This design comes from an exercise in tuning for small area, a short achievable clock period and few clock cycles per item on the open sky130 flow, not from production work. Where RTL was checked, it was by simulation tests only, not by an equivalence proof against the original. The series may have gaps, and a smaller design here may also do less where the tests do not look. The RTL of runs 4 to 7 was laid out without a check of its function.

Fig. 1: run 1, supply network
Pins as bars on the die edge.
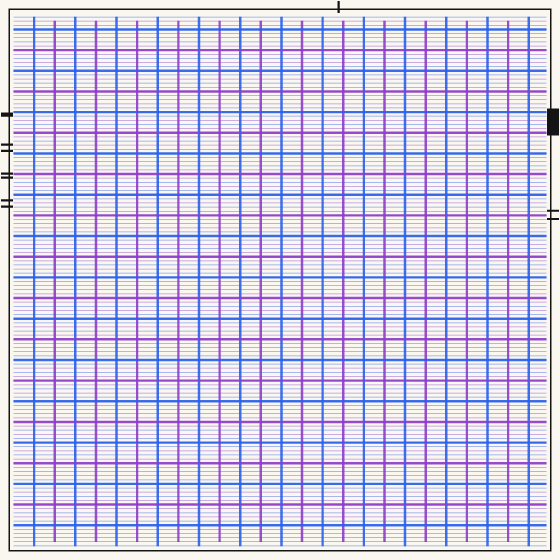
Fig. 2: run 1, cells coloured by class
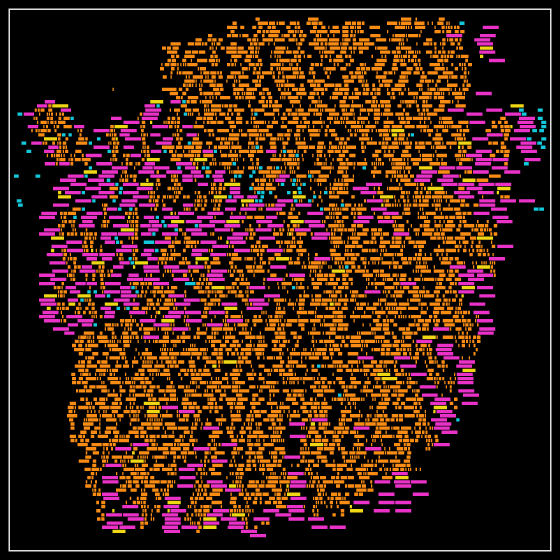
Fig. 3: run 1, routed clock nets over the placement
Scale bar: 100 um.
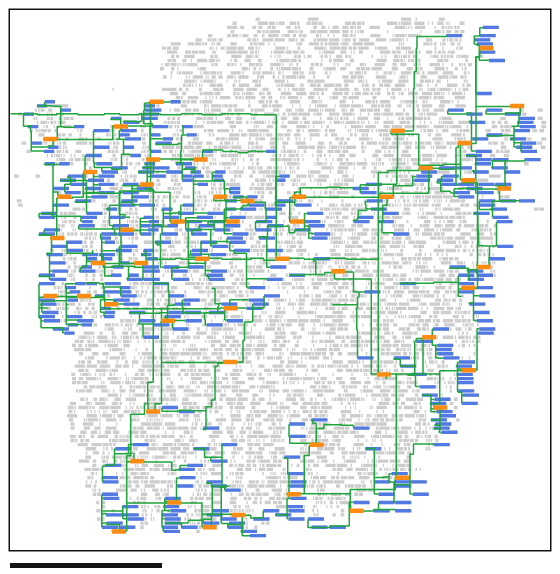
Fig. 4: run 1, metal layers overlaid
Scale bar: 100 um. Only two layers are drawn.
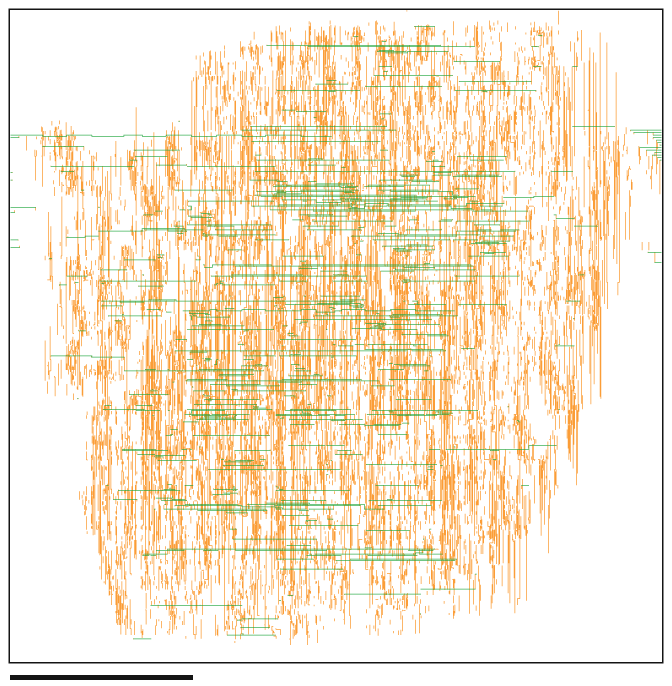
`design/flow/run.sh`:
```
#!/bin/bash
# synth_recipe.tcl (not shown) runs the flow's synth.tcl, then flattens the netlist and writes it again
# the make line also repeats each setting of config.mk as NAME=value (left out here)
make -C /OpenROAD-flow-scripts/flow DESIGN_CONFIG=/design/flow/config.mk WORK_HOME=/design/flow/orfs CLKGATE_MAP_FILE= SYNTH_SCRIPT=/design/flow/synth_recipe.tcl finish
```
`design/flow/design.v`:
```
module rotation(A,rot,dir,C,clk);
input signed[35:0] A;
input dir,clk;
input [1:0] rot;
output reg signed[35:0] C;
always@(posedge clk)begin
		if(dir==0)begin
			case(rot)
			     0:C<=A;
				 1: begin C[35:32]<=A[27:24];
					 C[31:28]<=A[15:12];
					 C[27:24]<=A[3:0];
					 C[23:20]<=A[31:28];
					 C[19:16]<=A[19:16];
					 C[15:12]<=A[7:4];
					 C[11:8]<=A[35:32];
					 C[7:4]<=A[23:20];
					 C[3:0]<=A[11:8];
					 end
				 2:	begin C[3:0]<=A[35:32];
					 C[7:4]<=A[31:28];
					 C[11:8]<=A[27:24];
					 C[15:12]<=A[23:20];
					 C[19:16]<=A[19:16];
					 C[23:20]<=A[15:12];
					 C[27:24]<=A[11:8];
					 C[31:28]<=A[7:4];
					 C[35:32]<=A[3:0];
					 end
				 3: begin C[27:24]<=A[35:32];
					 C[15:12]<=A[31:28];
					 C[3:0]<=A[27:24];
					 C[31:28]<=A[23:20];
					 C[19:16]<=A[19:16];
					 C[7:4]<=A[15:12];
					 C[35:32]<=A[11:8];
					 C[23:20]<=A[7:4];
					 C[11:8]<=A[3:0];
					 end
			endcase	 
		end
		else begin
			case(rot)
			0:C<=A;
				 1: begin C[27:24]<=A[35:32];
					 C[15:12]<=A[31:28];
					 C[3:0]<=A[27:24];
					 C[31:28]<=A[23:20];
					 C[19:16]<=A[19:16];
					 C[7:4]<=A[15:12];
					 C[35:32]<=A[11:8];
					 C[23:20]<=A[7:4];
					 C[11:8]<=A[3:0];
					 end
				2:begin   C[35:32]<=A[3:0];
					 C[31:28]<=A[7:4];
					 C[27:24]<=A[11:8];
					 C[23:20]<=A[15:12];
					 C[19:16]<=A[19:16];
					 C[15:12]<=A[23:20];
					 C[11:8]<=A[27:24];
					 C[7:4]<=A[31:28];
					 C[3:0]<=A[35:32];
				end
				3:begin   C[35:32]<=A[27:24];
					 C[31:28]<=A[15:12];
					 C[27:24]<=A[3:0];
					 C[23:20]<=A[31:28];
					 C[19:16]<=A[19:16];
					 C[15:12]<=A[7:4];
					 C[11:8]<=A[35:32];
					 C[7:4]<=A[23:20];
					 C[3:0]<=A[11:8];
					 end
			endcase
		end
end
endmodule
module add(a,b,out);
input signed[35:0] a;
input signed[35:0] b;
output signed[143:0] out;
wire signed[143:0] out;
assign out[143:128]=$signed(a[35:32])+$signed(b[35:32]);
assign out[127:112]=$signed(a[31:28])+$signed(b[31:28]);
assign out[111:96]=$signed(a[27:24])+$signed(b[27:24]);
assign out[95:80]=$signed(a[23:20])+$signed(b[23:20]);
assign out[79:64]=$signed(a[19:16])+$signed(b[19:16]);
assign out[63:48]=$signed(a[15:12])+$signed(b[15:12]);
assign out[47:32]=$signed(a[11:8])+$signed(b[11:8]);
assign out[31:16]=$signed(a[7:4])+$signed(b[7:4]);
assign out[15:0]=$signed(a[3:0])+$signed(b[3:0]);
endmodule
module sub(a,b,out);
input signed[35:0] a;
input signed[35:0] b;
output signed[143:0] out;
wire signed[143:0] out;
assign out[143:128]=$signed(a[35:32])-$signed(b[35:32]);
assign out[127:112]=$signed(a[31:28])-$signed(b[31:28]);
assign out[111:96]=$signed(a[27:24])-$signed(b[27:24]);
assign out[95:80]=$signed(a[23:20])-$signed(b[23:20]);
assign out[79:64]=$signed(a[19:16])-$signed(b[19:16]);
assign out[63:48]=$signed(a[15:12])-$signed(b[15:12]);
assign out[47:32]=$signed(a[11:8])-$signed(b[11:8]);
assign out[31:16]=$signed(a[7:4])-$signed(b[7:4]);
assign out[15:0]=$signed(a[3:0])-$signed(b[3:0]);
endmodule
module mul(a,b,out);
input signed[35:0] a;
input signed[35:0] b;
output signed[143:0] out;
wire signed[143:0] out;
assign out[15:0]=$signed(a[11:8])*$signed(b[27:24])+$signed(a[7:4])*$signed(b[15:12])+$signed(a[3:0])*$signed(b[3:0]);
assign out[31:16]=$signed(a[11:8])*$signed(b[31:28])+$signed(a[7:4])*$signed(b[19:16])+$signed(a[3:0])*$signed(b[7:4]);
assign out[47:32]=$signed(a[11:8])*$signed(b[35:32])+$signed(a[7:4])*$signed(b[23:20])+$signed(a[3:0])*$signed(b[11:8]);
assign out[63:48]=$signed(a[23:20])*$signed(b[27:24])+$signed(a[19:16])*$signed(b[15:12])+$signed(a[15:12])*$signed(b[3:0]);
assign out[79:64]=$signed(a[23:20])*$signed(b[31:28])+$signed(a[19:16])*$signed(b[19:16])+$signed(a[15:12])*$signed(b[7:4]);
assign out[95:80]=$signed(a[23:20])*$signed(b[35:32])+$signed(a[19:16])*$signed(b[23:20])+$signed(a[15:12])*$signed(b[11:8]);
assign out[111:96]=$signed(a[35:32])*$signed(b[27:24])+$signed(a[31:28])*$signed(b[15:12])+$signed(a[27:24])*$signed(b[3:0]);
assign out[127:112]=$signed(a[35:32])*$signed(b[31:28])+$signed(a[31:28])*$signed(b[19:16])+$signed(a[27:24])*$signed(b[7:4]);
assign out[143:128]=$signed(a[35:32])*$signed(b[35:32])+$signed(a[31:28])*$signed(b[23:20])+$signed(a[27:24])*$signed(b[11:8]);
endmodule
module deter(a,out);
input signed[35:0] a;
output signed[15:0]out;
wire signed[15:0]out;
assign out=($signed(a[35:32])*$signed(a[19:16])*$signed(a[3:0]))+($signed(a[31:28])*$signed(a[15:12])*$signed(a[11:8]))+($signed(a[27:24])*$signed(a[23:20])*$signed(a[7:4]))-($signed(a[27:24])*$signed(a[19:16])*$signed(a[11:8]))-($signed(a[35:32])*$signed(a[15:12])*$signed(a[7:4]))-($signed(a[31:28])*$signed(a[23:20])*$signed(a[3:0]));
endmodule
module MATRIX(	
	CLK, 
	RESET, 
	IN_VALID, 
	IN, 
	OUT_VALID, 
	OUT
);
input           	  CLK;
input           	  RESET;
input           	  IN_VALID;
input 	signed[3:0]   IN;
output        reg  	  OUT_VALID;
output  signed[15:0]  OUT;
reg    signed[143:0] a_out2;
reg    signed[143:0] s_out2;
reg    signed[143:0] m_out2;
reg    signed[15:0] d_out2;
reg    signed[35:0] a;
wire   signed[35:0] a1;
reg    signed[35:0] b;
wire    signed[35:0] b1;
wire    signed[143:0] a_out;
wire    signed[143:0] s_out;
wire    signed[143:0] m_out;
wire    signed[15:0] d_out;
reg     [19:0] num;
reg    [4:0] count;
reg     [4:0] count2;
reg     signed[15:0]  OUT;
always @(posedge CLK) begin
if(RESET)begin
count<=0;
end
else if(IN_VALID && count<23)begin
if(count>=18)
    num <={num[15:0],IN};
else if(count>=9)
    b <={b[31:0],IN};
else
    a <= {a[31:0], IN};
count<=count+1;
end
else if(count2==14)
count<=0;
end
rotation rot_a(a,num[17:16],num[12],a1,CLK);
rotation rot_b(b,num[9:8],num[4],b1,CLK);
mul multi(a1,b1,m_out);
sub sub(a1,b1,s_out);
add add(a1,b1,a_out);
deter det1(a1,d_out);
always @(posedge CLK)begin
if(RESET)begin
OUT_VALID<=0;
count2<=0;
end
else if(count==23)begin
if(count2<4)
count2<=count2+1;
else if(count2==4)begin
a_out2<=a_out;
s_out2<=s_out;
m_out2<=m_out;
d_out2<=d_out;
count2<=count2+1;
end
else if(count2<14)begin
OUT_VALID<=1;
count2<=count2+1;
case(num[1:0])
2'b00:OUT<=a_out2[143:128];
2'b01:OUT<=s_out2[143:128];
2'b10:OUT<=m_out2[143:128];
2'b11:OUT<=d_out2[15:0];
endcase
a_out2<={a_out2[127:0],16'b0000000000000000};
s_out2<={s_out2[127:0],16'b0000000000000000};
m_out2<={m_out2[127:0],16'b0000000000000000};
end
else begin
OUT_VALID<=0;
count2<=0;
end
end
end
endmodule
```
`design/flow/config.mk`:
```
export PLATFORM = sky130hd
export DESIGN_NAME = MATRIX
export DESIGN_NICKNAME = MATRIX
export VERILOG_FILES = /design/flow/design.v
export SDC_FILE = /design/flow/constraint.sdc
export NUM_CORES = 4
export LEC_CHECK = 0
export CAP_MARGIN = 20
export CORE_MARGIN = 2
export CORE_UTILIZATION = 40
export SLEW_MARGIN = 20
```
`design/flow/constraint.sdc`:
```
create_clock -name core_clock -period 10.0 [get_ports {CLK}]
set_input_delay 2.0000 -clock core_clock [delete_from_list [all_inputs] [get_ports {CLK}]]
set_output_delay 2.0000 -clock core_clock [all_outputs]
set_load 0.01 [all_outputs]
```
==> flow_summary.ini, run 1 <==
[outcome]
status = complete, no violations

[critical_path]
critical_path.reg2reg.endpoint = d_out2[14]
regToRegSetupSlack_ns = 0.56
timing.critical_path.depth = 31
setup.worst_path.end_class = flip-flop
setup.worst_path.start = rot_a.C[29]
start_kind = flip-flop
cpLargestDelayFamily = adder cells
regToRegStartpoint = rot_a.C[29]
cp_num_buf_inv = 5
worst_ep_required_ns = 10.42
timing.reg2reg.worst_path_depth = 31
worst_path_cell_with_the_longest_stage_delay = dfxtp_1
cp_max_fo = 11
critPathMaxStageDelay_ns = 0.72

[logic_synthesis]
synthMuxAreaShare = 0.00633
synth_top_family_by_area = adder cells
synth_common_cells = inv_1 (721), ha_1 (685), nand2_1 (657), fa_1 (546), edfxtp_1 (339)
yosys.area.top_type_share = 0.221
ys_dominant_reg_cell = edfxtp_1
synth_area_per_cell_um2 = 9.71
yosysWarnings = 2
synth_nets = 6331
cells_taking_the_most_area_after_synthesis = fa_1 (22%), edfxtp_1 (21%), ha_1 (17%)
yosysMostFrequentCell = inv_1
synthSimpleGateAreaFrac = 0.123
netlist_instances = 5093
synth_cell_type_count = 67

[worst_hold_path]
hp-class = reg -> reg
hold_path_depth = 0
worst_hold_startpoint = a[18]
whs_endpoint = rot_a.C[18]

[global_routing]
antenna_found_initial = 5
global_route.overflow_total = 0
globalRouteMet2Util = 0.353
globalRoute.busiestLayer = met2
grt_pass1_vias = 35600
groute.layer.met3.usage = 0.0293

[cells_and_area]
drive_above_1_share = 0.0445
layout_common_cells = inv_1 (721), ha_1 (685), nand2_1 (657)
comb.multi_input.count = 3743
num_antenna_cells = 1
nonClockBufferCount = 114
multi_input_area_share = 0.639
design.seq.count = 422
stdcell_count = 6728
non_clock_inverters = 729
final.fill_count = 11700
clock_area_frac = 0.0321
largest_reg_flops = 144
final-seq-area_um2 = 11800
clockBufferCount = 65
finish.net_count = 6299

[cts]
cts_setup_buffers = 0
worst_skew_pair.late_latency_ns = 0.68
clock_buffer_depth = 3
cts_htree_levels = 2
tritoncts_buffers = 51
cts.repair.resized = 0
clk_root_buffer_cell = clkbuf_16

[route]
top_layer_used = met5
detail_route.drc_violations = 0
drtIter0Drc = 2580
routed_via_density = 5.22
sum_of_met2_wire_segment_lengths_after_detailed_routing_mm = 62.2
final_antenna_net_count = 0
first_pass_iters = 5
met3WireLength_mm = 9.79
wirelength_met1_mm = 61.6

[sta]
worst_slew_margin_rel = 0.276
finalHoldWorstSlack_ns = 0.364
skew_ns = 0.0552
setup_viol = 0
slew_viol_final = 0
grt_setup_unrepaired = no
worstMarginPinSlew_ns = 1.08
postLayoutSetupSlackWorst_ns = 0.559
max_clock_freq_mhz = 106
timing_hold_violations_final = 0

[floorplan]
fp.dieArea_um2 = 126000
tapcell.inserted = 1625
die_h_um = 356
initial_core_util = 0.405
floorplan.die.width_um = 356
boundaryPins = 24

[place]
place_inst = 6633
buffer_ports.inserted = 23
place_ws_ns = 0.405

[flow_run]
drv_cap = 0
Testbench counts for the RTL of run 1, summed over its fixed seeds: cycles 60,800, items 1,600.
Back to the opening pictures, Fig. 1:
Blue stands for VSS. Purple stands for VDD.
24 signal pins sit on the boundary. 25 straps on met4. 129 met1 rails follow the rows. The core has 128 rows.

Back to the opening pictures, Fig. 2:
Yellow stands for clock drivers and dummy loads, cells 94, share of their area 3.3%. Cyan stands for remaining buffers and delay cells, cells 114, share of their area 1.8%. Magenta stands for sequential cells, cells 422, share of their area 23%. Orange stands for combinational and other logic, cells 4472, share of their area 72%.
fin area: 53400 um2
number of core rows: 128
utilization of the core after routing: 0.437
area of the placeable core: 122000 um2

Back to the opening pictures, Fig. 3:
Orange stands for clock drivers, count 51. Blue stands for flip-flops, count 422. Green stands for clock wires, length 7070 um.
There are 52 routed clock nets. Position of the flops: all over the die.

Back to the opening pictures, Fig. 4:
Orange stands for metal 2, wire length 62.2 mm. Green stands for metal 3, wire length 9790 um.
mean routed wirelength per cell: 20.5 um
Total Wirelength: 138 mm
GR Util All Layers: 0.221
Vias: 35.1k

==> run 2: a larger rewrite; changed files in full <==
==> design/flow/design.v <==
module MATRIX(CLK, RESET, IN_VALID, IN, OUT_VALID, OUT);
input CLK;
input RESET;
input IN_VALID;
input [3:0] IN;
output reg OUT_VALID;
output [15:0] OUT;
reg [5:0] cnt;
reg [1:0] qa, qb, op;     
reg [1:0] ci, cj;         
reg [3:0] a [0:8];
reg [3:0] b [0:8];
reg [11:0] o;
assign OUT = {{4{o[11]}}, o};
integer n, n1;
always @(posedge CLK) begin
  if (cnt <= 6'd8 && (cnt != 6'd0 || IN_VALID)) begin
    for (n1 = 0; n1 < 8; n1 = n1 + 1) a[n1] <= a[n1+1];
    a[8] <= IN;
  end
  if (cnt >= 6'd9 && cnt <= 6'd17) begin
    for (n1 = 0; n1 < 8; n1 = n1 + 1) b[n1] <= b[n1+1];
    b[8] <= IN;
  end
end
wire deta = cnt == 6'd9 || cnt == 6'd11 || cnt == 6'd13 || cnt == 6'd15 || cnt == 6'd17 || cnt == 6'd19;
wire detb = cnt == 6'd10 || cnt == 6'd12 || cnt == 6'd14 || cnt == 6'd16 || cnt == 6'd18 || cnt == 6'd20;
wire dodd = cnt >= 6'd16 && cnt <= 6'd20;
wire [1:0] opc = (cnt == 6'd22) ? IN[1:0] : op;    
wire outmm = opc == 2'd2 && cnt >= 6'd22 && cnt <= 6'd30;
wire outas = !opc[1] && cnt >= 6'd22 && cnt <= 6'd30;
function [1:0] m3;           
  input [2:0] x;
  m3 = (x >= 3'd3) ? x - 3'd3 : x[1:0];
endfunction
function [1:0] rv;           
  input [1:0] x;
  rv = 2'd2 - x;
endfunction
wire rowA = !qa[0];                        
wire revA = qa[1];                         
wire [1:0] idxA = (qa == 2'd0 || qa == 2'd3) ? ci : rv(ci);
wire rowB = qb[0];                         
wire revB = qb[0] ^ qb[1];
wire [1:0] idxB = (qb == 2'd0 || qb == 2'd1) ? cj : rv(cj);
reg [8:0] selA;
reg [8:0] selAR;
reg [8:0] selB0, selB1, selB2;
reg [1:0] kp [0:2];
reg [1:0] alB;
reg [1:0] alA;
integer r, c, k;
always @* begin
  selA = 9'd0;
  for (r = 0; r < 3; r = r + 1)
    for (c = 0; c < 3; c = c + 1)
      if (outmm && (rowA ? (idxA == r) : (idxA == c))) selA[3*r+c] = 1'b1;
  if (cnt == 6'd9 || cnt == 6'd15) selA[0] = 1'b1;
  if (cnt == 6'd11 || cnt == 6'd17) selA[1] = 1'b1;
  if (cnt == 6'd13 || cnt == 6'd19) selA[2] = 1'b1;
  for (k = 0; k < 3; k = k + 1) begin
    alA = m3(k + 3 - idxA);
    kp[k] = revA ? rv(alA) : alA;
  end
  selB0 = 9'd0; selB1 = 9'd0; selB2 = 9'd0;
  for (k = 0; k < 3; k = k + 1) begin
    alB = (outas && k == 1) ? ci : kp[k];
    if (revB) alB = rv(alB);
    for (r = 0; r < 3; r = r + 1)
      for (c = 0; c < 3; c = c + 1)
        if ((outmm || (outas && k == 1)) &&
            (rowB ? (idxB == r && alB == c) : (idxB == c && alB == r))) begin
          if (k == 0) selB0[3*r+c] = 1'b1;
          if (k == 1) selB1[3*r+c] = 1'b1;
          if (k == 2) selB2[3*r+c] = 1'b1;
        end
  end
  selAR = 9'd0;
  alA = revA ? rv(cj) : cj;
  for (r = 0; r < 3; r = r + 1)
    for (c = 0; c < 3; c = c + 1)
      if (outas && (rowA ? (idxA == r && alA == c) : (idxA == c && alA == r))) selAR[3*r+c] = 1'b1;
  case (cnt)
    6'd9:  selAR[4] = 1'b1;
    6'd10: selAR[8] = 1'b1;
    6'd11: selAR[5] = 1'b1;
    6'd12: selAR[6] = 1'b1;
    6'd13: selAR[3] = 1'b1;
    6'd14: selAR[7] = 1'b1;
    6'd15: selAR[5] = 1'b1;
    6'd16: selAR[7] = 1'b1;
    6'd17: selAR[3] = 1'b1;
    6'd18: selAR[8] = 1'b1;
    6'd19: selAR[4] = 1'b1;
    6'd20: selAR[6] = 1'b1;
    default: ;
  endcase
end
reg [3:0] At0, At1, At2, AR, Bt0, Bt1, Bt2;
always @* begin
  At0 = 4'd0; At1 = 4'd0; At2 = 4'd0; AR = 4'd0; Bt0 = 4'd0; Bt1 = 4'd0; Bt2 = 4'd0;
  for (n = 0; n < 9; n = n + 1) begin
    if ((n / 3 + n % 3) % 3 == 0) At0 = At0 | ({4{selA[n]}} & a[n]);
    if ((n / 3 + n % 3) % 3 == 1) At1 = At1 | ({4{selA[n]}} & a[n]);
    if ((n / 3 + n % 3) % 3 == 2) At2 = At2 | ({4{selA[n]}} & a[n]);
    AR = AR | ({4{selAR[n]}} & a[n]);
    Bt0 = Bt0 | ({4{selB0[n]}} & b[n]);
    Bt1 = Bt1 | ({4{selB1[n]}} & b[n]);
    Bt2 = Bt2 | ({4{selB2[n]}} & b[n]);
  end
end
reg [3:0] X0, Y0, X1, Y1, X1D, X2, Y2;
wire dP = cnt == 6'd10 || cnt == 6'd12 || cnt == 6'd14 || cnt == 6'd16 || cnt == 6'd18 || cnt == 6'd20;
wire dA = cnt == 6'd11 || cnt == 6'd13 || cnt == 6'd15 || cnt == 6'd17 || cnt == 6'd19 || cnt == 6'd21;
wire keep = (dA && cnt != 6'd11) || cnt == 6'd22;
wire negT = cnt == 6'd17 || cnt == 6'd19 || cnt == 6'd21;
wire invo = cnt == 6'd22;
wire [11:0] ob = (keep ? o : 12'd0) ^ {12{negT | invo}};
wire c_1 = (X0[0] & Y0[0]) ^ (X1[0] & Y1[0]) ^ (X2[0] & Y2[0]);
wire c_2 = ((X0[0] & Y0[0]) & (X1[0] & Y1[0])) | ((X0[0] & Y0[0]) & (X2[0] & Y2[0])) | ((X1[0] & Y1[0]) & (X2[0] & Y2[0]));
wire c_3 = ob[0] ^ invo;
wire c_4 = ob[0] & invo;
wire c_5 = (X0[0] & Y0[1]) ^ (X0[1] & Y0[0]) ^ (X1[0] & Y1[1]);
wire c_6 = ((X0[0] & Y0[1]) & (X0[1] & Y0[0])) | ((X0[0] & Y0[1]) & (X1[0] & Y1[1])) | ((X0[1] & Y0[0]) & (X1[0] & Y1[1]));
wire c_7 = (X1[1] & Y1[0]) ^ (X2[0] & Y2[1]) ^ (X2[1] & Y2[0]);
wire c_8 = ((X1[1] & Y1[0]) & (X2[0] & Y2[1])) | ((X1[1] & Y1[0]) & (X2[1] & Y2[0])) | ((X2[0] & Y2[1]) & (X2[1] & Y2[0]));
wire c_9 = (X0[0] & Y0[2]) ^ (X0[1] & Y0[1]) ^ (X0[2] & Y0[0]);
wire c_10 = ((X0[0] & Y0[2]) & (X0[1] & Y0[1])) | ((X0[0] & Y0[2]) & (X0[2] & Y0[0])) | ((X0[1] & Y0[1]) & (X0[2] & Y0[0]));
wire c_11 = (X1[0] & Y1[2]) ^ (X1[1] & Y1[1]) ^ (X1[2] & Y1[0]);
wire c_12 = ((X1[0] & Y1[2]) & (X1[1] & Y1[1])) | ((X1[0] & Y1[2]) & (X1[2] & Y1[0])) | ((X1[1] & Y1[1]) & (X1[2] & Y1[0]));
wire c_13 = (X2[0] & Y2[2]) ^ (X2[1] & Y2[1]) ^ (X2[2] & Y2[0]);
wire c_14 = ((X2[0] & Y2[2]) & (X2[1] & Y2[1])) | ((X2[0] & Y2[2]) & (X2[2] & Y2[0])) | ((X2[1] & Y2[1]) & (X2[2] & Y2[0]));
wire c_15 = ~(X0[0] & Y0[3]) ^ (X0[1] & Y0[2]) ^ (X0[2] & Y0[1]);
wire c_16 = (~(X0[0] & Y0[3]) & (X0[1] & Y0[2])) | (~(X0[0] & Y0[3]) & (X0[2] & Y0[1])) | ((X0[1] & Y0[2]) & (X0[2] & Y0[1]));
wire c_17 = ~(X0[3] & Y0[0]) ^ ~(X1[0] & Y1[3]) ^ (X1[1] & Y1[2]);
wire c_18 = (~(X0[3] & Y0[0]) & ~(X1[0] & Y1[3])) | (~(X0[3] & Y0[0]) & (X1[1] & Y1[2])) | (~(X1[0] & Y1[3]) & (X1[1] & Y1[2]));
wire c_19 = (X1[2] & Y1[1]) ^ ~(X1[3] & Y1[0]) ^ ~(X2[0] & Y2[3]);
wire c_20 = ((X1[2] & Y1[1]) & ~(X1[3] & Y1[0])) | ((X1[2] & Y1[1]) & ~(X2[0] & Y2[3])) | (~(X1[3] & Y1[0]) & ~(X2[0] & Y2[3]));
wire c_21 = (X2[1] & Y2[2]) ^ (X2[2] & Y2[1]) ^ ~(X2[3] & Y2[0]);
wire c_22 = ((X2[1] & Y2[2]) & (X2[2] & Y2[1])) | ((X2[1] & Y2[2]) & ~(X2[3] & Y2[0])) | ((X2[2] & Y2[1]) & ~(X2[3] & Y2[0]));
wire c_23 = ob[3] ^ dP;
wire c_24 = ob[3] & dP;
wire c_25 = ~(X0[1] & Y0[3]) ^ (X0[2] & Y0[2]) ^ ~(X0[3] & Y0[1]);
wire c_26 = (~(X0[1] & Y0[3]) & (X0[2] & Y0[2])) | (~(X0[1] & Y0[3]) & ~(X0[3] & Y0[1])) | ((X0[2] & Y0[2]) & ~(X0[3] & Y0[1]));
wire c_27 = ~(X1[1] & Y1[3]) ^ (X1[2] & Y1[2]) ^ ~(X1[3] & Y1[1]);
wire c_28 = (~(X1[1] & Y1[3]) & (X1[2] & Y1[2])) | (~(X1[1] & Y1[3]) & ~(X1[3] & Y1[1])) | ((X1[2] & Y1[2]) & ~(X1[3] & Y1[1]));
wire c_29 = (X1D[0] & Y1[0]) ^ ~(X2[1] & Y2[3]) ^ (X2[2] & Y2[2]);
wire c_30 = ((X1D[0] & Y1[0]) & ~(X2[1] & Y2[3])) | ((X1D[0] & Y1[0]) & (X2[2] & Y2[2])) | (~(X2[1] & Y2[3]) & (X2[2] & Y2[2]));
wire c_31 = ~(X2[3] & Y2[1]) ^ ob[4] ^ 1'b1;
wire c_32 = (~(X2[3] & Y2[1]) & ob[4]) | (~(X2[3] & Y2[1]) & 1'b1) | (ob[4] & 1'b1);
wire c_33 = ~(X0[2] & Y0[3]) ^ ~(X0[3] & Y0[2]) ^ ~(X1[2] & Y1[3]);
wire c_34 = (~(X0[2] & Y0[3]) & ~(X0[3] & Y0[2])) | (~(X0[2] & Y0[3]) & ~(X1[2] & Y1[3])) | (~(X0[3] & Y0[2]) & ~(X1[2] & Y1[3]));
wire c_35 = ~(X1[3] & Y1[2]) ^ (X1D[0] & Y1[1]) ^ (X1D[1] & Y1[0]);
wire c_36 = (~(X1[3] & Y1[2]) & (X1D[0] & Y1[1])) | (~(X1[3] & Y1[2]) & (X1D[1] & Y1[0])) | ((X1D[0] & Y1[1]) & (X1D[1] & Y1[0]));
wire c_37 = ~(X2[2] & Y2[3]) ^ ~(X2[3] & Y2[2]) ^ ob[5];
wire c_38 = (~(X2[2] & Y2[3]) & ~(X2[3] & Y2[2])) | (~(X2[2] & Y2[3]) & ob[5]) | (~(X2[3] & Y2[2]) & ob[5]);
wire c_39 = (X0[3] & Y0[3]) ^ (X1[3] & Y1[3]) ^ (X1D[0] & Y1[2]);
wire c_40 = ((X0[3] & Y0[3]) & (X1[3] & Y1[3])) | ((X0[3] & Y0[3]) & (X1D[0] & Y1[2])) | ((X1[3] & Y1[3]) & (X1D[0] & Y1[2]));
wire c_41 = (X1D[1] & Y1[1]) ^ (X1D[2] & Y1[0]) ^ (X2[3] & Y2[3]);
wire c_42 = ((X1D[1] & Y1[1]) & (X1D[2] & Y1[0])) | ((X1D[1] & Y1[1]) & (X2[3] & Y2[3])) | ((X1D[2] & Y1[0]) & (X2[3] & Y2[3]));
wire c_43 = ~(X1D[0] & Y1[3]) ^ (X1D[1] & Y1[2]) ^ (X1D[2] & Y1[1]);
wire c_44 = (~(X1D[0] & Y1[3]) & (X1D[1] & Y1[2])) | (~(X1D[0] & Y1[3]) & (X1D[2] & Y1[1])) | ((X1D[1] & Y1[2]) & (X1D[2] & Y1[1]));
wire c_45 = ~(X1D[3] & Y1[0]) ^ ob[7] ^ 1'b1;
wire c_46 = (~(X1D[3] & Y1[0]) & ob[7]) | (~(X1D[3] & Y1[0]) & 1'b1) | (ob[7] & 1'b1);
wire c_47 = ~(X1D[1] & Y1[3]) ^ (X1D[2] & Y1[2]) ^ ~(X1D[3] & Y1[1]);
wire c_48 = (~(X1D[1] & Y1[3]) & (X1D[2] & Y1[2])) | (~(X1D[1] & Y1[3]) & ~(X1D[3] & Y1[1])) | ((X1D[2] & Y1[2]) & ~(X1D[3] & Y1[1]));
wire c_49 = ob[8] ^ 1'b1;
wire c_50 = ob[8] & 1'b1;
wire c_51 = ~(X1D[2] & Y1[3]) ^ ~(X1D[3] & Y1[2]) ^ ob[9];
wire c_52 = (~(X1D[2] & Y1[3]) & ~(X1D[3] & Y1[2])) | (~(X1D[2] & Y1[3]) & ob[9]) | (~(X1D[3] & Y1[2]) & ob[9]);
wire c_53 = (X1D[3] & Y1[3]) ^ ob[10] ^ 1'b1;
wire c_54 = ((X1D[3] & Y1[3]) & ob[10]) | ((X1D[3] & Y1[3]) & 1'b1) | (ob[10] & 1'b1);
wire c_55 = c_2 ^ c_4 ^ c_5;
wire c_56 = (c_2 & c_4) | (c_2 & c_5) | (c_4 & c_5);
wire c_57 = c_7 ^ ob[1];
wire c_58 = c_7 & ob[1];
wire c_59 = c_6 ^ c_8 ^ c_9;
wire c_60 = (c_6 & c_8) | (c_6 & c_9) | (c_8 & c_9);
wire c_61 = c_11 ^ c_13 ^ ob[2];
wire c_62 = (c_11 & c_13) | (c_11 & ob[2]) | (c_13 & ob[2]);
wire c_63 = c_10 ^ c_12 ^ c_14;
wire c_64 = (c_10 & c_12) | (c_10 & c_14) | (c_12 & c_14);
wire c_65 = c_15 ^ c_17 ^ c_19;
wire c_66 = (c_15 & c_17) | (c_15 & c_19) | (c_17 & c_19);
wire c_67 = c_21 ^ c_23;
wire c_68 = c_21 & c_23;
wire c_69 = c_16 ^ c_18 ^ c_20;
wire c_70 = (c_16 & c_18) | (c_16 & c_20) | (c_18 & c_20);
wire c_71 = c_22 ^ c_24 ^ c_25;
wire c_72 = (c_22 & c_24) | (c_22 & c_25) | (c_24 & c_25);
wire c_73 = c_27 ^ c_29 ^ c_31;
wire c_74 = (c_27 & c_29) | (c_27 & c_31) | (c_29 & c_31);
wire c_75 = c_26 ^ c_28 ^ c_30;
wire c_76 = (c_26 & c_28) | (c_26 & c_30) | (c_28 & c_30);
wire c_77 = c_32 ^ c_33 ^ c_35;
wire c_78 = (c_32 & c_33) | (c_32 & c_35) | (c_33 & c_35);
wire c_79 = c_37 ^ 1'b1;
wire c_80 = c_37 & 1'b1;
wire c_81 = c_34 ^ c_36 ^ c_38;
wire c_82 = (c_34 & c_36) | (c_34 & c_38) | (c_36 & c_38);
wire c_83 = c_39 ^ c_41 ^ ob[6];
wire c_84 = (c_39 & c_41) | (c_39 & ob[6]) | (c_41 & ob[6]);
wire c_85 = c_40 ^ c_42 ^ c_43;
wire c_86 = (c_40 & c_42) | (c_40 & c_43) | (c_42 & c_43);
wire c_87 = c_44 ^ c_46 ^ c_47;
wire c_88 = (c_44 & c_46) | (c_44 & c_47) | (c_46 & c_47);
wire c_89 = c_48 ^ c_50 ^ c_51;
wire c_90 = (c_48 & c_50) | (c_48 & c_51) | (c_50 & c_51);
wire c_91 = c_56 ^ c_58 ^ c_59;
wire c_92 = (c_56 & c_58) | (c_56 & c_59) | (c_58 & c_59);
wire c_93 = c_60 ^ c_62 ^ c_63;
wire c_94 = (c_60 & c_62) | (c_60 & c_63) | (c_62 & c_63);
wire c_95 = c_65 ^ c_67;
wire c_96 = c_65 & c_67;
wire c_97 = c_64 ^ c_66 ^ c_68;
wire c_98 = (c_64 & c_66) | (c_64 & c_68) | (c_66 & c_68);
wire c_99 = c_69 ^ c_71 ^ c_73;
wire c_100 = (c_69 & c_71) | (c_69 & c_73) | (c_71 & c_73);
wire c_101 = c_70 ^ c_72 ^ c_74;
wire c_102 = (c_70 & c_72) | (c_70 & c_74) | (c_72 & c_74);
wire c_103 = c_75 ^ c_77 ^ c_79;
wire c_104 = (c_75 & c_77) | (c_75 & c_79) | (c_77 & c_79);
wire c_105 = c_76 ^ c_78 ^ c_80;
wire c_106 = (c_76 & c_78) | (c_76 & c_80) | (c_78 & c_80);
wire c_107 = c_81 ^ c_83;
wire c_108 = c_81 & c_83;
wire c_109 = c_82 ^ c_84 ^ c_85;
wire c_110 = (c_82 & c_84) | (c_82 & c_85) | (c_84 & c_85);
wire c_111 = c_86 ^ c_87 ^ c_49;
wire c_112 = (c_86 & c_87) | (c_86 & c_49) | (c_87 & c_49);
wire c_113 = c_88 ^ c_89 ^ 1'b1;
wire c_114 = (c_88 & c_89) | (c_88 & 1'b1) | (c_89 & 1'b1);
wire c_115 = c_90 ^ c_52 ^ c_53;
wire c_116 = (c_90 & c_52) | (c_90 & c_53) | (c_52 & c_53);
wire c_117 = c_92 ^ c_93 ^ c_95;
wire c_118 = (c_92 & c_93) | (c_92 & c_95) | (c_93 & c_95);
wire c_119 = c_94 ^ c_96 ^ c_97;
wire c_120 = (c_94 & c_96) | (c_94 & c_97) | (c_96 & c_97);
wire c_121 = c_98 ^ c_100 ^ c_101;
wire c_122 = (c_98 & c_100) | (c_98 & c_101) | (c_100 & c_101);
wire c_123 = c_102 ^ c_104 ^ c_105;
wire c_124 = (c_102 & c_104) | (c_102 & c_105) | (c_104 & c_105);
wire c_125 = c_106 ^ c_108 ^ c_109;
wire c_126 = (c_106 & c_108) | (c_106 & c_109) | (c_108 & c_109);
wire c_127 = c_116 ^ c_54 ^ ob[11];
wire c_128 = (c_116 & c_54) | (c_116 & ob[11]) | (c_54 & ob[11]);
wire c_129 = c_118 ^ c_119 ^ c_99;
wire c_130 = (c_118 & c_119) | (c_118 & c_99) | (c_119 & c_99);
wire c_131 = c_120 ^ c_121 ^ c_103;
wire c_132 = (c_120 & c_121) | (c_120 & c_103) | (c_121 & c_103);
wire c_133 = c_122 ^ c_123 ^ c_107;
wire c_134 = (c_122 & c_123) | (c_122 & c_107) | (c_123 & c_107);
wire c_135 = c_124 ^ c_125 ^ c_45;
wire c_136 = (c_124 & c_125) | (c_124 & c_45) | (c_125 & c_45);
wire c_137 = c_126 ^ c_110 ^ c_111;
wire c_138 = (c_126 & c_110) | (c_126 & c_111) | (c_110 & c_111);
wire c_139 = c_138 ^ c_112 ^ c_113;
wire c_140 = (c_138 & c_112) | (c_138 & c_113) | (c_112 & c_113);
wire c_141 = c_140 ^ c_114 ^ c_115;
wire c_142 = (c_140 & c_114) | (c_140 & c_115) | (c_114 & c_115);
wire [11:0] S = {c_142,c_141,c_139,c_136,c_134,c_132,c_130,c_129,c_117,c_91,c_55,c_1} + {c_127,1'b0,1'b0,c_137,c_135,c_133,c_131,1'b0,1'b0,c_61,c_57,c_3};
wire [11:0] onext = S ^ {12{negT}};
wire oen = dA || (invo && qa[0]) || (cnt >= 6'd23 && cnt <= 6'd31 && op != 2'd3);
always @(posedge CLK) begin
  X0 <= outas ? 4'd1 : At0;
  Y0 <= (outas || deta) ? AR : Bt0;
  X1 <= outas ? {{3{opc[0]}}, 1'b1} : At1;
  X1D <= {4{detb}} & S[7:4];
  X2 <= detb ? {~S[3], S[2:0]} : At2;
  Y1 <= (deta || detb) ? AR : Bt1;
  Y2 <= (deta || detb) ? AR : Bt2;
  if (oen) o <= onext;
  if (cnt == 6'd18) qa <= IN[1:0];
  if (cnt == 6'd19) qa[1] <= qa[1] ^ (qa[0] & IN[0]);
  if (cnt == 6'd20) qb <= IN[1:0];
  if (cnt == 6'd21) qb[1] <= qb[1] ^ (qb[0] & IN[0]);
  if (cnt == 6'd22) op <= IN[1:0];
  if (cnt <= 6'd21) begin
    ci <= 2'd0; cj <= 2'd0;
  end else if (cj == 2'd2) begin
    cj <= 2'd0; ci <= ci + 2'd1;
  end else
    cj <= cj + 2'd1;
  if (RESET) begin
    cnt <= 6'd0;
    OUT_VALID <= 1'b0;
  end else begin
    if (cnt == 6'd0) cnt <= {5'd0, IN_VALID};
    else if (cnt == ((op == 2'd3) ? 6'd31 : 6'd32)) cnt <= 6'd0;
    else cnt <= cnt + 6'd1;
    OUT_VALID <= (cnt == 6'd22 && IN[1:0] == 2'd3) || (op == 2'd3 && cnt >= 6'd23 && cnt <= 6'd30) ||
                 (op != 2'd3 && cnt >= 6'd23 && cnt <= 6'd31);
  end
end
endmodule
==> design/flow/config.mk <==
export PLATFORM = sky130hd
export DESIGN_NAME = MATRIX
export DESIGN_NICKNAME = MATRIX
export VERILOG_FILES = /design/flow/design.v
export SDC_FILE = /design/flow/constraint.sdc
export NUM_CORES = 4
export LEC_CHECK = 0
export CAP_MARGIN = 20
export CORE_MARGIN = 2
export CORE_UTILIZATION = 40
export SETUP_SLACK_MARGIN = 4
export SLEW_MARGIN = 20
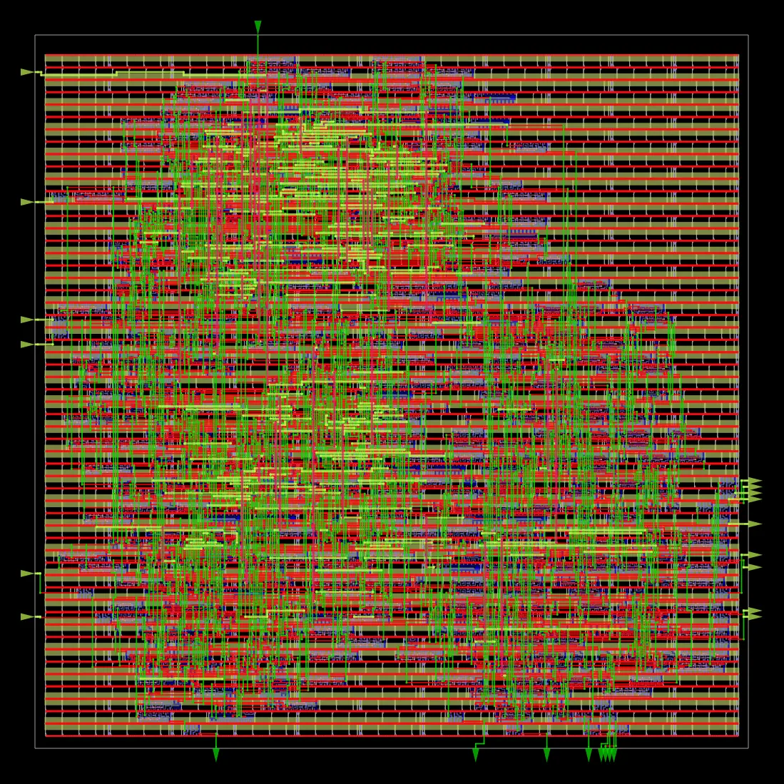
Fig. 5. Wires after detailed routing (run 2).
Met1 Routed Length: 11.5 mm
GR Util All Layers: 0.224
DR WL met3: 2.05 mm
Top Layer Used: met4
Vias: 7593

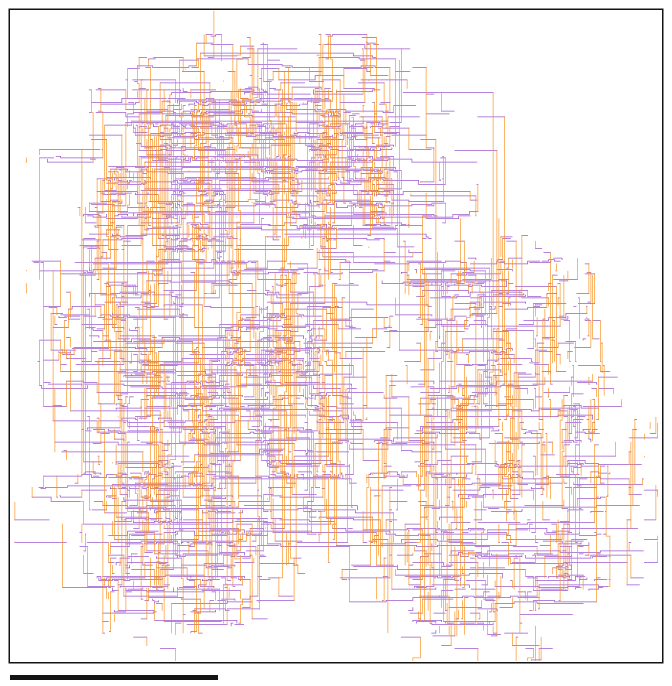
Fig. 6. Metal layers overlaid (run 2).
Scale bar: 50 um. Only two layers are drawn.
Orange stands for metal 2, wire length 12300 um. Purple stands for metal 1, wire length 11500 um.
Total Wirelength: 26.7 mm
mean routed wirelength per cell: 20.9 um

==> run 2 against run 1 <==
Compared with the run above: non-clock buffer count decreased by 85; still clean; critical endpoint is now o[11]; hold slack improved by 0.12 ns.
==> flow_summary.ini, run 2 <==
[outcome]
status = complete, no violations

[cells_and_area]
finish.net_count = 1049
clock_area_frac = 0.0598
design.seq.count = 129
utilization = 0.463
final-seq-area_um2 = 3480
clockBufferCount = 24
multi_input_area_share = 0.510
comb.multi_input.count = 671
nonClockBufferCount = 29
non_clock_inverters = 105

[place]
buffer_ports.inserted = 23
place_ws_ns = 3.84
place_inst = 1247

[logic_synthesis]
synthSimpleGateAreaFrac = 0.188
ys_dominant_reg_cell = edfxtp_1
cells_taking_the_most_area_after_synthesis = edfxtp_1 (28%), fa_1 (13%), dfxtp_1 (8.8%)
yosys.area.top_type_share = 0.283
synth_common_cells = inv_1 (104), nand2_1 (101), edfxtp_1 (88), fa_1 (59), nor2_1 (53)
synth_area_per_cell_um2 = 9.91
synth_nets = 1038
yosysMostFrequentCell = inv_1
yosysWarnings = 4

[sta]
finalHoldWorstSlack_ns = 0.486
slew_viol_final = 0
timing_hold_violations_final = 0
worstMarginPinSlew_ns = 1.02
setup_viol = 0
worst_slew_margin_rel = 0.313
grt_setup_unrepaired = no
skew_ns = 0.0129
postLayoutSetupSlackWorst_ns = 4.37

[floorplan]
boundaryPins = 24
tapcell.inserted = 313
floorplan.die.width_um = 157
fp.dieArea_um2 = 24600
std_cell_rows = 55
initial_core_util = 0.410
die_h_um = 157

[cts]
cts_htree_levels = 4
cts.repair.resized = 5
tritoncts_buffers = 17

[critical_path]
critPathMaxStageDelay_ns = 0.57
regToRegStartpoint = cnt[3]
timing.reg2reg.worst_path_depth = 20
critical_path.reg2reg.endpoint = o[11]
worst_ep_required_ns = 10.17
cp_num_buf_inv = 2
regToRegSetupSlack_ns = 4.37
cpLargestDelayFamily = adder cells

[route]
drtIter0Drc = 1030
sum_of_met2_wire_segment_lengths_after_detailed_routing_mm = 12.3
detail_route.drc_violations = 0

[worst_hold_path]
whs_endpoint = a[7][2]
worst_hold_startpoint = a[8][2]
hp-class = reg -> reg

[global_routing]
globalRoute.busiestLayer = met2
groute.layer.met3.usage = 0.0410
grt_pass1_vias = 7265
Testbench counts for the RTL of run 2, summed over its fixed seeds: cycles 52,408, items 1,600.
==> run 3, diff against run 2 <==
--- a/design/flow/config.mk
+++ b/design/flow/config.mk
@@ -10,3 +10,2 @@
 export CORE_UTILIZATION = 40
-export SETUP_SLACK_MARGIN = 4
 export SLEW_MARGIN = 20
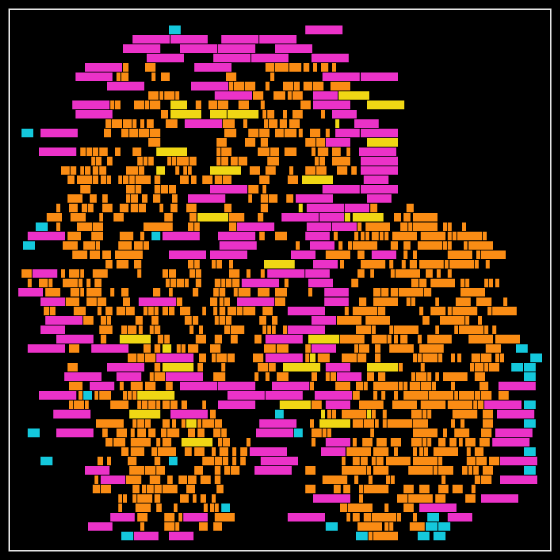
Fig. 7. Cells coloured by class (run 3).
Yellow stands for clock drivers and dummy loads, cells 32, share of their area 6.1%. Orange stands for combinational and other logic, cells 776, share of their area 57%. Cyan stands for remaining buffers and delay cells, cells 29, share of their area 2.7%. Magenta stands for sequential cells, cells 129, share of their area 34%.
number of core rows: 55
fin area: 10500 um2
utilization of the core after routing: 0.459
area of the placeable core: 22800 um2
flip-flop and latch share of the layout cell area: 0.331

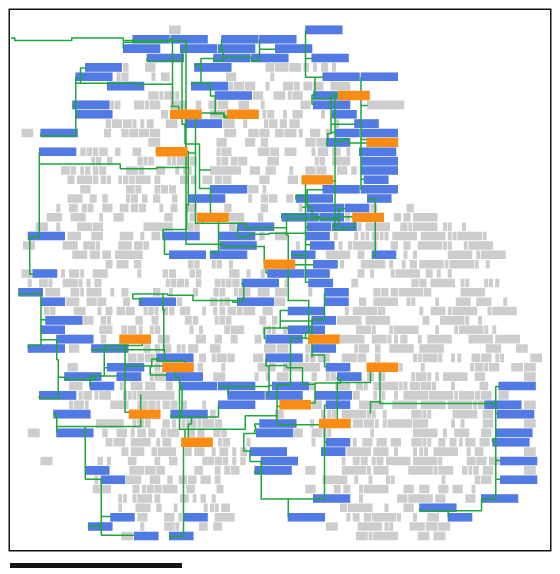
Fig. 8. Routed clock nets over the placement (run 3).
Scale bar: 50 um.
Green stands for clock wires, length 1950 um. Blue stands for flip-flops, count 129. Orange stands for clock drivers, count 17.
There are 18 routed clock nets.

==> run 3 against run 2 <==
Compared with the run above: synthesized cell count unchanged; critical path depth decreased by 1; final area decreased by 0.89%; clock-buffer cell count decreased by 1; via count decreased by 2.0%; synthesized area unchanged; worst setup slack got worse by 0.55 ns; critical endpoint unchanged; clock skew increased by 0.0048 ns; critical path type unchanged; first-iteration DRC count decreased by 32%.
==> flow_summary.ini, run 3 <==
[sta]
setup_viol = 0
timing_hold_violations_final = 0
finalHoldWorstSlack_ns = 0.491
worstMarginPinSlew_ns = 1.02
skew_ns = 0.0178
slew_viol_final = 0
worst_slew_margin_rel = 0.314

[cts]
cts_htree_levels = 4
cts.repair.resized = 0
tritoncts_buffers = 17

[cells_and_area]
nonClockBufferCount = 29
design.seq.count = 129
clockBufferCount = 23
comb.multi_input.count = 671
final-seq-area_um2 = 3460
multi_input_area_share = 0.508
finish.net_count = 1049

[critical_path]
critical_path.reg2reg.endpoint = o[11]
regToRegStartpoint = cnt[4]
critPathMaxStageDelay_ns = 0.65
cp_num_buf_inv = 2
timing.reg2reg.worst_path_depth = 19
worst_ep_required_ns = 10.18
cpLargestDelayFamily = adder cells

[route]
drtIter0Drc = 701
wirelength_met1_mm = 11.8
sum_of_met2_wire_segment_lengths_after_detailed_routing_mm = 12.5
top_layer_used = met4
vias = 7438
drt-wirelength-per-cell_um = 21.0
total_wirelength_mm = 26.9

[global_routing]
globalRoute.busiestLayer = met2
gr-usage-all-layers = 0.228

[worst_hold_path]
whs_endpoint = a[7][2]
worst_hold_startpoint = a[8][2]
hp-class = reg -> reg

[floorplan]
die_h_um = 157
tapcell.inserted = 313
floorplan.die.width_um = 157
initial_core_util = 0.410
boundaryPins = 24
fp.dieArea_um2 = 24600

[logic_synthesis]
yosys.area.top_type_share = 0.283
yosysMostFrequentCell = inv_1
yosysWarnings = 4
synth_common_cells = inv_1 (104), nand2_1 (101), edfxtp_1 (88), fa_1 (59), nor2_1 (53)
synth_area_per_cell_um2 = 9.91
ys_dominant_reg_cell = edfxtp_1
synthSimpleGateAreaFrac = 0.188
cells_taking_the_most_area_after_synthesis = edfxtp_1 (28%), fa_1 (13%), dfxtp_1 (8.8%)

[place]
place_ws_ns = 3.89
buffer_ports.inserted = 23
place_inst = 1247

[outcome]
status = complete, no violations
==> run 4, diff against run 3 <==
--- a/design/flow/design.v
+++ b/design/flow/design.v
@@ -112,7 +112,11 @@
 reg [3:0] X0, Y0, X1, Y1, X1D, X2, Y2;
-wire dP = cnt == 6'd10 || cnt == 6'd12 || cnt == 6'd14 || cnt == 6'd16 || cnt == 6'd18 || cnt == 6'd20;
-wire dA = cnt == 6'd11 || cnt == 6'd13 || cnt == 6'd15 || cnt == 6'd17 || cnt == 6'd19 || cnt == 6'd21;
-wire keep = (dA && cnt != 6'd11) || cnt == 6'd22;
-wire negT = cnt == 6'd17 || cnt == 6'd19 || cnt == 6'd21;
-wire invo = cnt == 6'd22;
+reg dP, dA, keep, negT, invo, oen;
+always @(posedge CLK) begin
+  dP <= deta;
+  dA <= detb;
+  keep <= (detb && cnt != 6'd10) || cnt == 6'd21;
+  negT <= cnt == 6'd16 || cnt == 6'd18 || cnt == 6'd20;
+  invo <= cnt == 6'd21;
+  oen <= detb || (cnt == 6'd21 && qa[0]) || (cnt >= 6'd22 && cnt <= 6'd30 && opc != 2'd3);
+end
 wire [11:0] ob = (keep ? o : 12'd0) ^ {12{negT | invo}};
@@ -262,3 +266,2 @@
 wire [11:0] onext = S ^ {12{negT}};
-wire oen = dA || (invo && qa[0]) || (cnt >= 6'd23 && cnt <= 6'd31 && op != 2'd3);
 always @(posedge CLK) begin
--- a/design/flow/config.mk
+++ b/design/flow/config.mk
@@ -10,2 +10,3 @@
 export CORE_UTILIZATION = 40
+export SETUP_SLACK_MARGIN = 5
 export SLEW_MARGIN = 20
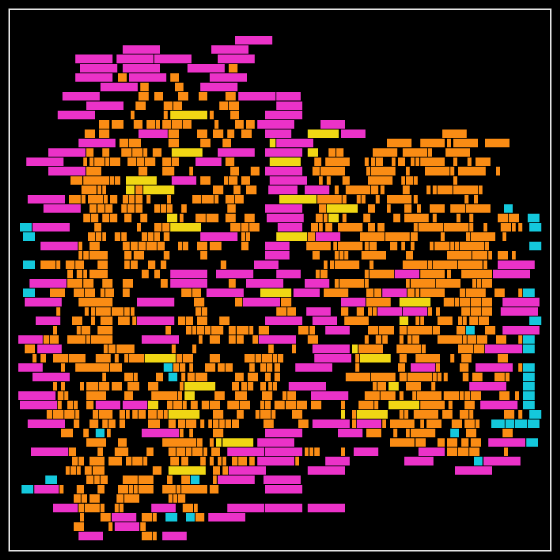
Fig. 9. Cells coloured by class (run 4).
fin area: 10600 um2
flip-flop and latch share of the layout cell area: 0.338
utilization of the core after routing: 0.465

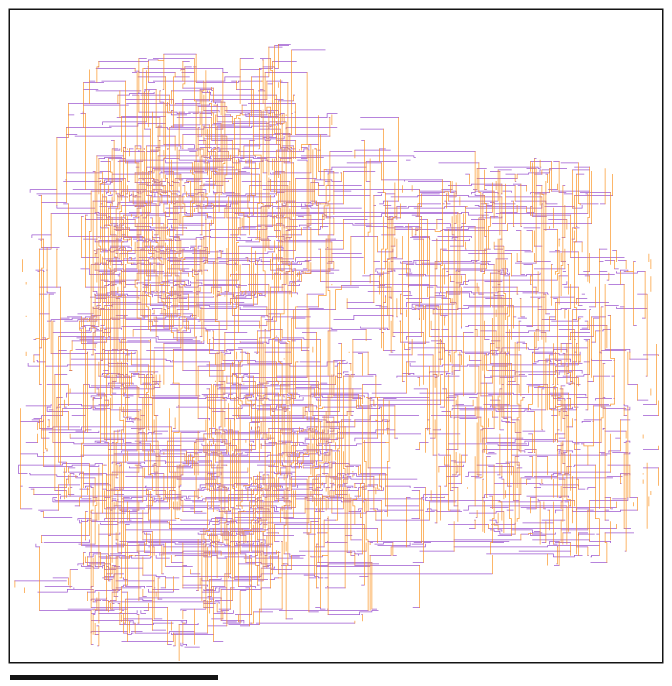
Fig. 10. Metal layers overlaid (run 4).
Scale bar: 50 um. Only two layers are drawn.
GR Util All Layers: 0.234
Total Wirelength: 27.4 mm
Vias: 7435
mean routed wirelength per cell: 21.8 um

==> run 4 against run 3 <==
Compared with the run above: still clean on timing, DRC and antenna; cell count decreased by 1.9%; register-to-register slack better by 1.3 ns; synthesized area rose by 0.36%.
==> flow_summary.ini, run 4 <==
[outcome]
status = complete, no violations

[critical_path]
critPathMaxStageDelay_ns = 0.55
worst_ep_required_ns = 10.17
critical_path.reg2reg.endpoint = o[11]
timing.reg2reg.worst_path_depth = 15
cpLargestDelayFamily = adder cells
regToRegStartpoint = X0[0]
cp_num_buf_inv = 3

[sta]
slew_viol_final = 0
worstMarginPinSlew_ns = 1.11
timing_hold_violations_final = 0
period_minus_slack_ns = 4.84
setup_viol = 0
finalHoldWorstSlack_ns = 0.497
skew_ns = 0.0171
worst_slew_margin_rel = 0.253

[cells_and_area]
reg_top3 = a x36, b x36, o x12
non_clock_inverters = 94
clock_area_frac = 0.0569
multi_input_area_share = 0.504
drive_above_1_share = 0.0881
comb.multi_input.count = 648
nonClockBufferCount = 34
design.seq.count = 134
multiInputGateArea_um2 = 5340
finish.net_count = 1025
num_antenna_cells = 0
final.fill_count = 2138
clockBufferCount = 17
stdcell_count = 1255
final-seq-area_um2 = 3580

[logic_synthesis]
yosysWarnings = 4
synth_area_per_cell_um2 = 10.2
cells_taking_the_most_area_after_synthesis = edfxtp_1 (28%), fa_1 (13%), dfxtp_1 (9.8%)
synthSimpleGateAreaFrac = 0.173
synth_compound_gate_area_share = 0.166
seq_area_frac_synth = 0.380
yosys.area.top_type_share = 0.282
synth_common_cells = inv_1 (94), edfxtp_1 (88), nand2_1 (80), fa_1 (59), nor2_1 (51)
ys_dominant_reg_cell = edfxtp_1
netlist_instances = 921
synthMuxAreaShare = 0.00908
yosysMostFrequentCell = inv_1
yosys.area_share.adder = 0.166
synth_cell_type_count = 76
yosysTopAreaCell = edfxtp_1

[floorplan]
std_cell_rows = 55
fp.dieArea_um2 = 24700
floorplan.die.width_um = 157
boundaryPins = 24
initial_core_util = 0.411
design.core.area_um2 = 22800
die_h_um = 157
tapcell.inserted = 313

[cts]
cts_htree_levels = 4
tritoncts_buffers = 17
cts.repair.resized = 6
cts_setup_buffers = 3
clock_pin_slew_reported_for_the_worst_setup_and_hold_paths_after_clock_tree_synthesis_ns = 0.06
worst_skew_pair.late_latency_ns = 0.43
clock_buffer_depth = 2

[route]
detail_route.drc_violations = 0
wirelength_met1_mm = 11.6
top_layer_used = met4
routed_via_density = 5.92
drtIter0Drc = 876
sum_of_met2_wire_segment_lengths_after_detailed_routing_mm = 12.7

[worst_hold_path]
whs_endpoint = a[2][2]
worst_hold_startpoint = a[3][2]
hold_path_depth = 0
hp-class = reg -> reg

[global_routing]
globalRoute.busiestLayer = met2
groute.layer.met3.usage = 0.0396

[place]
place_inst = 1218
buffer_ports.inserted = 23
place_ws_ns = 4.61
==> run 5, diff against run 4 <==
--- a/design/flow/config.mk
+++ b/design/flow/config.mk
@@ -10,3 +10,3 @@
 export CORE_UTILIZATION = 40
-export SETUP_SLACK_MARGIN = 5
+export SETUP_SLACK_MARGIN = 3
 export SLEW_MARGIN = 20
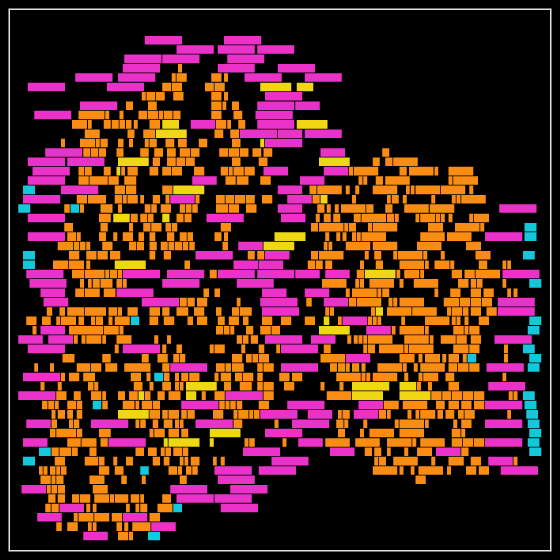
Fig. 11. Cells coloured by class (run 5).
fin area: 10400 um2
flip-flop and latch share of the layout cell area: 0.342
utilization of the core after routing: 0.457

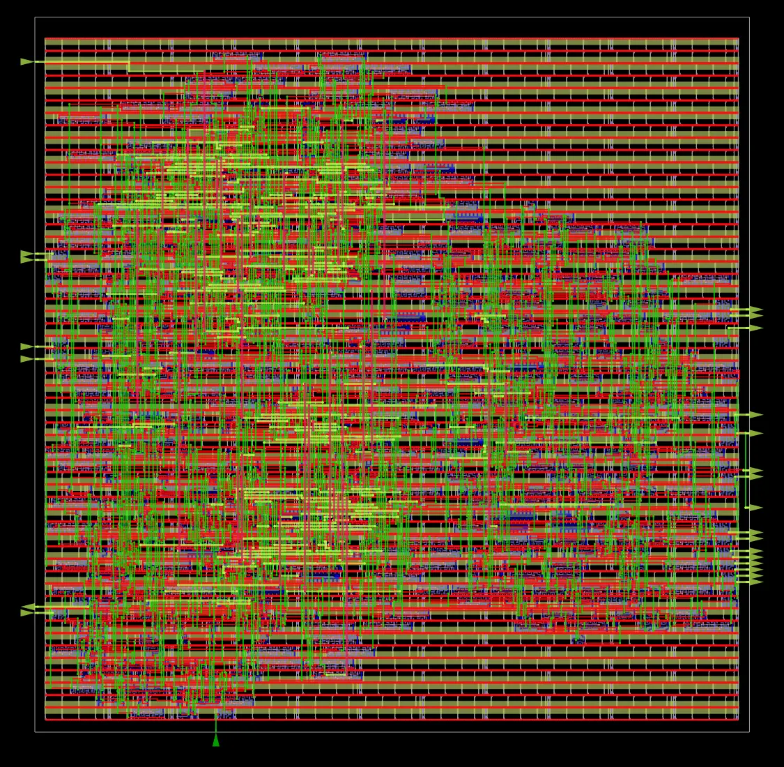
Fig. 12. Wires after detailed routing (run 5).
GR Util All Layers: 0.221
DR WL met3: 1.88 mm
Total Wirelength: 26.3 mm

==> run 5 against run 4 <==
Compared with the run above: first-iteration DRC count rose by 13%; clock skew decreased by 0.00085 ns; utilization fell by 0.76 points; worst setup slack lost 0.48 ns.
==> flow_summary.ini, run 5 <==
[route]
drt-wirelength-per-cell_um = 21.0
first_pass_iters = 6
top_layer_used = met4
wirelength_met1_mm = 11.4
vias = 7353
routed_via_density = 5.88
drtIter0Drc = 986
detail_route.drc_violations = 0
sum_of_met2_wire_segment_lengths_after_detailed_routing_mm = 12.1

[sta]
worst_slew_margin_rel = 0.357
slew_viol_final = 0
worstMarginPinSlew_ns = 0.963
max_clock_freq_mhz = 188
period_minus_slack_ns = 5.31
skew_ns = 0.0162
timing_hold_violations_final = 0
finalHoldWorstSlack_ns = 0.497

[critical_path]
cpLargestDelayFamily = adder cells
timing.reg2reg.worst_path_depth = 19
dominant_cell_type_by_count_on_the_critical_path = inv_1
regToRegStartpoint = negT
worst_path_cell_with_the_longest_stage_delay = dfxtp_1
cp_num_buf_inv = 6
critical_path.reg2reg.endpoint = o[11]
worst_ep_required_ns = 10.18
critPathMaxStageDelay_ns = 0.72

[cts]
cts.repair.resized = 0
clock_pin_slew_reported_for_the_worst_setup_and_hold_paths_after_clock_tree_synthesis_ns = 0.06
clock_buffer_depth = 2
cts_setup_buffers = 0
cts_htree_levels = 4
worst_skew_pair.late_latency_ns = 0.44
tritoncts_buffers = 17

[cells_and_area]
non_clock_inverters = 94
comb.multi_input.count = 648
num_antenna_cells = 0
design.seq.count = 134
nonClockBufferCount = 30
drive_above_1_share = 0.0640
multiInputGateArea_um2 = 5260
clock_area_frac = 0.0541
stdcell_count = 1251
clockBufferCount = 25
final-seq-area_um2 = 3560
finish.net_count = 1021
reg_top3 = a x36, b x36, o x12
final.fill_count = 2168
multi_input_area_share = 0.505

[floorplan]
initial_core_util = 0.411
floorplan.die.width_um = 157
tapcell.inserted = 313
design.core.area_um2 = 22800
fp.dieArea_um2 = 24700
boundaryPins = 24
std_cell_rows = 55

[worst_hold_path]
hp-class = reg -> reg
whs_endpoint = a[1][3]
hold_path_depth = 0
worst_hold_startpoint = a[2][3]

[global_routing]
globalRouteMet2Util = 0.347
globalRoute.busiestLayer = met2
groute.layer.met3.usage = 0.0350

[place]
buffer_ports.inserted = 23
placement.cell_area_um2 = 9850
place_inst = 1219
place_ws_ns = 4.65

[logic_synthesis]
yosysTopAreaCell = edfxtp_1
yosys.area_share.adder = 0.166
yosysMostFrequentCell = inv_1
synth_compound_gate_area_share = 0.166
yosys.area.top_type_share = 0.282
synth_area_per_cell_um2 = 10.2
synthMuxAreaShare = 0.00908
cells_taking_the_most_area_after_synthesis = edfxtp_1 (28%), fa_1 (13%), dfxtp_1 (9.8%)
yosysWarnings = 4
seq_area_frac_synth = 0.380
synth_common_cells = inv_1 (94), edfxtp_1 (88), nand2_1 (80), fa_1 (59), nor2_1 (51)
ys_dominant_reg_cell = edfxtp_1
synthSimpleGateAreaFrac = 0.173
synth_cell_type_count = 76
netlist_instances = 921

[outcome]
status = complete, no violations
==> run 6, diff against run 5 <==
--- a/design/flow/design.v
+++ b/design/flow/design.v
@@ -29,4 +29,7 @@
 wire [1:0] opc = (cnt == 6'd22) ? IN[1:0] : op;    
-wire outmm = opc == 2'd2 && cnt >= 6'd22 && cnt <= 6'd30;
-wire outas = !opc[1] && cnt >= 6'd22 && cnt <= 6'd30;
+wire outmm = cnt == 6'd22 || (op == 2'd2 && cnt >= 6'd23 && cnt <= 6'd30);    
+wire outas = !op[1] && cnt >= 6'd23 && cnt <= 6'd30;                         
+wire outar = cnt >= 6'd22 && cnt <= 6'd30;                                   
+wire isas = (cnt == 6'd22) ? !IN[1] : outas;                                 
+wire [3:0] Bc = (qb == 2'd0) ? b[0] : (qb == 2'd1) ? b[2] : (qb == 2'd2) ? b[8] : b[6];
 function [1:0] m3;           
@@ -81,3 +84,3 @@
     for (c = 0; c < 3; c = c + 1)
-      if (outas && (rowA ? (idxA == r && alA == c) : (idxA == c && alA == r))) selAR[3*r+c] = 1'b1;
+      if (outar && (rowA ? (idxA == r && alA == c) : (idxA == c && alA == r))) selAR[3*r+c] = 1'b1;
   case (cnt)
@@ -267,8 +270,8 @@
 always @(posedge CLK) begin
-  X0 <= outas ? 4'd1 : At0;
-  Y0 <= (outas || deta) ? AR : Bt0;
-  X1 <= outas ? {{3{opc[0]}}, 1'b1} : At1;
+  X0 <= isas ? 4'd1 : At0;
+  Y0 <= (isas || deta) ? AR : Bt0;
+  X1 <= isas ? {{3{opc[0]}}, 1'b1} : At1;
   X1D <= {4{detb}} & S[7:4];
-  X2 <= detb ? {~S[3], S[2:0]} : At2;
-  Y1 <= (deta || detb) ? AR : Bt1;
+  X2 <= detb ? {~S[3], S[2:0]} : (isas ? 4'd0 : At2);
+  Y1 <= (deta || detb) ? AR : ((cnt == 6'd22 && !IN[1]) ? Bc : Bt1);
   Y2 <= (deta || detb) ? AR : Bt2;
--- a/design/flow/config.mk
+++ b/design/flow/config.mk
@@ -10,3 +10,3 @@
 export CORE_UTILIZATION = 40
-export SETUP_SLACK_MARGIN = 3
+export SETUP_SLACK_MARGIN = 5
 export SLEW_MARGIN = 20
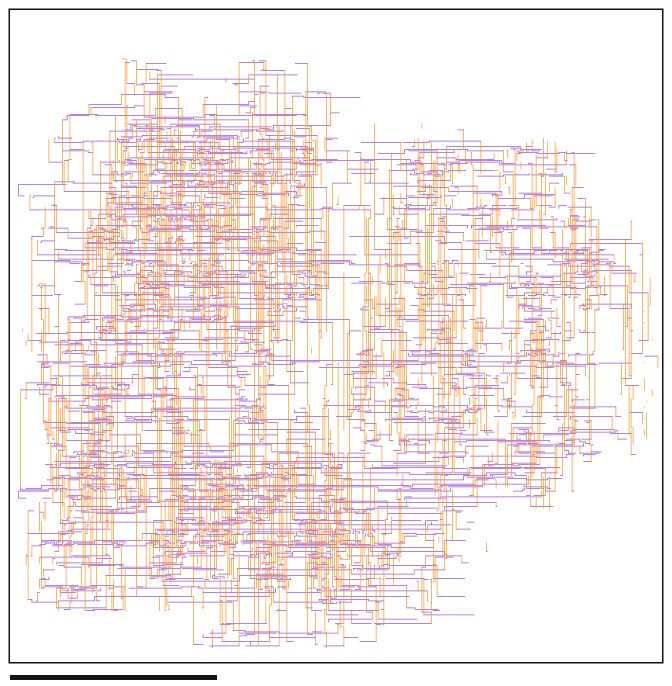
Fig. 13. Metal layers overlaid (run 6).
Scale bar: 50 um. Only two layers are drawn.
Purple stands for metal 1, wire length 11100 um. Orange stands for metal 2, wire length 11800 um.
mean routed wirelength per cell: 20.7 um
Total Wirelength: 26.0 mm

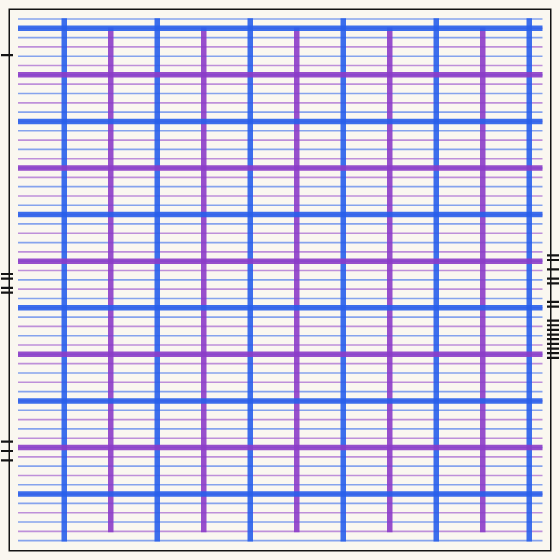
Fig. 14. Supply network (run 6).
Pins as bars on the die edge.
Purple stands for VDD. Blue stands for VSS.
24 signal pins sit on the boundary. 11 straps on met5. 11 straps on met4.
chip width: 158 um
die span in y: 158 um

==> run 6 against run 5 <==
Compared with the run above: still clean; synthesized cell count grew 0.43%; critical path depth decreased by 6; synthesized area rose by 0.84%; die area rose by 0.82%; worst setup slack improved by 0.54 ns; global-route usage is 0.49 points lower; register-to-register slack better by 0.54 ns; critical path type unchanged; largest cell class unchanged.
==> flow_summary.ini, run 6 <==
[cts]
cts_htree_levels = 4
tritoncts_buffers = 17
cts_setup_buffers = 0
cts.repair.resized = 2
clock_buffer_depth = 2
clock_pin_slew_reported_for_the_worst_setup_and_hold_paths_after_clock_tree_synthesis_ns = 0.06

[floorplan]
std_cell_rows = 56
tapcell.inserted = 319
design.core.area_um2 = 23300
initial_core_util = 0.405
boundaryPins = 24
fp.dieArea_um2 = 24900

[sta]
period_minus_slack_ns = 4.77
worstMarginPinSlew_ns = 1.11
timing_hold_violations_final = 0
slew_viol_final = 0
finalHoldWorstSlack_ns = 0.493
worst_slew_margin_rel = 0.259
postLayoutSetupSlackWorst_ns = 5.23
max_clock_freq_mhz = 210
skew_ns = 0.0113

[place]
place_inst = 1226
buffer_ports.inserted = 23
place_ws_ns = 4.81

[critical_path]
worst_path_cell_with_the_longest_stage_delay = edfxtp_1
cp_num_buf_inv = 0
setup.worst_path.start = qa[0]
start_kind = flip-flop
dominant_cell_type_by_count_on_the_critical_path = mux2i_1
critPathMaxStageDelay_ns = 0.84
regToRegStartpoint = qa[0]
worst_ep_required_ns = 10.28
critical_path.reg2reg.endpoint = Y1[3]
cpLargestDelayFamily = multiplexers
worst-endpoint-arrival_ns = 5.05

[global_routing]
gr-usage-all-layers = 0.216
globalRoute.busiestLayer = met2
globalRouteMet2Util = 0.342
groute.layer.met3.usage = 0.0495

[logic_synthesis]
synth_area_per_cell_um2 = 10.2
synth_common_cells = nand2_1 (91), edfxtp_1 (88), inv_1 (83), fa_1 (59), nor2_1 (54)
netlist_instances = 925
seq_area_frac_synth = 0.377
synth_cell_type_count = 67
synth_xor_area_frac = 0.0454
ys_dominant_reg_cell = edfxtp_1
cells_taking_the_most_area_after_synthesis = edfxtp_1 (28%), fa_1 (13%), dfxtp_1 (9.8%)
yosysMostFrequentCell = nand2_1
yosysWarnings = 4
yosysTopAreaCell = edfxtp_1
synthSimpleGateAreaFrac = 0.152
yosys.area_share.adder = 0.166
synthMuxAreaShare = 0.0314

[cells_and_area]
nonClockBufferCount = 29
final.fill_count = 2247
num_antenna_cells = 0
finish.net_count = 1023
multi_input_area_share = 0.510
flip_flop_and_latch_share_of_the_layout_cell_area = 0.338
final_design_area_no_fill_um2 = 10600
drive_above_1_share = 0.0714
stdcell_count = 1258
comb.multi_input.count = 661
multiInputGateArea_um2 = 5380
design.seq.count = 134
final-seq-area_um2 = 3560
non_clock_inverters = 83
utilization = 0.452

[worst_hold_path]
worst_hold_startpoint = a[8][0]
hp-class = reg -> reg
whs_endpoint = a[7][0]
hold_path_depth = 0

[route]
top_layer_used = met4
first_pass_iters = 7
detail_route.drc_violations = 0
vias = 7414
routed_via_density = 5.89
met3WireLength_mm = 2.34
wirelength_met1_mm = 11.1
sum_of_met2_wire_segment_lengths_after_detailed_routing_mm = 11.8
drtIter0Drc = 1073

[outcome]
status = complete, no violations
==> run 7, diff against run 6 <==
--- a/design/flow/design.v
+++ b/design/flow/design.v
@@ -50,3 +50,4 @@
 reg [8:0] selAR;
-reg [8:0] selB0, selB1, selB2;
+reg [8:0] selBL;
+reg [1:0] tau [0:2];
 reg [1:0] kp [0:2];
@@ -67,3 +68,6 @@
   end
-  selB0 = 9'd0; selB1 = 9'd0; selB2 = 9'd0;
+  selBL = 9'd0;
+  for (r = 0; r < 3; r = r + 1)
+    for (c = 0; c < 3; c = c + 1)
+      if (rowB ? (idxB == r) : (idxB == c)) selBL[3*r+c] = 1'b1;
   for (k = 0; k < 3; k = k + 1) begin
@@ -71,10 +75,3 @@
     if (revB) alB = rv(alB);
-    for (r = 0; r < 3; r = r + 1)
-      for (c = 0; c < 3; c = c + 1)
-        if ((outmm || (outas && k == 1)) &&
-            (rowB ? (idxB == r && alB == c) : (idxB == c && alB == r))) begin
-          if (k == 0) selB0[3*r+c] = 1'b1;
-          if (k == 1) selB1[3*r+c] = 1'b1;
-          if (k == 2) selB2[3*r+c] = 1'b1;
-        end
+    tau[k] = m3(idxB + alB);
   end
@@ -101,5 +98,5 @@
 end
-reg [3:0] At0, At1, At2, AR, Bt0, Bt1, Bt2;
+reg [3:0] At0, At1, At2, AR, Bl0, Bl1, Bl2;
 always @* begin
-  At0 = 4'd0; At1 = 4'd0; At2 = 4'd0; AR = 4'd0; Bt0 = 4'd0; Bt1 = 4'd0; Bt2 = 4'd0;
+  At0 = 4'd0; At1 = 4'd0; At2 = 4'd0; AR = 4'd0; Bl0 = 4'd0; Bl1 = 4'd0; Bl2 = 4'd0;
   for (n = 0; n < 9; n = n + 1) begin
@@ -109,7 +106,15 @@
     AR = AR | ({4{selAR[n]}} & a[n]);
-    Bt0 = Bt0 | ({4{selB0[n]}} & b[n]);
-    Bt1 = Bt1 | ({4{selB1[n]}} & b[n]);
-    Bt2 = Bt2 | ({4{selB2[n]}} & b[n]);
+    if ((n / 3 + n % 3) % 3 == 0) Bl0 = Bl0 | ({4{selBL[n]}} & b[n]);
+    if ((n / 3 + n % 3) % 3 == 1) Bl1 = Bl1 | ({4{selBL[n]}} & b[n]);
+    if ((n / 3 + n % 3) % 3 == 2) Bl2 = Bl2 | ({4{selBL[n]}} & b[n]);
   end
 end
+function [3:0] pick;
+  input [1:0] t;
+  input [3:0] v0, v1, v2;
+  pick = (t == 2'd0) ? v0 : (t == 2'd1) ? v1 : v2;
+endfunction
+wire [3:0] Bt0 = pick(tau[0], Bl0, Bl1, Bl2);
+wire [3:0] Bt1 = pick(tau[1], Bl0, Bl1, Bl2);
+wire [3:0] Bt2 = pick(tau[2], Bl0, Bl1, Bl2);
 reg [3:0] X0, Y0, X1, Y1, X1D, X2, Y2;
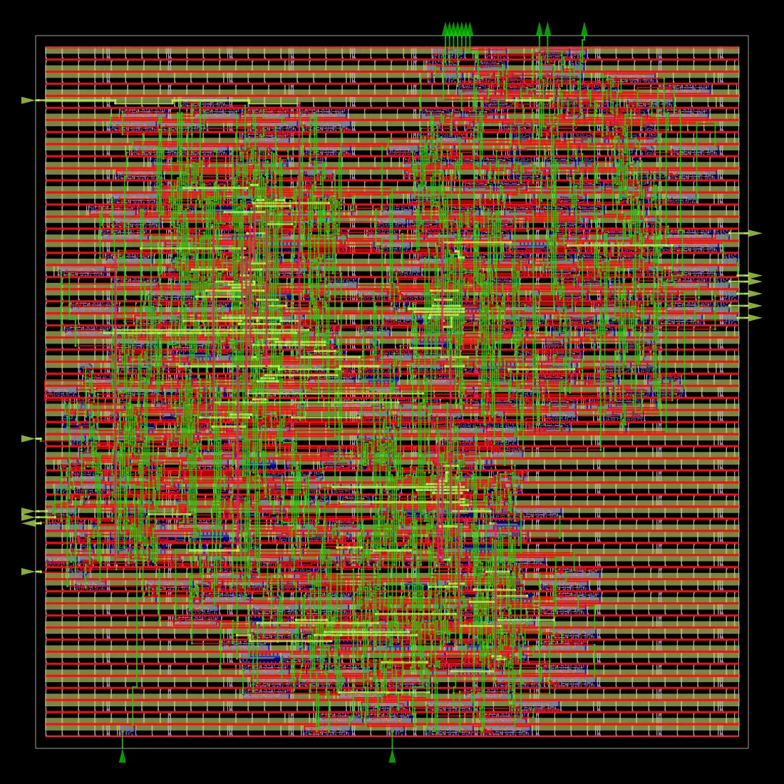
Fig. 15. Wires after detailed routing (run 7).
sum of met2 wire segment lengths after detailed routing: 10.8 mm
GR Util All Layers: 0.195
mean routed wirelength per cell: 18.7 um

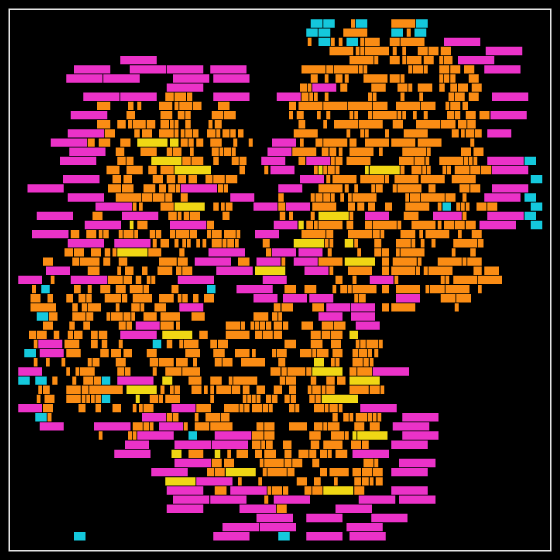
Fig. 16. Cells coloured by class (run 7).
Cyan stands for remaining buffers and delay cells, cells 30, share of their area 2.7%. Orange stands for combinational and other logic, cells 772, share of their area 58%. Yellow stands for clock drivers and dummy loads, cells 32, share of their area 5.4%. Magenta stands for sequential cells, cells 134, share of their area 34%.
flip-flop and latch share of the layout cell area: 0.329
utilization of the core after routing: 0.448
fin area: 10800 um2
number of core rows: 57
area of the placeable core: 24200 um2

==> run 7 against run 6 <==
Compared with the run above: worst setup slack better by 0.017 ns; register-to-register slack improved by 0.02 ns; clock-buffer cell count down 6; non-clock buffer count is 1 higher; utilization down 0.45 points; hold slack got worse by 0.040 ns; flip-flop and latch count is the same; critical endpoint is now o[11].
==> flow_summary.ini, run 7 <==
[logic_synthesis]
yosysWarnings = 5
synth_cell_type_count = 93
netlist_instances = 947
yosys.area_share.adder = 0.173
yosysTopAreaCell = edfxtp_1
synth_common_cells = inv_1 (102), nand2_1 (89), edfxtp_1 (88), fa_1 (62), nor2_1 (48)

[critical_path]
regToRegStartpoint = Y1[3]
dominant_cell_type_by_count_on_the_critical_path = fa_1
worst_path_cell_with_the_longest_stage_delay = fa_1
cpLargestDelayFamily = adder cells
cp_num_buf_inv = 4

[worst_hold_path]
hold_path_depth = 0
worst_hold_startpoint = b[4][2]
whs_endpoint = b[3][2]

[sta]
period_minus_slack_ns = 4.75
finalHoldWorstSlack_ns = 0.452
slew_viol_final = 0
worstMarginPinSlew_ns = 0.956
timing_hold_violations_final = 0
postLayoutSetupSlackWorst_ns = 5.25

[route]
first_pass_iters = 7
drtIter0Drc = 794
wirelength_met1_mm = 11.7

[global_routing]
globalRoute.busiestLayer = met2
globalRouteMet2Util = 0.307
groute.layer.met3.usage = 0.0302

[floorplan]
fp.dieArea_um2 = 25700
floorplan.die.width_um = 160
initial_core_util = 0.405
boundaryPins = 24

[cells_and_area]
non_clock_inverters = 104
final-seq-area_um2 = 3570
comb.multi_input.count = 668

[place]
place_ws_ns = 4.94
buffer_ports.inserted = 23

[cts]
cts.repair.resized = 1
cts_setup_buffers = 0

[outcome]
status = complete, no violations
## Run 8: files that changed since run 7, shown whole
removed: design/flow/run.sh
==> design/flow/design.v <==
module MATRIX(CLK, RESET, IN_VALID, IN, OUT_VALID, OUT);
input CLK;
input RESET;
input IN_VALID;
input [3:0] IN;
output reg OUT_VALID;
output [15:0] OUT;
reg [5:0] cnt;
reg [1:0] qa, qb, op;     
reg [2:0] ci, cj;         
reg [3:0] a [0:8];
reg [3:0] b [0:8];
reg [11:0] o;
assign OUT = {{4{o[11]}}, o};
integer n, n1;
always @(posedge CLK) begin
  if (cnt <= 6'd8 && (cnt != 6'd0 || IN_VALID)) begin
    for (n1 = 0; n1 < 8; n1 = n1 + 1) a[n1] <= a[n1+1];
    a[8] <= IN;
  end
  if (cnt >= 6'd9 && cnt <= 6'd17) begin
    for (n1 = 0; n1 < 8; n1 = n1 + 1) b[n1] <= b[n1+1];
    b[8] <= IN;
  end
end
reg f22, outmm, outas, outar, deta, detb;
always @(posedge CLK) begin
  f22 <= cnt == 6'd21;
  outmm <= cnt == 6'd21 || (cnt >= 6'd22 && cnt <= 6'd29 && opc == 2'd2);    
  outas <= cnt >= 6'd22 && cnt <= 6'd29 && !opc[1];                         
  outar <= cnt >= 6'd21 && cnt <= 6'd29;                                    
  deta <= cnt == 6'd8 || cnt == 6'd10 || cnt == 6'd12 || cnt == 6'd14 || cnt == 6'd16 || cnt == 6'd18;
  detb <= cnt == 6'd9 || cnt == 6'd11 || cnt == 6'd13 || cnt == 6'd15 || cnt == 6'd17 || cnt == 6'd19;
end
wire [1:0] opc = (cnt == 6'd22) ? IN[1:0] : op;    
wire isas = f22 ? !IN[1] : outas;                   
wire [3:0] Bc = (qb == 2'd0) ? b[0] : (qb == 2'd1) ? b[2] : (qb == 2'd2) ? b[8] : b[6];
function [2:0] rv;           
  input [2:0] x;
  rv = {x[0], x[1], x[2]};
endfunction
wire rowA = !qa[0];                        
wire revA = qa[1];                         
wire [2:0] idxA = (qa == 2'd0 || qa == 2'd3) ? ci : rv(ci);
wire rowB = qb[0];                         
wire revB = qb[0] ^ qb[1];
wire [2:0] idxB = (qb == 2'd0 || qb == 2'd1) ? cj : rv(cj);
reg [8:0] selA, selAR, selBL;
reg [2:0] alA, alB, alR;
reg [2:0] tau [0:2];
integer r, c, k, p;
always @* begin
  selA = 9'd0;
  for (r = 0; r < 3; r = r + 1)
    for (c = 0; c < 3; c = c + 1)
      selA[3*r+c] = outmm && (rowA ? idxA[r] : idxA[c]);
  if (cnt == 6'd9 || cnt == 6'd15) selA[0] = 1'b1;
  if (cnt == 6'd11 || cnt == 6'd17) selA[1] = 1'b1;
  if (cnt == 6'd13 || cnt == 6'd19) selA[2] = 1'b1;
  for (r = 0; r < 3; r = r + 1)
    for (c = 0; c < 3; c = c + 1)
      selBL[3*r+c] = rowB ? idxB[r] : idxB[c];
  for (k = 0; k < 3; k = k + 1) begin
    for (p = 0; p < 3; p = p + 1) alA[p] = idxA[(k - p + 3) % 3];    
    alB = (revA ^ revB) ? rv(alA) : alA;
    if (outas && k == 1) alB = revB ? rv(ci) : ci;
    for (p = 0; p < 3; p = p + 1)
      tau[k][p] = (idxB[0] & alB[p]) | (idxB[1] & alB[(p + 2) % 3]) | (idxB[2] & alB[(p + 1) % 3]);
  end
  alR = revA ? rv(cj) : cj;
  for (r = 0; r < 3; r = r + 1)
    for (c = 0; c < 3; c = c + 1)
      selAR[3*r+c] = outar && (rowA ? (idxA[r] && alR[c]) : (idxA[c] && alR[r]));
  case (cnt)
    6'd9:  selAR[4] = 1'b1;
    6'd10: selAR[8] = 1'b1;
    6'd11: selAR[5] = 1'b1;
    6'd12: selAR[6] = 1'b1;
    6'd13: selAR[3] = 1'b1;
    6'd14: selAR[7] = 1'b1;
    6'd15: selAR[5] = 1'b1;
    6'd16: selAR[7] = 1'b1;
    6'd17: selAR[3] = 1'b1;
    6'd18: selAR[8] = 1'b1;
    6'd19: selAR[4] = 1'b1;
    6'd20: selAR[6] = 1'b1;
    default: ;
  endcase
end
reg [3:0] At0, At1, At2, AR, Bl0, Bl1, Bl2;
always @* begin
  At0 = 4'd0; At1 = 4'd0; At2 = 4'd0; AR = 4'd0; Bl0 = 4'd0; Bl1 = 4'd0; Bl2 = 4'd0;
  for (n = 0; n < 9; n = n + 1) begin
    if ((n / 3 + n % 3) % 3 == 0) At0 = At0 | ({4{selA[n]}} & a[n]);
    if ((n / 3 + n % 3) % 3 == 1) At1 = At1 | ({4{selA[n]}} & a[n]);
    if ((n / 3 + n % 3) % 3 == 2) At2 = At2 | ({4{selA[n]}} & a[n]);
    AR = AR | ({4{selAR[n]}} & a[n]);
    if ((n / 3 + n % 3) % 3 == 0) Bl0 = Bl0 | ({4{selBL[n]}} & b[n]);
    if ((n / 3 + n % 3) % 3 == 1) Bl1 = Bl1 | ({4{selBL[n]}} & b[n]);
    if ((n / 3 + n % 3) % 3 == 2) Bl2 = Bl2 | ({4{selBL[n]}} & b[n]);
  end
end
wire [3:0] Bt0 = ({4{tau[0][0]}} & Bl0) | ({4{tau[0][1]}} & Bl1) | ({4{tau[0][2]}} & Bl2);
wire [3:0] Bt1 = ({4{tau[1][0]}} & Bl0) | ({4{tau[1][1]}} & Bl1) | ({4{tau[1][2]}} & Bl2);
wire [3:0] Bt2 = ({4{tau[2][0]}} & Bl0) | ({4{tau[2][1]}} & Bl1) | ({4{tau[2][2]}} & Bl2);
wire nx0 = cnt == 6'd15, nx1 = cnt == 6'd17, nx2 = cnt == 6'd19;
reg [3:0] X0, Y0, X1, Y1, X1D, X2, Y2;
reg dP, keep, invo, oen;
always @(posedge CLK) begin
  dP <= deta;
  keep <= (detb && cnt != 6'd10) || cnt == 6'd21;
  invo <= cnt == 6'd21;
  oen <= detb || (cnt == 6'd21 && qa[0]) || (cnt >= 6'd22 && cnt <= 6'd30 && opc != 2'd3);
end
wire [11:0] ob = ((keep ? o : 12'd0) ^ {12{invo}}) | {8'd0, dP, 3'd0};
wire c_1 = (X0[0] & Y0[0]) ^ (X1[0] & Y1[0]) ^ (X2[0] & Y2[0]);
wire c_2 = ((X0[0] & Y0[0]) & (X1[0] & Y1[0])) | ((X0[0] & Y0[0]) & (X2[0] & Y2[0])) | ((X1[0] & Y1[0]) & (X2[0] & Y2[0]));
wire c_3 = ob[0] ^ invo;
wire c_4 = ob[0] & invo;
wire c_5 = (X0[0] & Y0[1]) ^ (X0[1] & Y0[0]) ^ (X1[0] & Y1[1]);
wire c_6 = ((X0[0] & Y0[1]) & (X0[1] & Y0[0])) | ((X0[0] & Y0[1]) & (X1[0] & Y1[1])) | ((X0[1] & Y0[0]) & (X1[0] & Y1[1]));
wire c_7 = (X1[1] & Y1[0]) ^ (X2[0] & Y2[1]) ^ (X2[1] & Y2[0]);
wire c_8 = ((X1[1] & Y1[0]) & (X2[0] & Y2[1])) | ((X1[1] & Y1[0]) & (X2[1] & Y2[0])) | ((X2[0] & Y2[1]) & (X2[1] & Y2[0]));
wire c_9 = (X0[0] & Y0[2]) ^ (X0[1] & Y0[1]) ^ (X0[2] & Y0[0]);
wire c_10 = ((X0[0] & Y0[2]) & (X0[1] & Y0[1])) | ((X0[0] & Y0[2]) & (X0[2] & Y0[0])) | ((X0[1] & Y0[1]) & (X0[2] & Y0[0]));
wire c_11 = (X1[0] & Y1[2]) ^ (X1[1] & Y1[1]) ^ (X1[2] & Y1[0]);
wire c_12 = ((X1[0] & Y1[2]) & (X1[1] & Y1[1])) | ((X1[0] & Y1[2]) & (X1[2] & Y1[0])) | ((X1[1] & Y1[1]) & (X1[2] & Y1[0]));
wire c_13 = (X2[0] & Y2[2]) ^ (X2[1] & Y2[1]) ^ (X2[2] & Y2[0]);
wire c_14 = ((X2[0] & Y2[2]) & (X2[1] & Y2[1])) | ((X2[0] & Y2[2]) & (X2[2] & Y2[0])) | ((X2[1] & Y2[1]) & (X2[2] & Y2[0]));
wire c_15 = ~(X0[0] & Y0[3]) ^ (X0[1] & Y0[2]) ^ (X0[2] & Y0[1]);
wire c_16 = (~(X0[0] & Y0[3]) & (X0[1] & Y0[2])) | (~(X0[0] & Y0[3]) & (X0[2] & Y0[1])) | ((X0[1] & Y0[2]) & (X0[2] & Y0[1]));
wire c_17 = ~(X0[3] & Y0[0]) ^ ~(X1[0] & Y1[3]) ^ (X1[1] & Y1[2]);
wire c_18 = (~(X0[3] & Y0[0]) & ~(X1[0] & Y1[3])) | (~(X0[3] & Y0[0]) & (X1[1] & Y1[2])) | (~(X1[0] & Y1[3]) & (X1[1] & Y1[2]));
wire c_19 = (X1[2] & Y1[1]) ^ ~(X1[3] & Y1[0]) ^ ~(X2[0] & Y2[3]);
wire c_20 = ((X1[2] & Y1[1]) & ~(X1[3] & Y1[0])) | ((X1[2] & Y1[1]) & ~(X2[0] & Y2[3])) | (~(X1[3] & Y1[0]) & ~(X2[0] & Y2[3]));
wire c_21 = (X2[1] & Y2[2]) ^ (X2[2] & Y2[1]) ^ ~(X2[3] & Y2[0]);
wire c_22 = ((X2[1] & Y2[2]) & (X2[2] & Y2[1])) | ((X2[1] & Y2[2]) & ~(X2[3] & Y2[0])) | ((X2[2] & Y2[1]) & ~(X2[3] & Y2[0]));
wire c_23 = ~(X0[1] & Y0[3]) ^ (X0[2] & Y0[2]) ^ ~(X0[3] & Y0[1]);
wire c_24 = (~(X0[1] & Y0[3]) & (X0[2] & Y0[2])) | (~(X0[1] & Y0[3]) & ~(X0[3] & Y0[1])) | ((X0[2] & Y0[2]) & ~(X0[3] & Y0[1]));
wire c_25 = ~(X1[1] & Y1[3]) ^ (X1[2] & Y1[2]) ^ ~(X1[3] & Y1[1]);
wire c_26 = (~(X1[1] & Y1[3]) & (X1[2] & Y1[2])) | (~(X1[1] & Y1[3]) & ~(X1[3] & Y1[1])) | ((X1[2] & Y1[2]) & ~(X1[3] & Y1[1]));
wire c_27 = (X1D[0] & Y1[0]) ^ ~(X2[1] & Y2[3]) ^ (X2[2] & Y2[2]);
wire c_28 = ((X1D[0] & Y1[0]) & ~(X2[1] & Y2[3])) | ((X1D[0] & Y1[0]) & (X2[2] & Y2[2])) | (~(X2[1] & Y2[3]) & (X2[2] & Y2[2]));
wire c_29 = ~(X2[3] & Y2[1]) ^ ob[4] ^ 1'b1;
wire c_30 = (~(X2[3] & Y2[1]) & ob[4]) | (~(X2[3] & Y2[1]) & 1'b1) | (ob[4] & 1'b1);
wire c_31 = ~(X0[2] & Y0[3]) ^ ~(X0[3] & Y0[2]) ^ ~(X1[2] & Y1[3]);
wire c_32 = (~(X0[2] & Y0[3]) & ~(X0[3] & Y0[2])) | (~(X0[2] & Y0[3]) & ~(X1[2] & Y1[3])) | (~(X0[3] & Y0[2]) & ~(X1[2] & Y1[3]));
wire c_33 = ~(X1[3] & Y1[2]) ^ (X1D[0] & Y1[1]) ^ (X1D[1] & Y1[0]);
wire c_34 = (~(X1[3] & Y1[2]) & (X1D[0] & Y1[1])) | (~(X1[3] & Y1[2]) & (X1D[1] & Y1[0])) | ((X1D[0] & Y1[1]) & (X1D[1] & Y1[0]));
wire c_35 = ~(X2[2] & Y2[3]) ^ ~(X2[3] & Y2[2]) ^ ob[5];
wire c_36 = (~(X2[2] & Y2[3]) & ~(X2[3] & Y2[2])) | (~(X2[2] & Y2[3]) & ob[5]) | (~(X2[3] & Y2[2]) & ob[5]);
wire c_37 = (X0[3] & Y0[3]) ^ (X1[3] & Y1[3]) ^ (X1D[0] & Y1[2]);
wire c_38 = ((X0[3] & Y0[3]) & (X1[3] & Y1[3])) | ((X0[3] & Y0[3]) & (X1D[0] & Y1[2])) | ((X1[3] & Y1[3]) & (X1D[0] & Y1[2]));
wire c_39 = (X1D[1] & Y1[1]) ^ (X1D[2] & Y1[0]) ^ (X2[3] & Y2[3]);
wire c_40 = ((X1D[1] & Y1[1]) & (X1D[2] & Y1[0])) | ((X1D[1] & Y1[1]) & (X2[3] & Y2[3])) | ((X1D[2] & Y1[0]) & (X2[3] & Y2[3]));
wire c_41 = ~(X1D[0] & Y1[3]) ^ (X1D[1] & Y1[2]) ^ (X1D[2] & Y1[1]);
wire c_42 = (~(X1D[0] & Y1[3]) & (X1D[1] & Y1[2])) | (~(X1D[0] & Y1[3]) & (X1D[2] & Y1[1])) | ((X1D[1] & Y1[2]) & (X1D[2] & Y1[1]));
wire c_43 = ~(X1D[3] & Y1[0]) ^ ob[7] ^ 1'b1;
wire c_44 = (~(X1D[3] & Y1[0]) & ob[7]) | (~(X1D[3] & Y1[0]) & 1'b1) | (ob[7] & 1'b1);
wire c_45 = ~(X1D[1] & Y1[3]) ^ (X1D[2] & Y1[2]) ^ ~(X1D[3] & Y1[1]);
wire c_46 = (~(X1D[1] & Y1[3]) & (X1D[2] & Y1[2])) | (~(X1D[1] & Y1[3]) & ~(X1D[3] & Y1[1])) | ((X1D[2] & Y1[2]) & ~(X1D[3] & Y1[1]));
wire c_47 = ob[8] ^ 1'b1;
wire c_48 = ob[8] & 1'b1;
wire c_49 = ~(X1D[2] & Y1[3]) ^ ~(X1D[3] & Y1[2]) ^ ob[9];
wire c_50 = (~(X1D[2] & Y1[3]) & ~(X1D[3] & Y1[2])) | (~(X1D[2] & Y1[3]) & ob[9]) | (~(X1D[3] & Y1[2]) & ob[9]);
wire c_51 = (X1D[3] & Y1[3]) ^ ob[10] ^ 1'b1;
wire c_52 = ((X1D[3] & Y1[3]) & ob[10]) | ((X1D[3] & Y1[3]) & 1'b1) | (ob[10] & 1'b1);
wire c_53 = c_2 ^ c_4 ^ c_5;
wire c_54 = (c_2 & c_4) | (c_2 & c_5) | (c_4 & c_5);
wire c_55 = c_7 ^ ob[1];
wire c_56 = c_7 & ob[1];
wire c_57 = c_6 ^ c_8 ^ c_9;
wire c_58 = (c_6 & c_8) | (c_6 & c_9) | (c_8 & c_9);
wire c_59 = c_11 ^ c_13 ^ ob[2];
wire c_60 = (c_11 & c_13) | (c_11 & ob[2]) | (c_13 & ob[2]);
wire c_61 = c_10 ^ c_12 ^ c_14;
wire c_62 = (c_10 & c_12) | (c_10 & c_14) | (c_12 & c_14);
wire c_63 = c_15 ^ c_17 ^ c_19;
wire c_64 = (c_15 & c_17) | (c_15 & c_19) | (c_17 & c_19);
wire c_65 = c_21 ^ ob[3];
wire c_66 = c_21 & ob[3];
wire c_67 = c_16 ^ c_18 ^ c_20;
wire c_68 = (c_16 & c_18) | (c_16 & c_20) | (c_18 & c_20);
wire c_69 = c_22 ^ c_23 ^ c_25;
wire c_70 = (c_22 & c_23) | (c_22 & c_25) | (c_23 & c_25);
wire c_71 = c_27 ^ c_29;
wire c_72 = c_27 & c_29;
wire c_73 = c_24 ^ c_26 ^ c_28;
wire c_74 = (c_24 & c_26) | (c_24 & c_28) | (c_26 & c_28);
wire c_75 = c_30 ^ c_31 ^ c_33;
wire c_76 = (c_30 & c_31) | (c_30 & c_33) | (c_31 & c_33);
wire c_77 = c_35 ^ 1'b1;
wire c_78 = c_35 & 1'b1;
wire c_79 = c_32 ^ c_34 ^ c_36;
wire c_80 = (c_32 & c_34) | (c_32 & c_36) | (c_34 & c_36);
wire c_81 = c_37 ^ c_39 ^ ob[6];
wire c_82 = (c_37 & c_39) | (c_37 & ob[6]) | (c_39 & ob[6]);
wire c_83 = c_38 ^ c_40 ^ c_41;
wire c_84 = (c_38 & c_40) | (c_38 & c_41) | (c_40 & c_41);
wire c_85 = c_42 ^ c_44 ^ c_45;
wire c_86 = (c_42 & c_44) | (c_42 & c_45) | (c_44 & c_45);
wire c_87 = c_46 ^ c_48 ^ c_49;
wire c_88 = (c_46 & c_48) | (c_46 & c_49) | (c_48 & c_49);
wire c_89 = c_54 ^ c_56 ^ c_57;
wire c_90 = (c_54 & c_56) | (c_54 & c_57) | (c_56 & c_57);
wire c_91 = c_58 ^ c_60 ^ c_61;
wire c_92 = (c_58 & c_60) | (c_58 & c_61) | (c_60 & c_61);
wire c_93 = c_63 ^ c_65;
wire c_94 = c_63 & c_65;
wire c_95 = c_62 ^ c_64 ^ c_66;
wire c_96 = (c_62 & c_64) | (c_62 & c_66) | (c_64 & c_66);
wire c_97 = c_67 ^ c_69 ^ c_71;
wire c_98 = (c_67 & c_69) | (c_67 & c_71) | (c_69 & c_71);
wire c_99 = c_68 ^ c_70 ^ c_72;
wire c_100 = (c_68 & c_70) | (c_68 & c_72) | (c_70 & c_72);
wire c_101 = c_73 ^ c_75 ^ c_77;
wire c_102 = (c_73 & c_75) | (c_73 & c_77) | (c_75 & c_77);
wire c_103 = c_74 ^ c_76 ^ c_78;
wire c_104 = (c_74 & c_76) | (c_74 & c_78) | (c_76 & c_78);
wire c_105 = c_79 ^ c_81;
wire c_106 = c_79 & c_81;
wire c_107 = c_80 ^ c_82 ^ c_83;
wire c_108 = (c_80 & c_82) | (c_80 & c_83) | (c_82 & c_83);
wire c_109 = c_84 ^ c_85 ^ c_47;
wire c_110 = (c_84 & c_85) | (c_84 & c_47) | (c_85 & c_47);
wire c_111 = c_86 ^ c_87 ^ 1'b1;
wire c_112 = (c_86 & c_87) | (c_86 & 1'b1) | (c_87 & 1'b1);
wire c_113 = c_88 ^ c_50 ^ c_51;
wire c_114 = (c_88 & c_50) | (c_88 & c_51) | (c_50 & c_51);
wire c_115 = c_90 ^ c_91 ^ c_93;
wire c_116 = (c_90 & c_91) | (c_90 & c_93) | (c_91 & c_93);
wire c_117 = c_92 ^ c_94 ^ c_95;
wire c_118 = (c_92 & c_94) | (c_92 & c_95) | (c_94 & c_95);
wire c_119 = c_96 ^ c_98 ^ c_99;
wire c_120 = (c_96 & c_98) | (c_96 & c_99) | (c_98 & c_99);
wire c_121 = c_100 ^ c_102 ^ c_103;
wire c_122 = (c_100 & c_102) | (c_100 & c_103) | (c_102 & c_103);
wire c_123 = c_104 ^ c_106 ^ c_107;
wire c_124 = (c_104 & c_106) | (c_104 & c_107) | (c_106 & c_107);
wire c_125 = c_114 ^ c_52 ^ ob[11];
wire c_126 = (c_114 & c_52) | (c_114 & ob[11]) | (c_52 & ob[11]);
wire c_127 = c_116 ^ c_117 ^ c_97;
wire c_128 = (c_116 & c_117) | (c_116 & c_97) | (c_117 & c_97);
wire c_129 = c_118 ^ c_119 ^ c_101;
wire c_130 = (c_118 & c_119) | (c_118 & c_101) | (c_119 & c_101);
wire c_131 = c_120 ^ c_121 ^ c_105;
wire c_132 = (c_120 & c_121) | (c_120 & c_105) | (c_121 & c_105);
wire c_133 = c_122 ^ c_123 ^ c_43;
wire c_134 = (c_122 & c_123) | (c_122 & c_43) | (c_123 & c_43);
wire c_135 = c_124 ^ c_108 ^ c_109;
wire c_136 = (c_124 & c_108) | (c_124 & c_109) | (c_108 & c_109);
wire c_137 = c_136 ^ c_110 ^ c_111;
wire c_138 = (c_136 & c_110) | (c_136 & c_111) | (c_110 & c_111);
wire c_139 = c_138 ^ c_112 ^ c_113;
wire c_140 = (c_138 & c_112) | (c_138 & c_113) | (c_112 & c_113);
wire [11:0] S = {c_140,c_139,c_137,c_134,c_132,c_130,c_128,c_127,c_115,c_89,c_53,c_1} + {c_125,1'b0,1'b0,c_135,c_133,c_131,c_129,1'b0,1'b0,c_59,c_55,c_3};
always @(posedge CLK) begin
  X0 <= isas ? 4'd1 : ((At0 ^ {4{nx0}}) | {3'd0, nx2});
  Y0 <= (isas || deta) ? AR : Bt0;
  X1 <= isas ? {{3{opc[0]}}, 1'b1} : ((At1 ^ {4{nx1}}) | {3'd0, nx0});
  X1D <= {4{detb}} & S[7:4];
  X2 <= detb ? {~S[3], S[2:0]} : (isas ? 4'd0 : ((At2 ^ {4{nx2}}) | {3'd0, nx1}));
  Y1 <= (deta || detb) ? AR : ((f22 && !IN[1]) ? Bc : Bt1);
  Y2 <= (deta || detb) ? AR : Bt2;
  if (oen) o <= S;
  if (cnt == 6'd18) qa <= IN[1:0];
  if (cnt == 6'd19) qa[1] <= qa[1] ^ (qa[0] & IN[0]);
  if (cnt == 6'd20) qb <= IN[1:0];
  if (cnt == 6'd21) qb[1] <= qb[1] ^ (qb[0] & IN[0]);
  if (cnt == 6'd22) op <= IN[1:0];
  if (cnt <= 6'd21) begin
    ci <= 3'b001; cj <= 3'b001;
  end else begin
    cj <= {cj[1:0], cj[2]};
    if (cj[2]) ci <= {ci[1:0], ci[2]};
  end
  if (RESET) begin
    cnt <= 6'd0;
    OUT_VALID <= 1'b0;
  end else begin
    if (cnt == 6'd0) cnt <= {5'd0, IN_VALID};
    else if (cnt == ((op == 2'd3) ? 6'd31 : 6'd32)) cnt <= 6'd0;
    else cnt <= cnt + 6'd1;
    OUT_VALID <= (cnt == 6'd22 && IN[1:0] == 2'd3) || (op == 2'd3 && cnt >= 6'd23 && cnt <= 6'd30) ||
                 (op != 2'd3 && cnt >= 6'd23 && cnt <= 6'd31);
  end
end
endmodule
==> design/flow/flow/run.sh <==
#!/bin/bash
set -euo pipefail
bash standard.sh SETUP_SLACK_MARGIN=7 finish > standard.log 2>&1
==> design/flow/standard.sh <==
#!/bin/bash
# synth_recipe.tcl (not shown) runs the flow's synth.tcl, then flattens the netlist and writes it again
# the make line also repeats each setting of config.mk as NAME=value (left out here)
make -C /OpenROAD-flow-scripts/flow DESIGN_CONFIG=/design/flow/config.mk WORK_HOME=/design/flow/orfs CLKGATE_MAP_FILE= SYNTH_SCRIPT=/design/flow/synth_recipe.tcl "${@:-finish}"
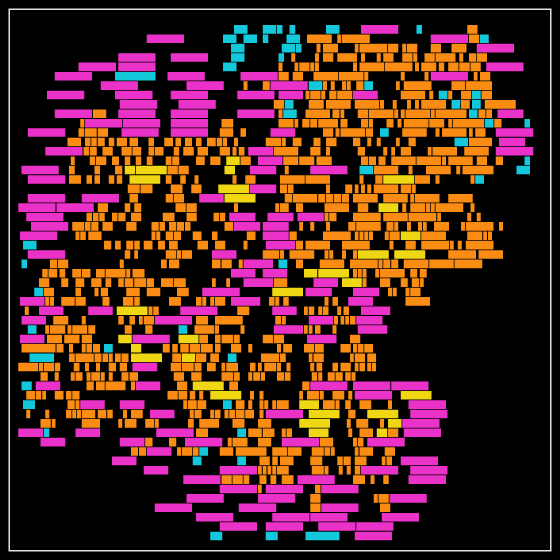
Fig. 17. Cells coloured by class (run 8).
Cyan stands for remaining buffers and delay cells, cells 55, share of their area 4.9%. Magenta stands for sequential cells, cells 140, share of their area 35%. Yellow stands for clock drivers and dummy loads, cells 32, share of their area 5.8%. Orange stands for combinational and other logic, cells 734, share of their area 54%.
flip-flop and latch share of the layout cell area: 0.341
number of core rows: 55
utilization of the core after routing: 0.480

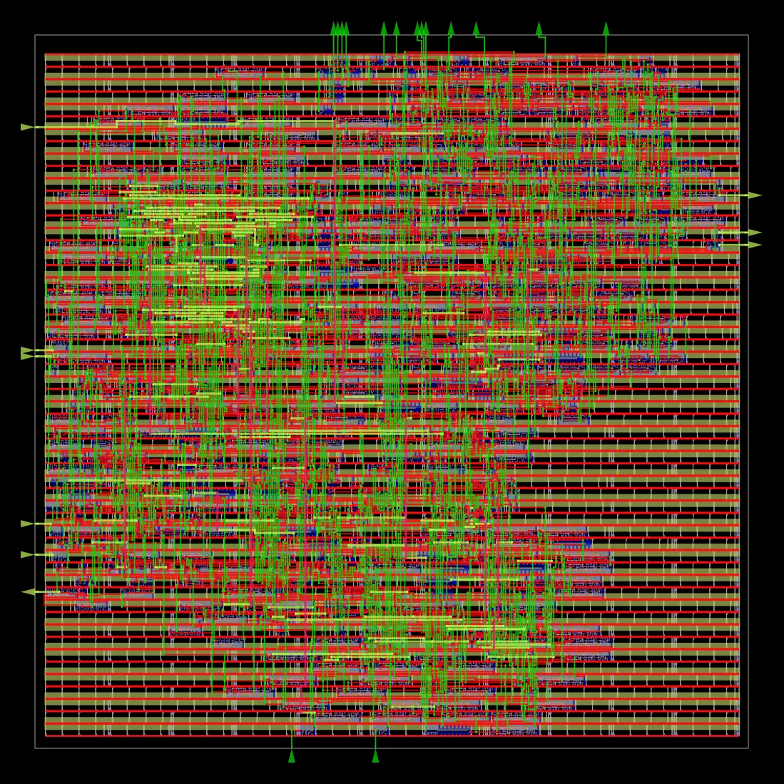
Fig. 18. Wires after detailed routing (run 8).
sum of met2 wire segment lengths after detailed routing: 11.8 mm
DR WL met3: 1.40 mm
mean routed wirelength per cell: 19.5 um
Vias: 7085
GR Util All Layers: 0.210

==> run 8 against run 7 <==
Compared with the run above: utilization increased by 3.2 points; final area increased by 0.91%; flip-flop and latch count increased by 6; non-clock buffer count increased by 25; global-route usage increased by 1.5 points; maximum frequency increased by 13%; hold slack got worse by 0.034 ns; clock skew increased by 0.0050 ns; wire length increased by 3.0%.
==> flow_summary.ini, run 8 <==
[cts]
clock_pin_slew_reported_for_the_worst_setup_and_hold_paths_after_clock_tree_synthesis_ns = 0.07
cts.hold.buffers_added = 0
cts_setup_buffers = 18
cts.repair.resized = 119

[cells_and_area]
design.seq.count = 140
synthToLayoutAreaGrowth_pct = 17.4
final-seq-area_um2 = 3730
layout.cells.most_common = nand2_1
non_clock_inverters = 93
clock_area_frac = 0.0562
comb.multi_input.count = 641
final.fill_count = 2134
final_design_area_no_fill_um2 = 10900

[global_routing]
globalRouteMet2Util = 0.344
groute.layer.met3.usage = 0.0393
globalRoute.busiestLayer = met2

[logic_synthesis]
yosys.area_share.adder = 0.158
netlist_instances = 922
synth_cell_type_count = 66
synth-async-reset-ratio = 0
synthSimpleGateAreaFrac = 0.155
synth_common_cells = nand2_1 (98), inv_1 (92), edfxtp_1 (88), fa_1 (58), dfxtp_1 (52)
yosysTopAreaCell = edfxtp_1
synth_top_family_by_area = adder cells
yosysWarnings = 4

[critical_path]
regToRegStartpoint = X0[2]
setup.worst_path.end_class = flip-flop
cp_num_buf_inv = 4
cpLargestDelayFamily = adder cells
regToRegSetupSlack_ns = 5.78
endpoint_of_the_most_critical_setup_path = X1D[3]
worst_path_cell_with_the_longest_stage_delay = fa_1
dominant_cell_type_by_count_on_the_critical_path = fa_1
critical_path.reg2reg.endpoint = X1D[3]

[sta]
period_minus_slack_ns = 4.22
postLayoutSetupSlackWorst_ns = 5.78
worstMarginPinSlew_ns = 1.01
slew_viol_final = 0
timing_hold_violations_final = 0
finalHoldWorstSlack_ns = 0.418

[floorplan]
floorplan.die.width_um = 157
design.core.area_um2 = 22800
fp.dieArea_um2 = 24500
initial_core_util = 0.409
boundaryPins = 24

[route]
first_pass_iters = 8
drtIter0Drc = 822
wirelength_met1_mm = 11.1

[worst_hold_path]
hold_path_depth = 0
whs_endpoint = dP
hp-class = reg -> reg
worst_hold_startpoint = deta

[place]
place_congestion = 0.935
place_ws_ns = 5.55
buffer_ports.inserted = 23

[flow_run]
drv_cap = 0

[outcome]
status = complete, no violations
Testbench counts for the RTL of run 8, summed over its fixed seeds: cycles 52,408, items 1,600.
==> run 9, diff against run 8 <==
==> design/flow/run.sh (new file) <==
#!/bin/bash
# synth_recipe.tcl (not shown) runs the flow's synth.tcl, then flattens the netlist and writes it again
# the make line also repeats each setting of config.mk as NAME=value (left out here)
make -C /OpenROAD-flow-scripts/flow DESIGN_CONFIG=/design/flow/config.mk WORK_HOME=/design/flow/orfs CLKGATE_MAP_FILE= SYNTH_SCRIPT=/design/flow/synth_recipe.tcl finish
removed: design/flow/flow/run.sh
removed: design/flow/standard.sh
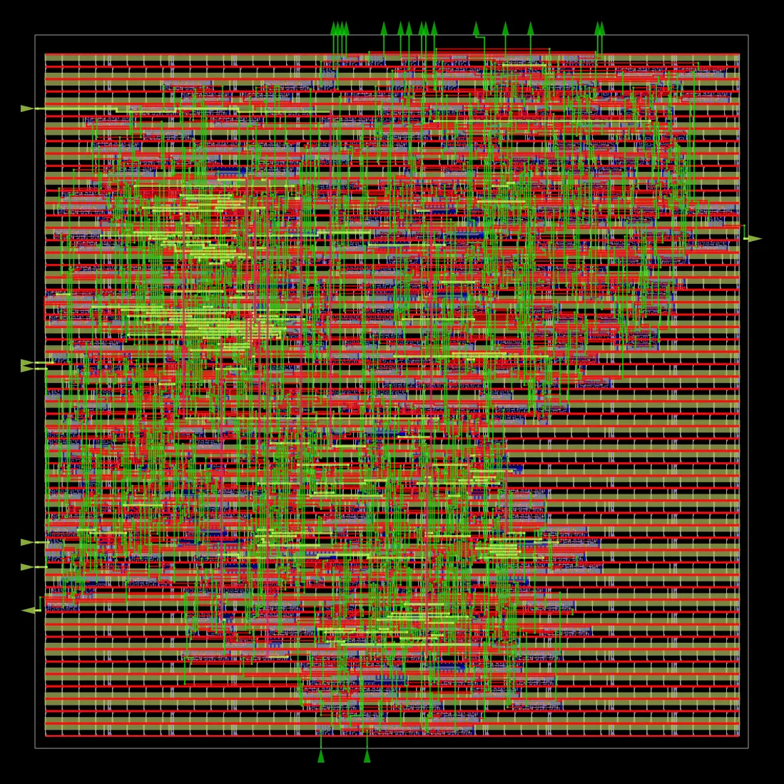
Fig. 19. Wires after detailed routing (run 9).
Vias: 6834
sum of met2 wire segment lengths after detailed routing: 11.0 mm
Total Wirelength: 23.4 mm
GR Util All Layers: 0.201
mean routed wirelength per cell: 18.8 um

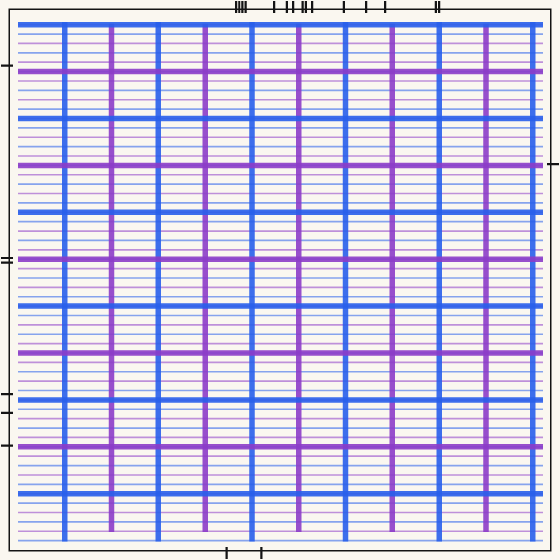
Fig. 20. Supply network (run 9).
Pins as bars on the die edge.
Purple stands for VDD. Blue stands for VSS.
24 signal pins sit on the boundary. The core has 55 rows.
area of the placeable core: 22800 um2
die span in y: 157 um

==> run 9 against run 8 <==
Compared with the run above: still clean; maximum frequency shrank 6.7%; flip-flop and latch count is the same; first-iteration DRC count shrank 3.9%; global-route usage shrank 0.90 points; non-clock buffer count shrank 28; critical endpoint is now o[11]; highest routed layer unchanged.
==> flow_summary.ini, run 9 <==
[outcome]
status = complete, no violations

[cells_and_area]
flip_flop_and_latch_share_of_the_layout_cell_area = 0.355
design.seq.count = 140
synthToLayoutAreaGrowth_pct = 11.6
utilization = 0.456
non_clock_inverters = 93
nonClockBufferCount = 27
final_design_area_no_fill_um2 = 10400
clock_area_frac = 0.0581
comb.multi_input.count = 641
final.fill_count = 2148
clockBufferCount = 17

[critical_path]
critical_path.reg2reg.endpoint = o[11]
cpLargestDelayFamily = adder cells
worst_path_cell_with_the_longest_stage_delay = dfxtp_1
endpoint_of_the_most_critical_setup_path = o[11]
regToRegSetupSlack_ns = 5.48
critPathMaxStageDelay_ns = 0.89
regToRegStartpoint = f22
cp_num_buf_inv = 4
setup.worst_path.end_class = flip-flop

[global_routing]
globalRouteMet2Util = 0.316
groute.layer.met3.usage = 0.0363
globalRoute.busiestLayer = met2

[logic_synthesis]
yosysTopAreaCell = edfxtp_1
netlist_instances = 922
synth-async-reset-ratio = 0
yosys.area_share.adder = 0.158
yosys.area.top_type_share = 0.284
synthMuxAreaShare = 0.0425
synth_cell_type_count = 66
synth_common_cells = nand2_1 (98), inv_1 (92), edfxtp_1 (88), fa_1 (58), dfxtp_1 (52)
synthSimpleGateAreaFrac = 0.155
synth_top_family_by_area = adder cells
synth_compound_gate_area_share = 0.141

[place]
place_congestion = 0.939
placement.cell_area_um2 = 9760
buffer_ports.inserted = 23
place_ws_ns = 5.43

[worst_hold_path]
hold_path_depth = 0
whs_endpoint = dP
hp-class = reg -> reg
worst_hold_startpoint = deta

[route]
drtIter0Drc = 790
met3WireLength_mm = 1.30
wirelength_met1_mm = 10.6
first_pass_iters = 8

[floorplan]
std_cell_rows = 55
fp.dieArea_um2 = 24500
floorplan.die.width_um = 157
boundaryPins = 24

[cts]
cts.repair.resized = 0
cts_tree = yes
clock_pin_slew_reported_for_the_worst_setup_and_hold_paths_after_clock_tree_synthesis_ns = 0.07
cts_setup_buffers = 0

[flow_run]
drv_cap = 0

[sta]
finalHoldWorstSlack_ns = 0.378
skew_ns = 0.0104
slew_viol_final = 0
period_minus_slack_ns = 4.52
worstMarginPinSlew_ns = 1.00
timing_hold_violations_final = 0
==> run 10, diff against run 9 <==
==> design/flow/flow/run.sh (new file) <==
#!/bin/bash
set -euo pipefail
bash standard.sh SETUP_SLACK_MARGIN=6 finish > standard.log 2>&1
==> design/flow/standard.sh (new file) <==
#!/bin/bash
# synth_recipe.tcl (not shown) runs the flow's synth.tcl, then flattens the netlist and writes it again
# the make line also repeats each setting of config.mk as NAME=value (left out here)
make -C /OpenROAD-flow-scripts/flow DESIGN_CONFIG=/design/flow/config.mk WORK_HOME=/design/flow/orfs CLKGATE_MAP_FILE= SYNTH_SCRIPT=/design/flow/synth_recipe.tcl "${@:-finish}"
--- a/design/flow/config.mk
+++ b/design/flow/config.mk
@@ -7,2 +7,3 @@
 export LEC_CHECK = 0
+export ABC_AREA = 1
 export CAP_MARGIN = 20
removed: design/flow/run.sh
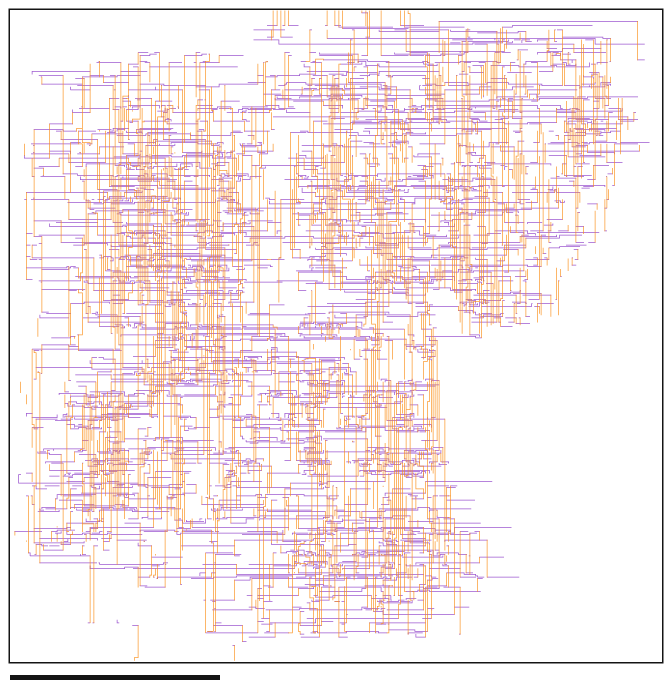
Fig. 21. Metal layers overlaid (run 10).
Scale bar: 50 um. Only two layers are drawn.
Orange stands for metal 2, wire length 11200 um. Purple stands for metal 1, wire length 11000 um.

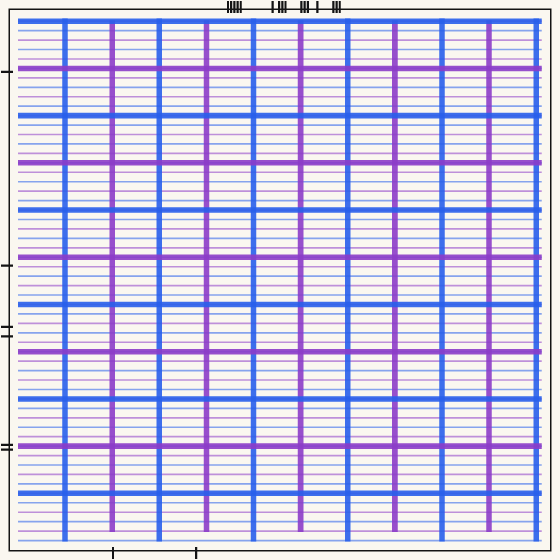
Fig. 22. Supply network (run 10).
Pins as bars on the die edge.
Blue stands for VSS. Purple stands for VDD.
56 met1 rails follow the rows. The core has 55 rows. 11 straps on met4. 24 signal pins sit on the boundary. 11 straps on met5.

==> run 10 against run 9 <==
Compared with the run above: critical path depth grew 1; maximum frequency rose by 5.0%; die area shrank 1.3%; utilization is 1.7 points higher; clock skew rose by 0.0026 ns; sequential share of layout area fell by 0.53 points; via count rose by 5.9%; cell count up 16%; flip-flop and latch count is the same; hold slack better by 0.019 ns; global-route usage increased by 0.52 points.
==> flow_summary.ini, run 10 <==
[cells_and_area]
biggest_area_class = multi-input gates
clock_area_frac = 0.0559
non_clock_inverters = 188
comb.multi_input.count = 758
final.fill_count = 2189
design.seq.count = 140
nonClockBufferCount = 42
clockBufferCount = 17
synthToLayoutAreaGrowth_pct = 16.2

[place]
placement.cell_area_um2 = 9750
buffer_ports.inserted = 23
place_ws_ns = 5.22
place_congestion = 0.939

[cts]
clock_pin_slew_reported_for_the_worst_setup_and_hold_paths_after_clock_tree_synthesis_ns = 0.07
cts_setup_buffers = 8
worst_skew_pair.late_latency_ns = 0.43

[route]
vias = 7237
first_pass_iters = 5
total_wirelength_mm = 24.0
drt-wirelength-per-cell_um = 16.6
met3WireLength_mm = 1.02
sum_of_met2_wire_segment_lengths_after_detailed_routing_mm = 11.2

[outcome]
status = complete, no violations

[global_routing]
groute.layer.met3.usage = 0.0381
gr-usage-all-layers = 0.206
grt_first_pass_wirelength_mm = 38.5
globalRoute.busiestLayer = met2

[logic_synthesis]
yosysTopAreaCell = edfxtp_1
synth_common_cells = nand2_1 (378), inv_1 (175), edfxtp_1 (88), nand3_1 (72), fa_1 (58)
synthSimpleGateAreaFrac = 0.255
synthMuxAreaShare = 0.00436
synth_compound_gate_area_share = 0.0627
synth-async-reset-ratio = 0
netlist_instances = 1108
synth_cell_type_count = 45
yosys.area.top_type_share = 0.288
synth_top_family_by_area = simple AND/OR/NAND/NOR gates

[sta]
slew_viol_final = 0
timing_hold_violations_final = 0
skew_ns = 0.0130
postLayoutSetupSlackWorst_ns = 5.69
finalHoldWorstSlack_ns = 0.397
worstMarginPinSlew_ns = 1.03
period_minus_slack_ns = 4.31

[floorplan]
die_h_um = 156
fp.dieArea_um2 = 24200
boundaryPins = 24
floorplan.die.width_um = 156
design.core.area_um2 = 22600
std_cell_rows = 55

[critical_path]
setup.worst_path.start = X1[3]
cpLargestDelayFamily = adder cells
cp_num_buf_inv = 5
setup.worst_path.end_class = flip-flop
regToRegSetupSlack_ns = 5.69
critPathMaxStageDelay_ns = 0.53
critical_path.reg2reg.endpoint = o[9]
endpoint_of_the_most_critical_setup_path = o[9]

[worst_hold_path]
worst_hold_startpoint = deta
hp-class = reg -> reg
whs_endpoint = dP

[flow_run]
drv_cap = 0
==> run 11, diff against run 10 <==
--- a/design/flow/config.mk
+++ b/design/flow/config.mk
@@ -7,3 +7,2 @@
 export LEC_CHECK = 0
-export ABC_AREA = 1
 export CAP_MARGIN = 20
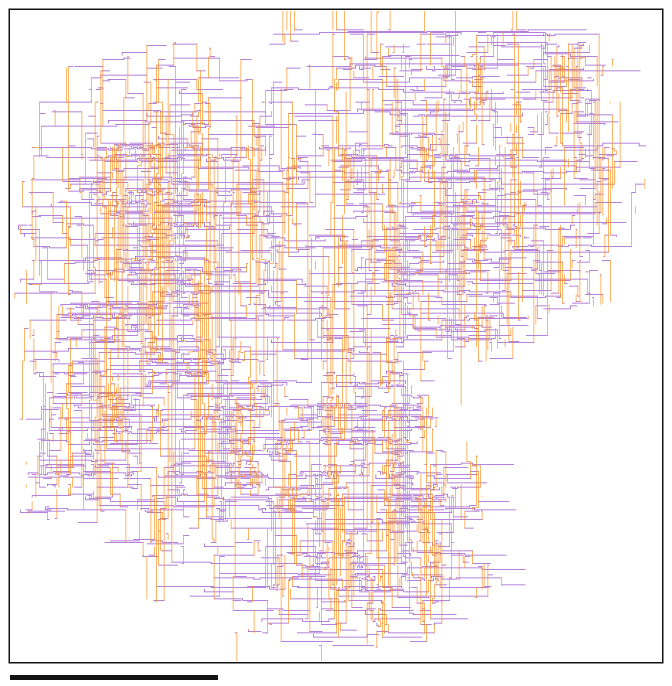
Fig. 23. Metal layers overlaid (run 11).
Scale bar: 50 um. Only two layers are drawn.
Purple stands for metal 1, wire length 11000 um. Orange stands for metal 2, wire length 11500 um.

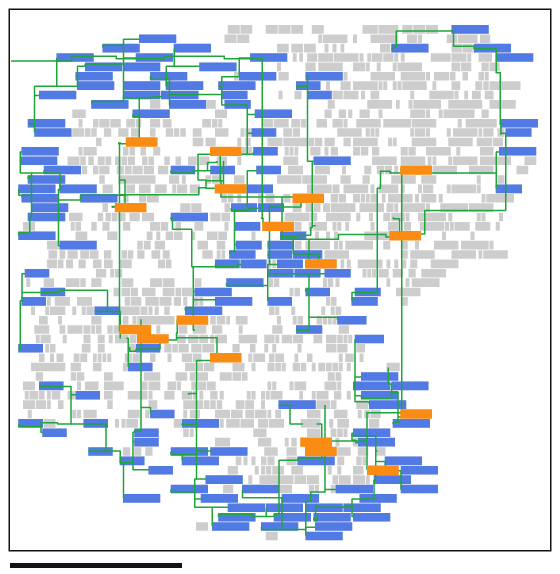
Fig. 24. Routed clock nets over the placement (run 11).
Scale bar: 50 um.
Blue stands for flip-flops, count 140. Orange stands for clock drivers, count 17. Green stands for clock wires, length 2040 um.
Position of the flops: all over the die. There are 18 routed clock nets.

==> run 11 against run 10 <==
Compared with the run above: still clean on timing, DRC and antenna; synthesized cell count decreased by 17%; non-clock buffer count decreased by 8; clock skew decreased by 0.0010 ns; sequential share of layout area decreased by 0.098 points; flip-flop and latch count unchanged; worst setup slack improved by 0.12 ns; critical endpoint unchanged; largest cell class unchanged.
==> flow_summary.ini, run 11 <==
[logic_synthesis]
synth_enable_flop_cells = 88
yosysTopAreaCell = edfxtp_1
synthMuxAreaShare = 0.0425
synth-async-reset-ratio = 0
cells_taking_the_most_area_after_synthesis = edfxtp_1 (28%), fa_1 (12%), dfxtp_1 (11%)
synth_top_family_by_area = adder cells
netlist_instances = 922
synth_cell_type_count = 66
synth_compound_gate_area_share = 0.141
synth_common_cells = nand2_1 (98), inv_1 (92), edfxtp_1 (88), fa_1 (58), dfxtp_1 (52)
summed_instance_area_of_the_synthesized_netlist_um2 = 9310
yosysWarnings = 4
ys_dominant_reg_cell = edfxtp_1
yosys.area.top_type_share = 0.284
synthSimpleGateAreaFrac = 0.155

[critical_path]
cpLargestDelayFamily = adder cells
worst_path_cell_with_the_longest_stage_delay = fa_2
endpoint_of_the_most_critical_setup_path = o[9]
setup.worst_path.start = Y1[2]
critPathMaxStageDelay_ns = 0.54
cp_num_buf_inv = 4
setup.worst_path.end_class = flip-flop
regToRegSetupSlack_ns = 5.81
critPathKind = reg -> reg
critical_path.reg2reg.endpoint = o[9]

[cts]
cts_sinks = 140
cts.repair.resized = 26
cts_setup_buffers = 4
cts_tree = yes
worst_skew_pair.late_latency_ns = 0.44
clock_buffer_depth = 2
clock_pin_slew_reported_for_the_worst_setup_and_hold_paths_after_clock_tree_synthesis_ns = 0.07

[cells_and_area]
non_clock_inverters = 93
final.fill_count = 2138
final_design_area_no_fill_um2 = 10700
biggest_area_class = multi-input gates
synthToLayoutAreaGrowth_pct = 14.7
flip_flop_and_latch_share_of_the_layout_cell_area = 0.348
nonClockBufferCount = 34
layout.cells.most_common = nand2_1
final-seq-area_um2 = 3720
design.seq.count = 140
stdcell_count = 1253
clockBufferCount = 17
comb.multi_input.count = 641
clock_area_frac = 0.0585
area_share_nonclk_buffers = 0.0319

[route]
total_wirelength_mm = 24.3
drtIter0Drc = 698
met3WireLength_mm = 1.29
vias = 6935
sum_of_met2_wire_segment_lengths_after_detailed_routing_mm = 11.5
top_layer_used = met4
first_pass_iters = 8
wirelength_met1_mm = 11.0
drt-wirelength-per-cell_um = 19.4

[worst_hold_path]
hp-class = reg -> reg
whs_endpoint = dP
worst_hold_startpoint = deta

[global_routing]
groute.layer.met3.usage = 0.0371
grt_first_pass_wirelength_mm = 38.5
globalRoute.busiestLayer = met2
gr-usage-all-layers = 0.206
antenna_found_initial = 0

[sta]
skew_ns = 0.0120
timing_hold_violations_final = 0
finalHoldWorstSlack_ns = 0.373
timing.final.crit_share = 0.419
period_minus_slack_ns = 4.19
worstMarginPinSlew_ns = 1.03
totalNegativeSetupSlack_ns = 0
postLayoutSetupSlackWorst_ns = 5.81
slew_viol_final = 0

[place]
place_inst = 1214
placement.cell_area_um2 = 9840
place_ws_ns = 5.51
buffer_ports.inserted = 23
place_congestion = 0.915

[floorplan]
die_h_um = 157
initial_core_util = 0.409
std_cell_rows = 55
boundaryPins = 24
floorplan.die.width_um = 157
fp.dieArea_um2 = 24500
design.core.area_um2 = 22800

[outcome]
status = complete, no violations

[flow_run]
drv_cap = 0

port drivers added, routing unchanged:
No port has a modelled driver above. Below, the same layouts with a new extraction and two added sets of constraints.
Step 1 sets driving cells, clkbuf_16 on the clock port and buf_2 on the other inputs (assumed; they add their load-dependent delay and slew).
Step 2, shift: input delay + t, output delay - t, t = (earliest + latest rising clock arrival at the registers) / 2. This alone moves slack from input paths to output paths.
Slacks: ideal / step 1 / step 2; pairs: ideal / step 1.
| run | t (ns) | slack for setup (ns) | worst slew at a driven data input, ns |
|---|---|---|---|
| run 1 | 0.720 | 0.559 / 0.559 / 0.559 | 0.03 |
| run 2 | 0.471 | 4.368 / 4.368 / 4.368 | 0.03 |
| run 3 | 0.474 | 3.815 / 3.815 / 3.815 | 0.03 |
| run 4 | 0.470 | 5.162 / 5.162 / 4.727 | 0.03 |
| run 5 | 0.475 | 4.686 / 4.686 / 4.550 | 0.03 |
| run 6 | 0.477 | 5.230 / 5.230 / 5.230 | 0.03 |
| run 7 | 0.476 | 5.247 / 5.247 / 5.247 | 0.03 |
| run 8 | 0.469 | 5.780 / 5.780 / 5.780 | 0.03 |
| run 9 | 0.474 | 5.475 / 5.475 / 5.475 | 0.03 |
| run 10 | 0.471 | 5.692 / 5.692 / 5.692 | 0.03 |
| run 11 | 0.471 | 5.813 / 5.813 / 5.734 | 0.03 |
After both steps every run listed still meets setup and hold. The setup slack of run 4, which loses most, moves by 0.000 ns with the drivers and by -0.435 ns with both steps.
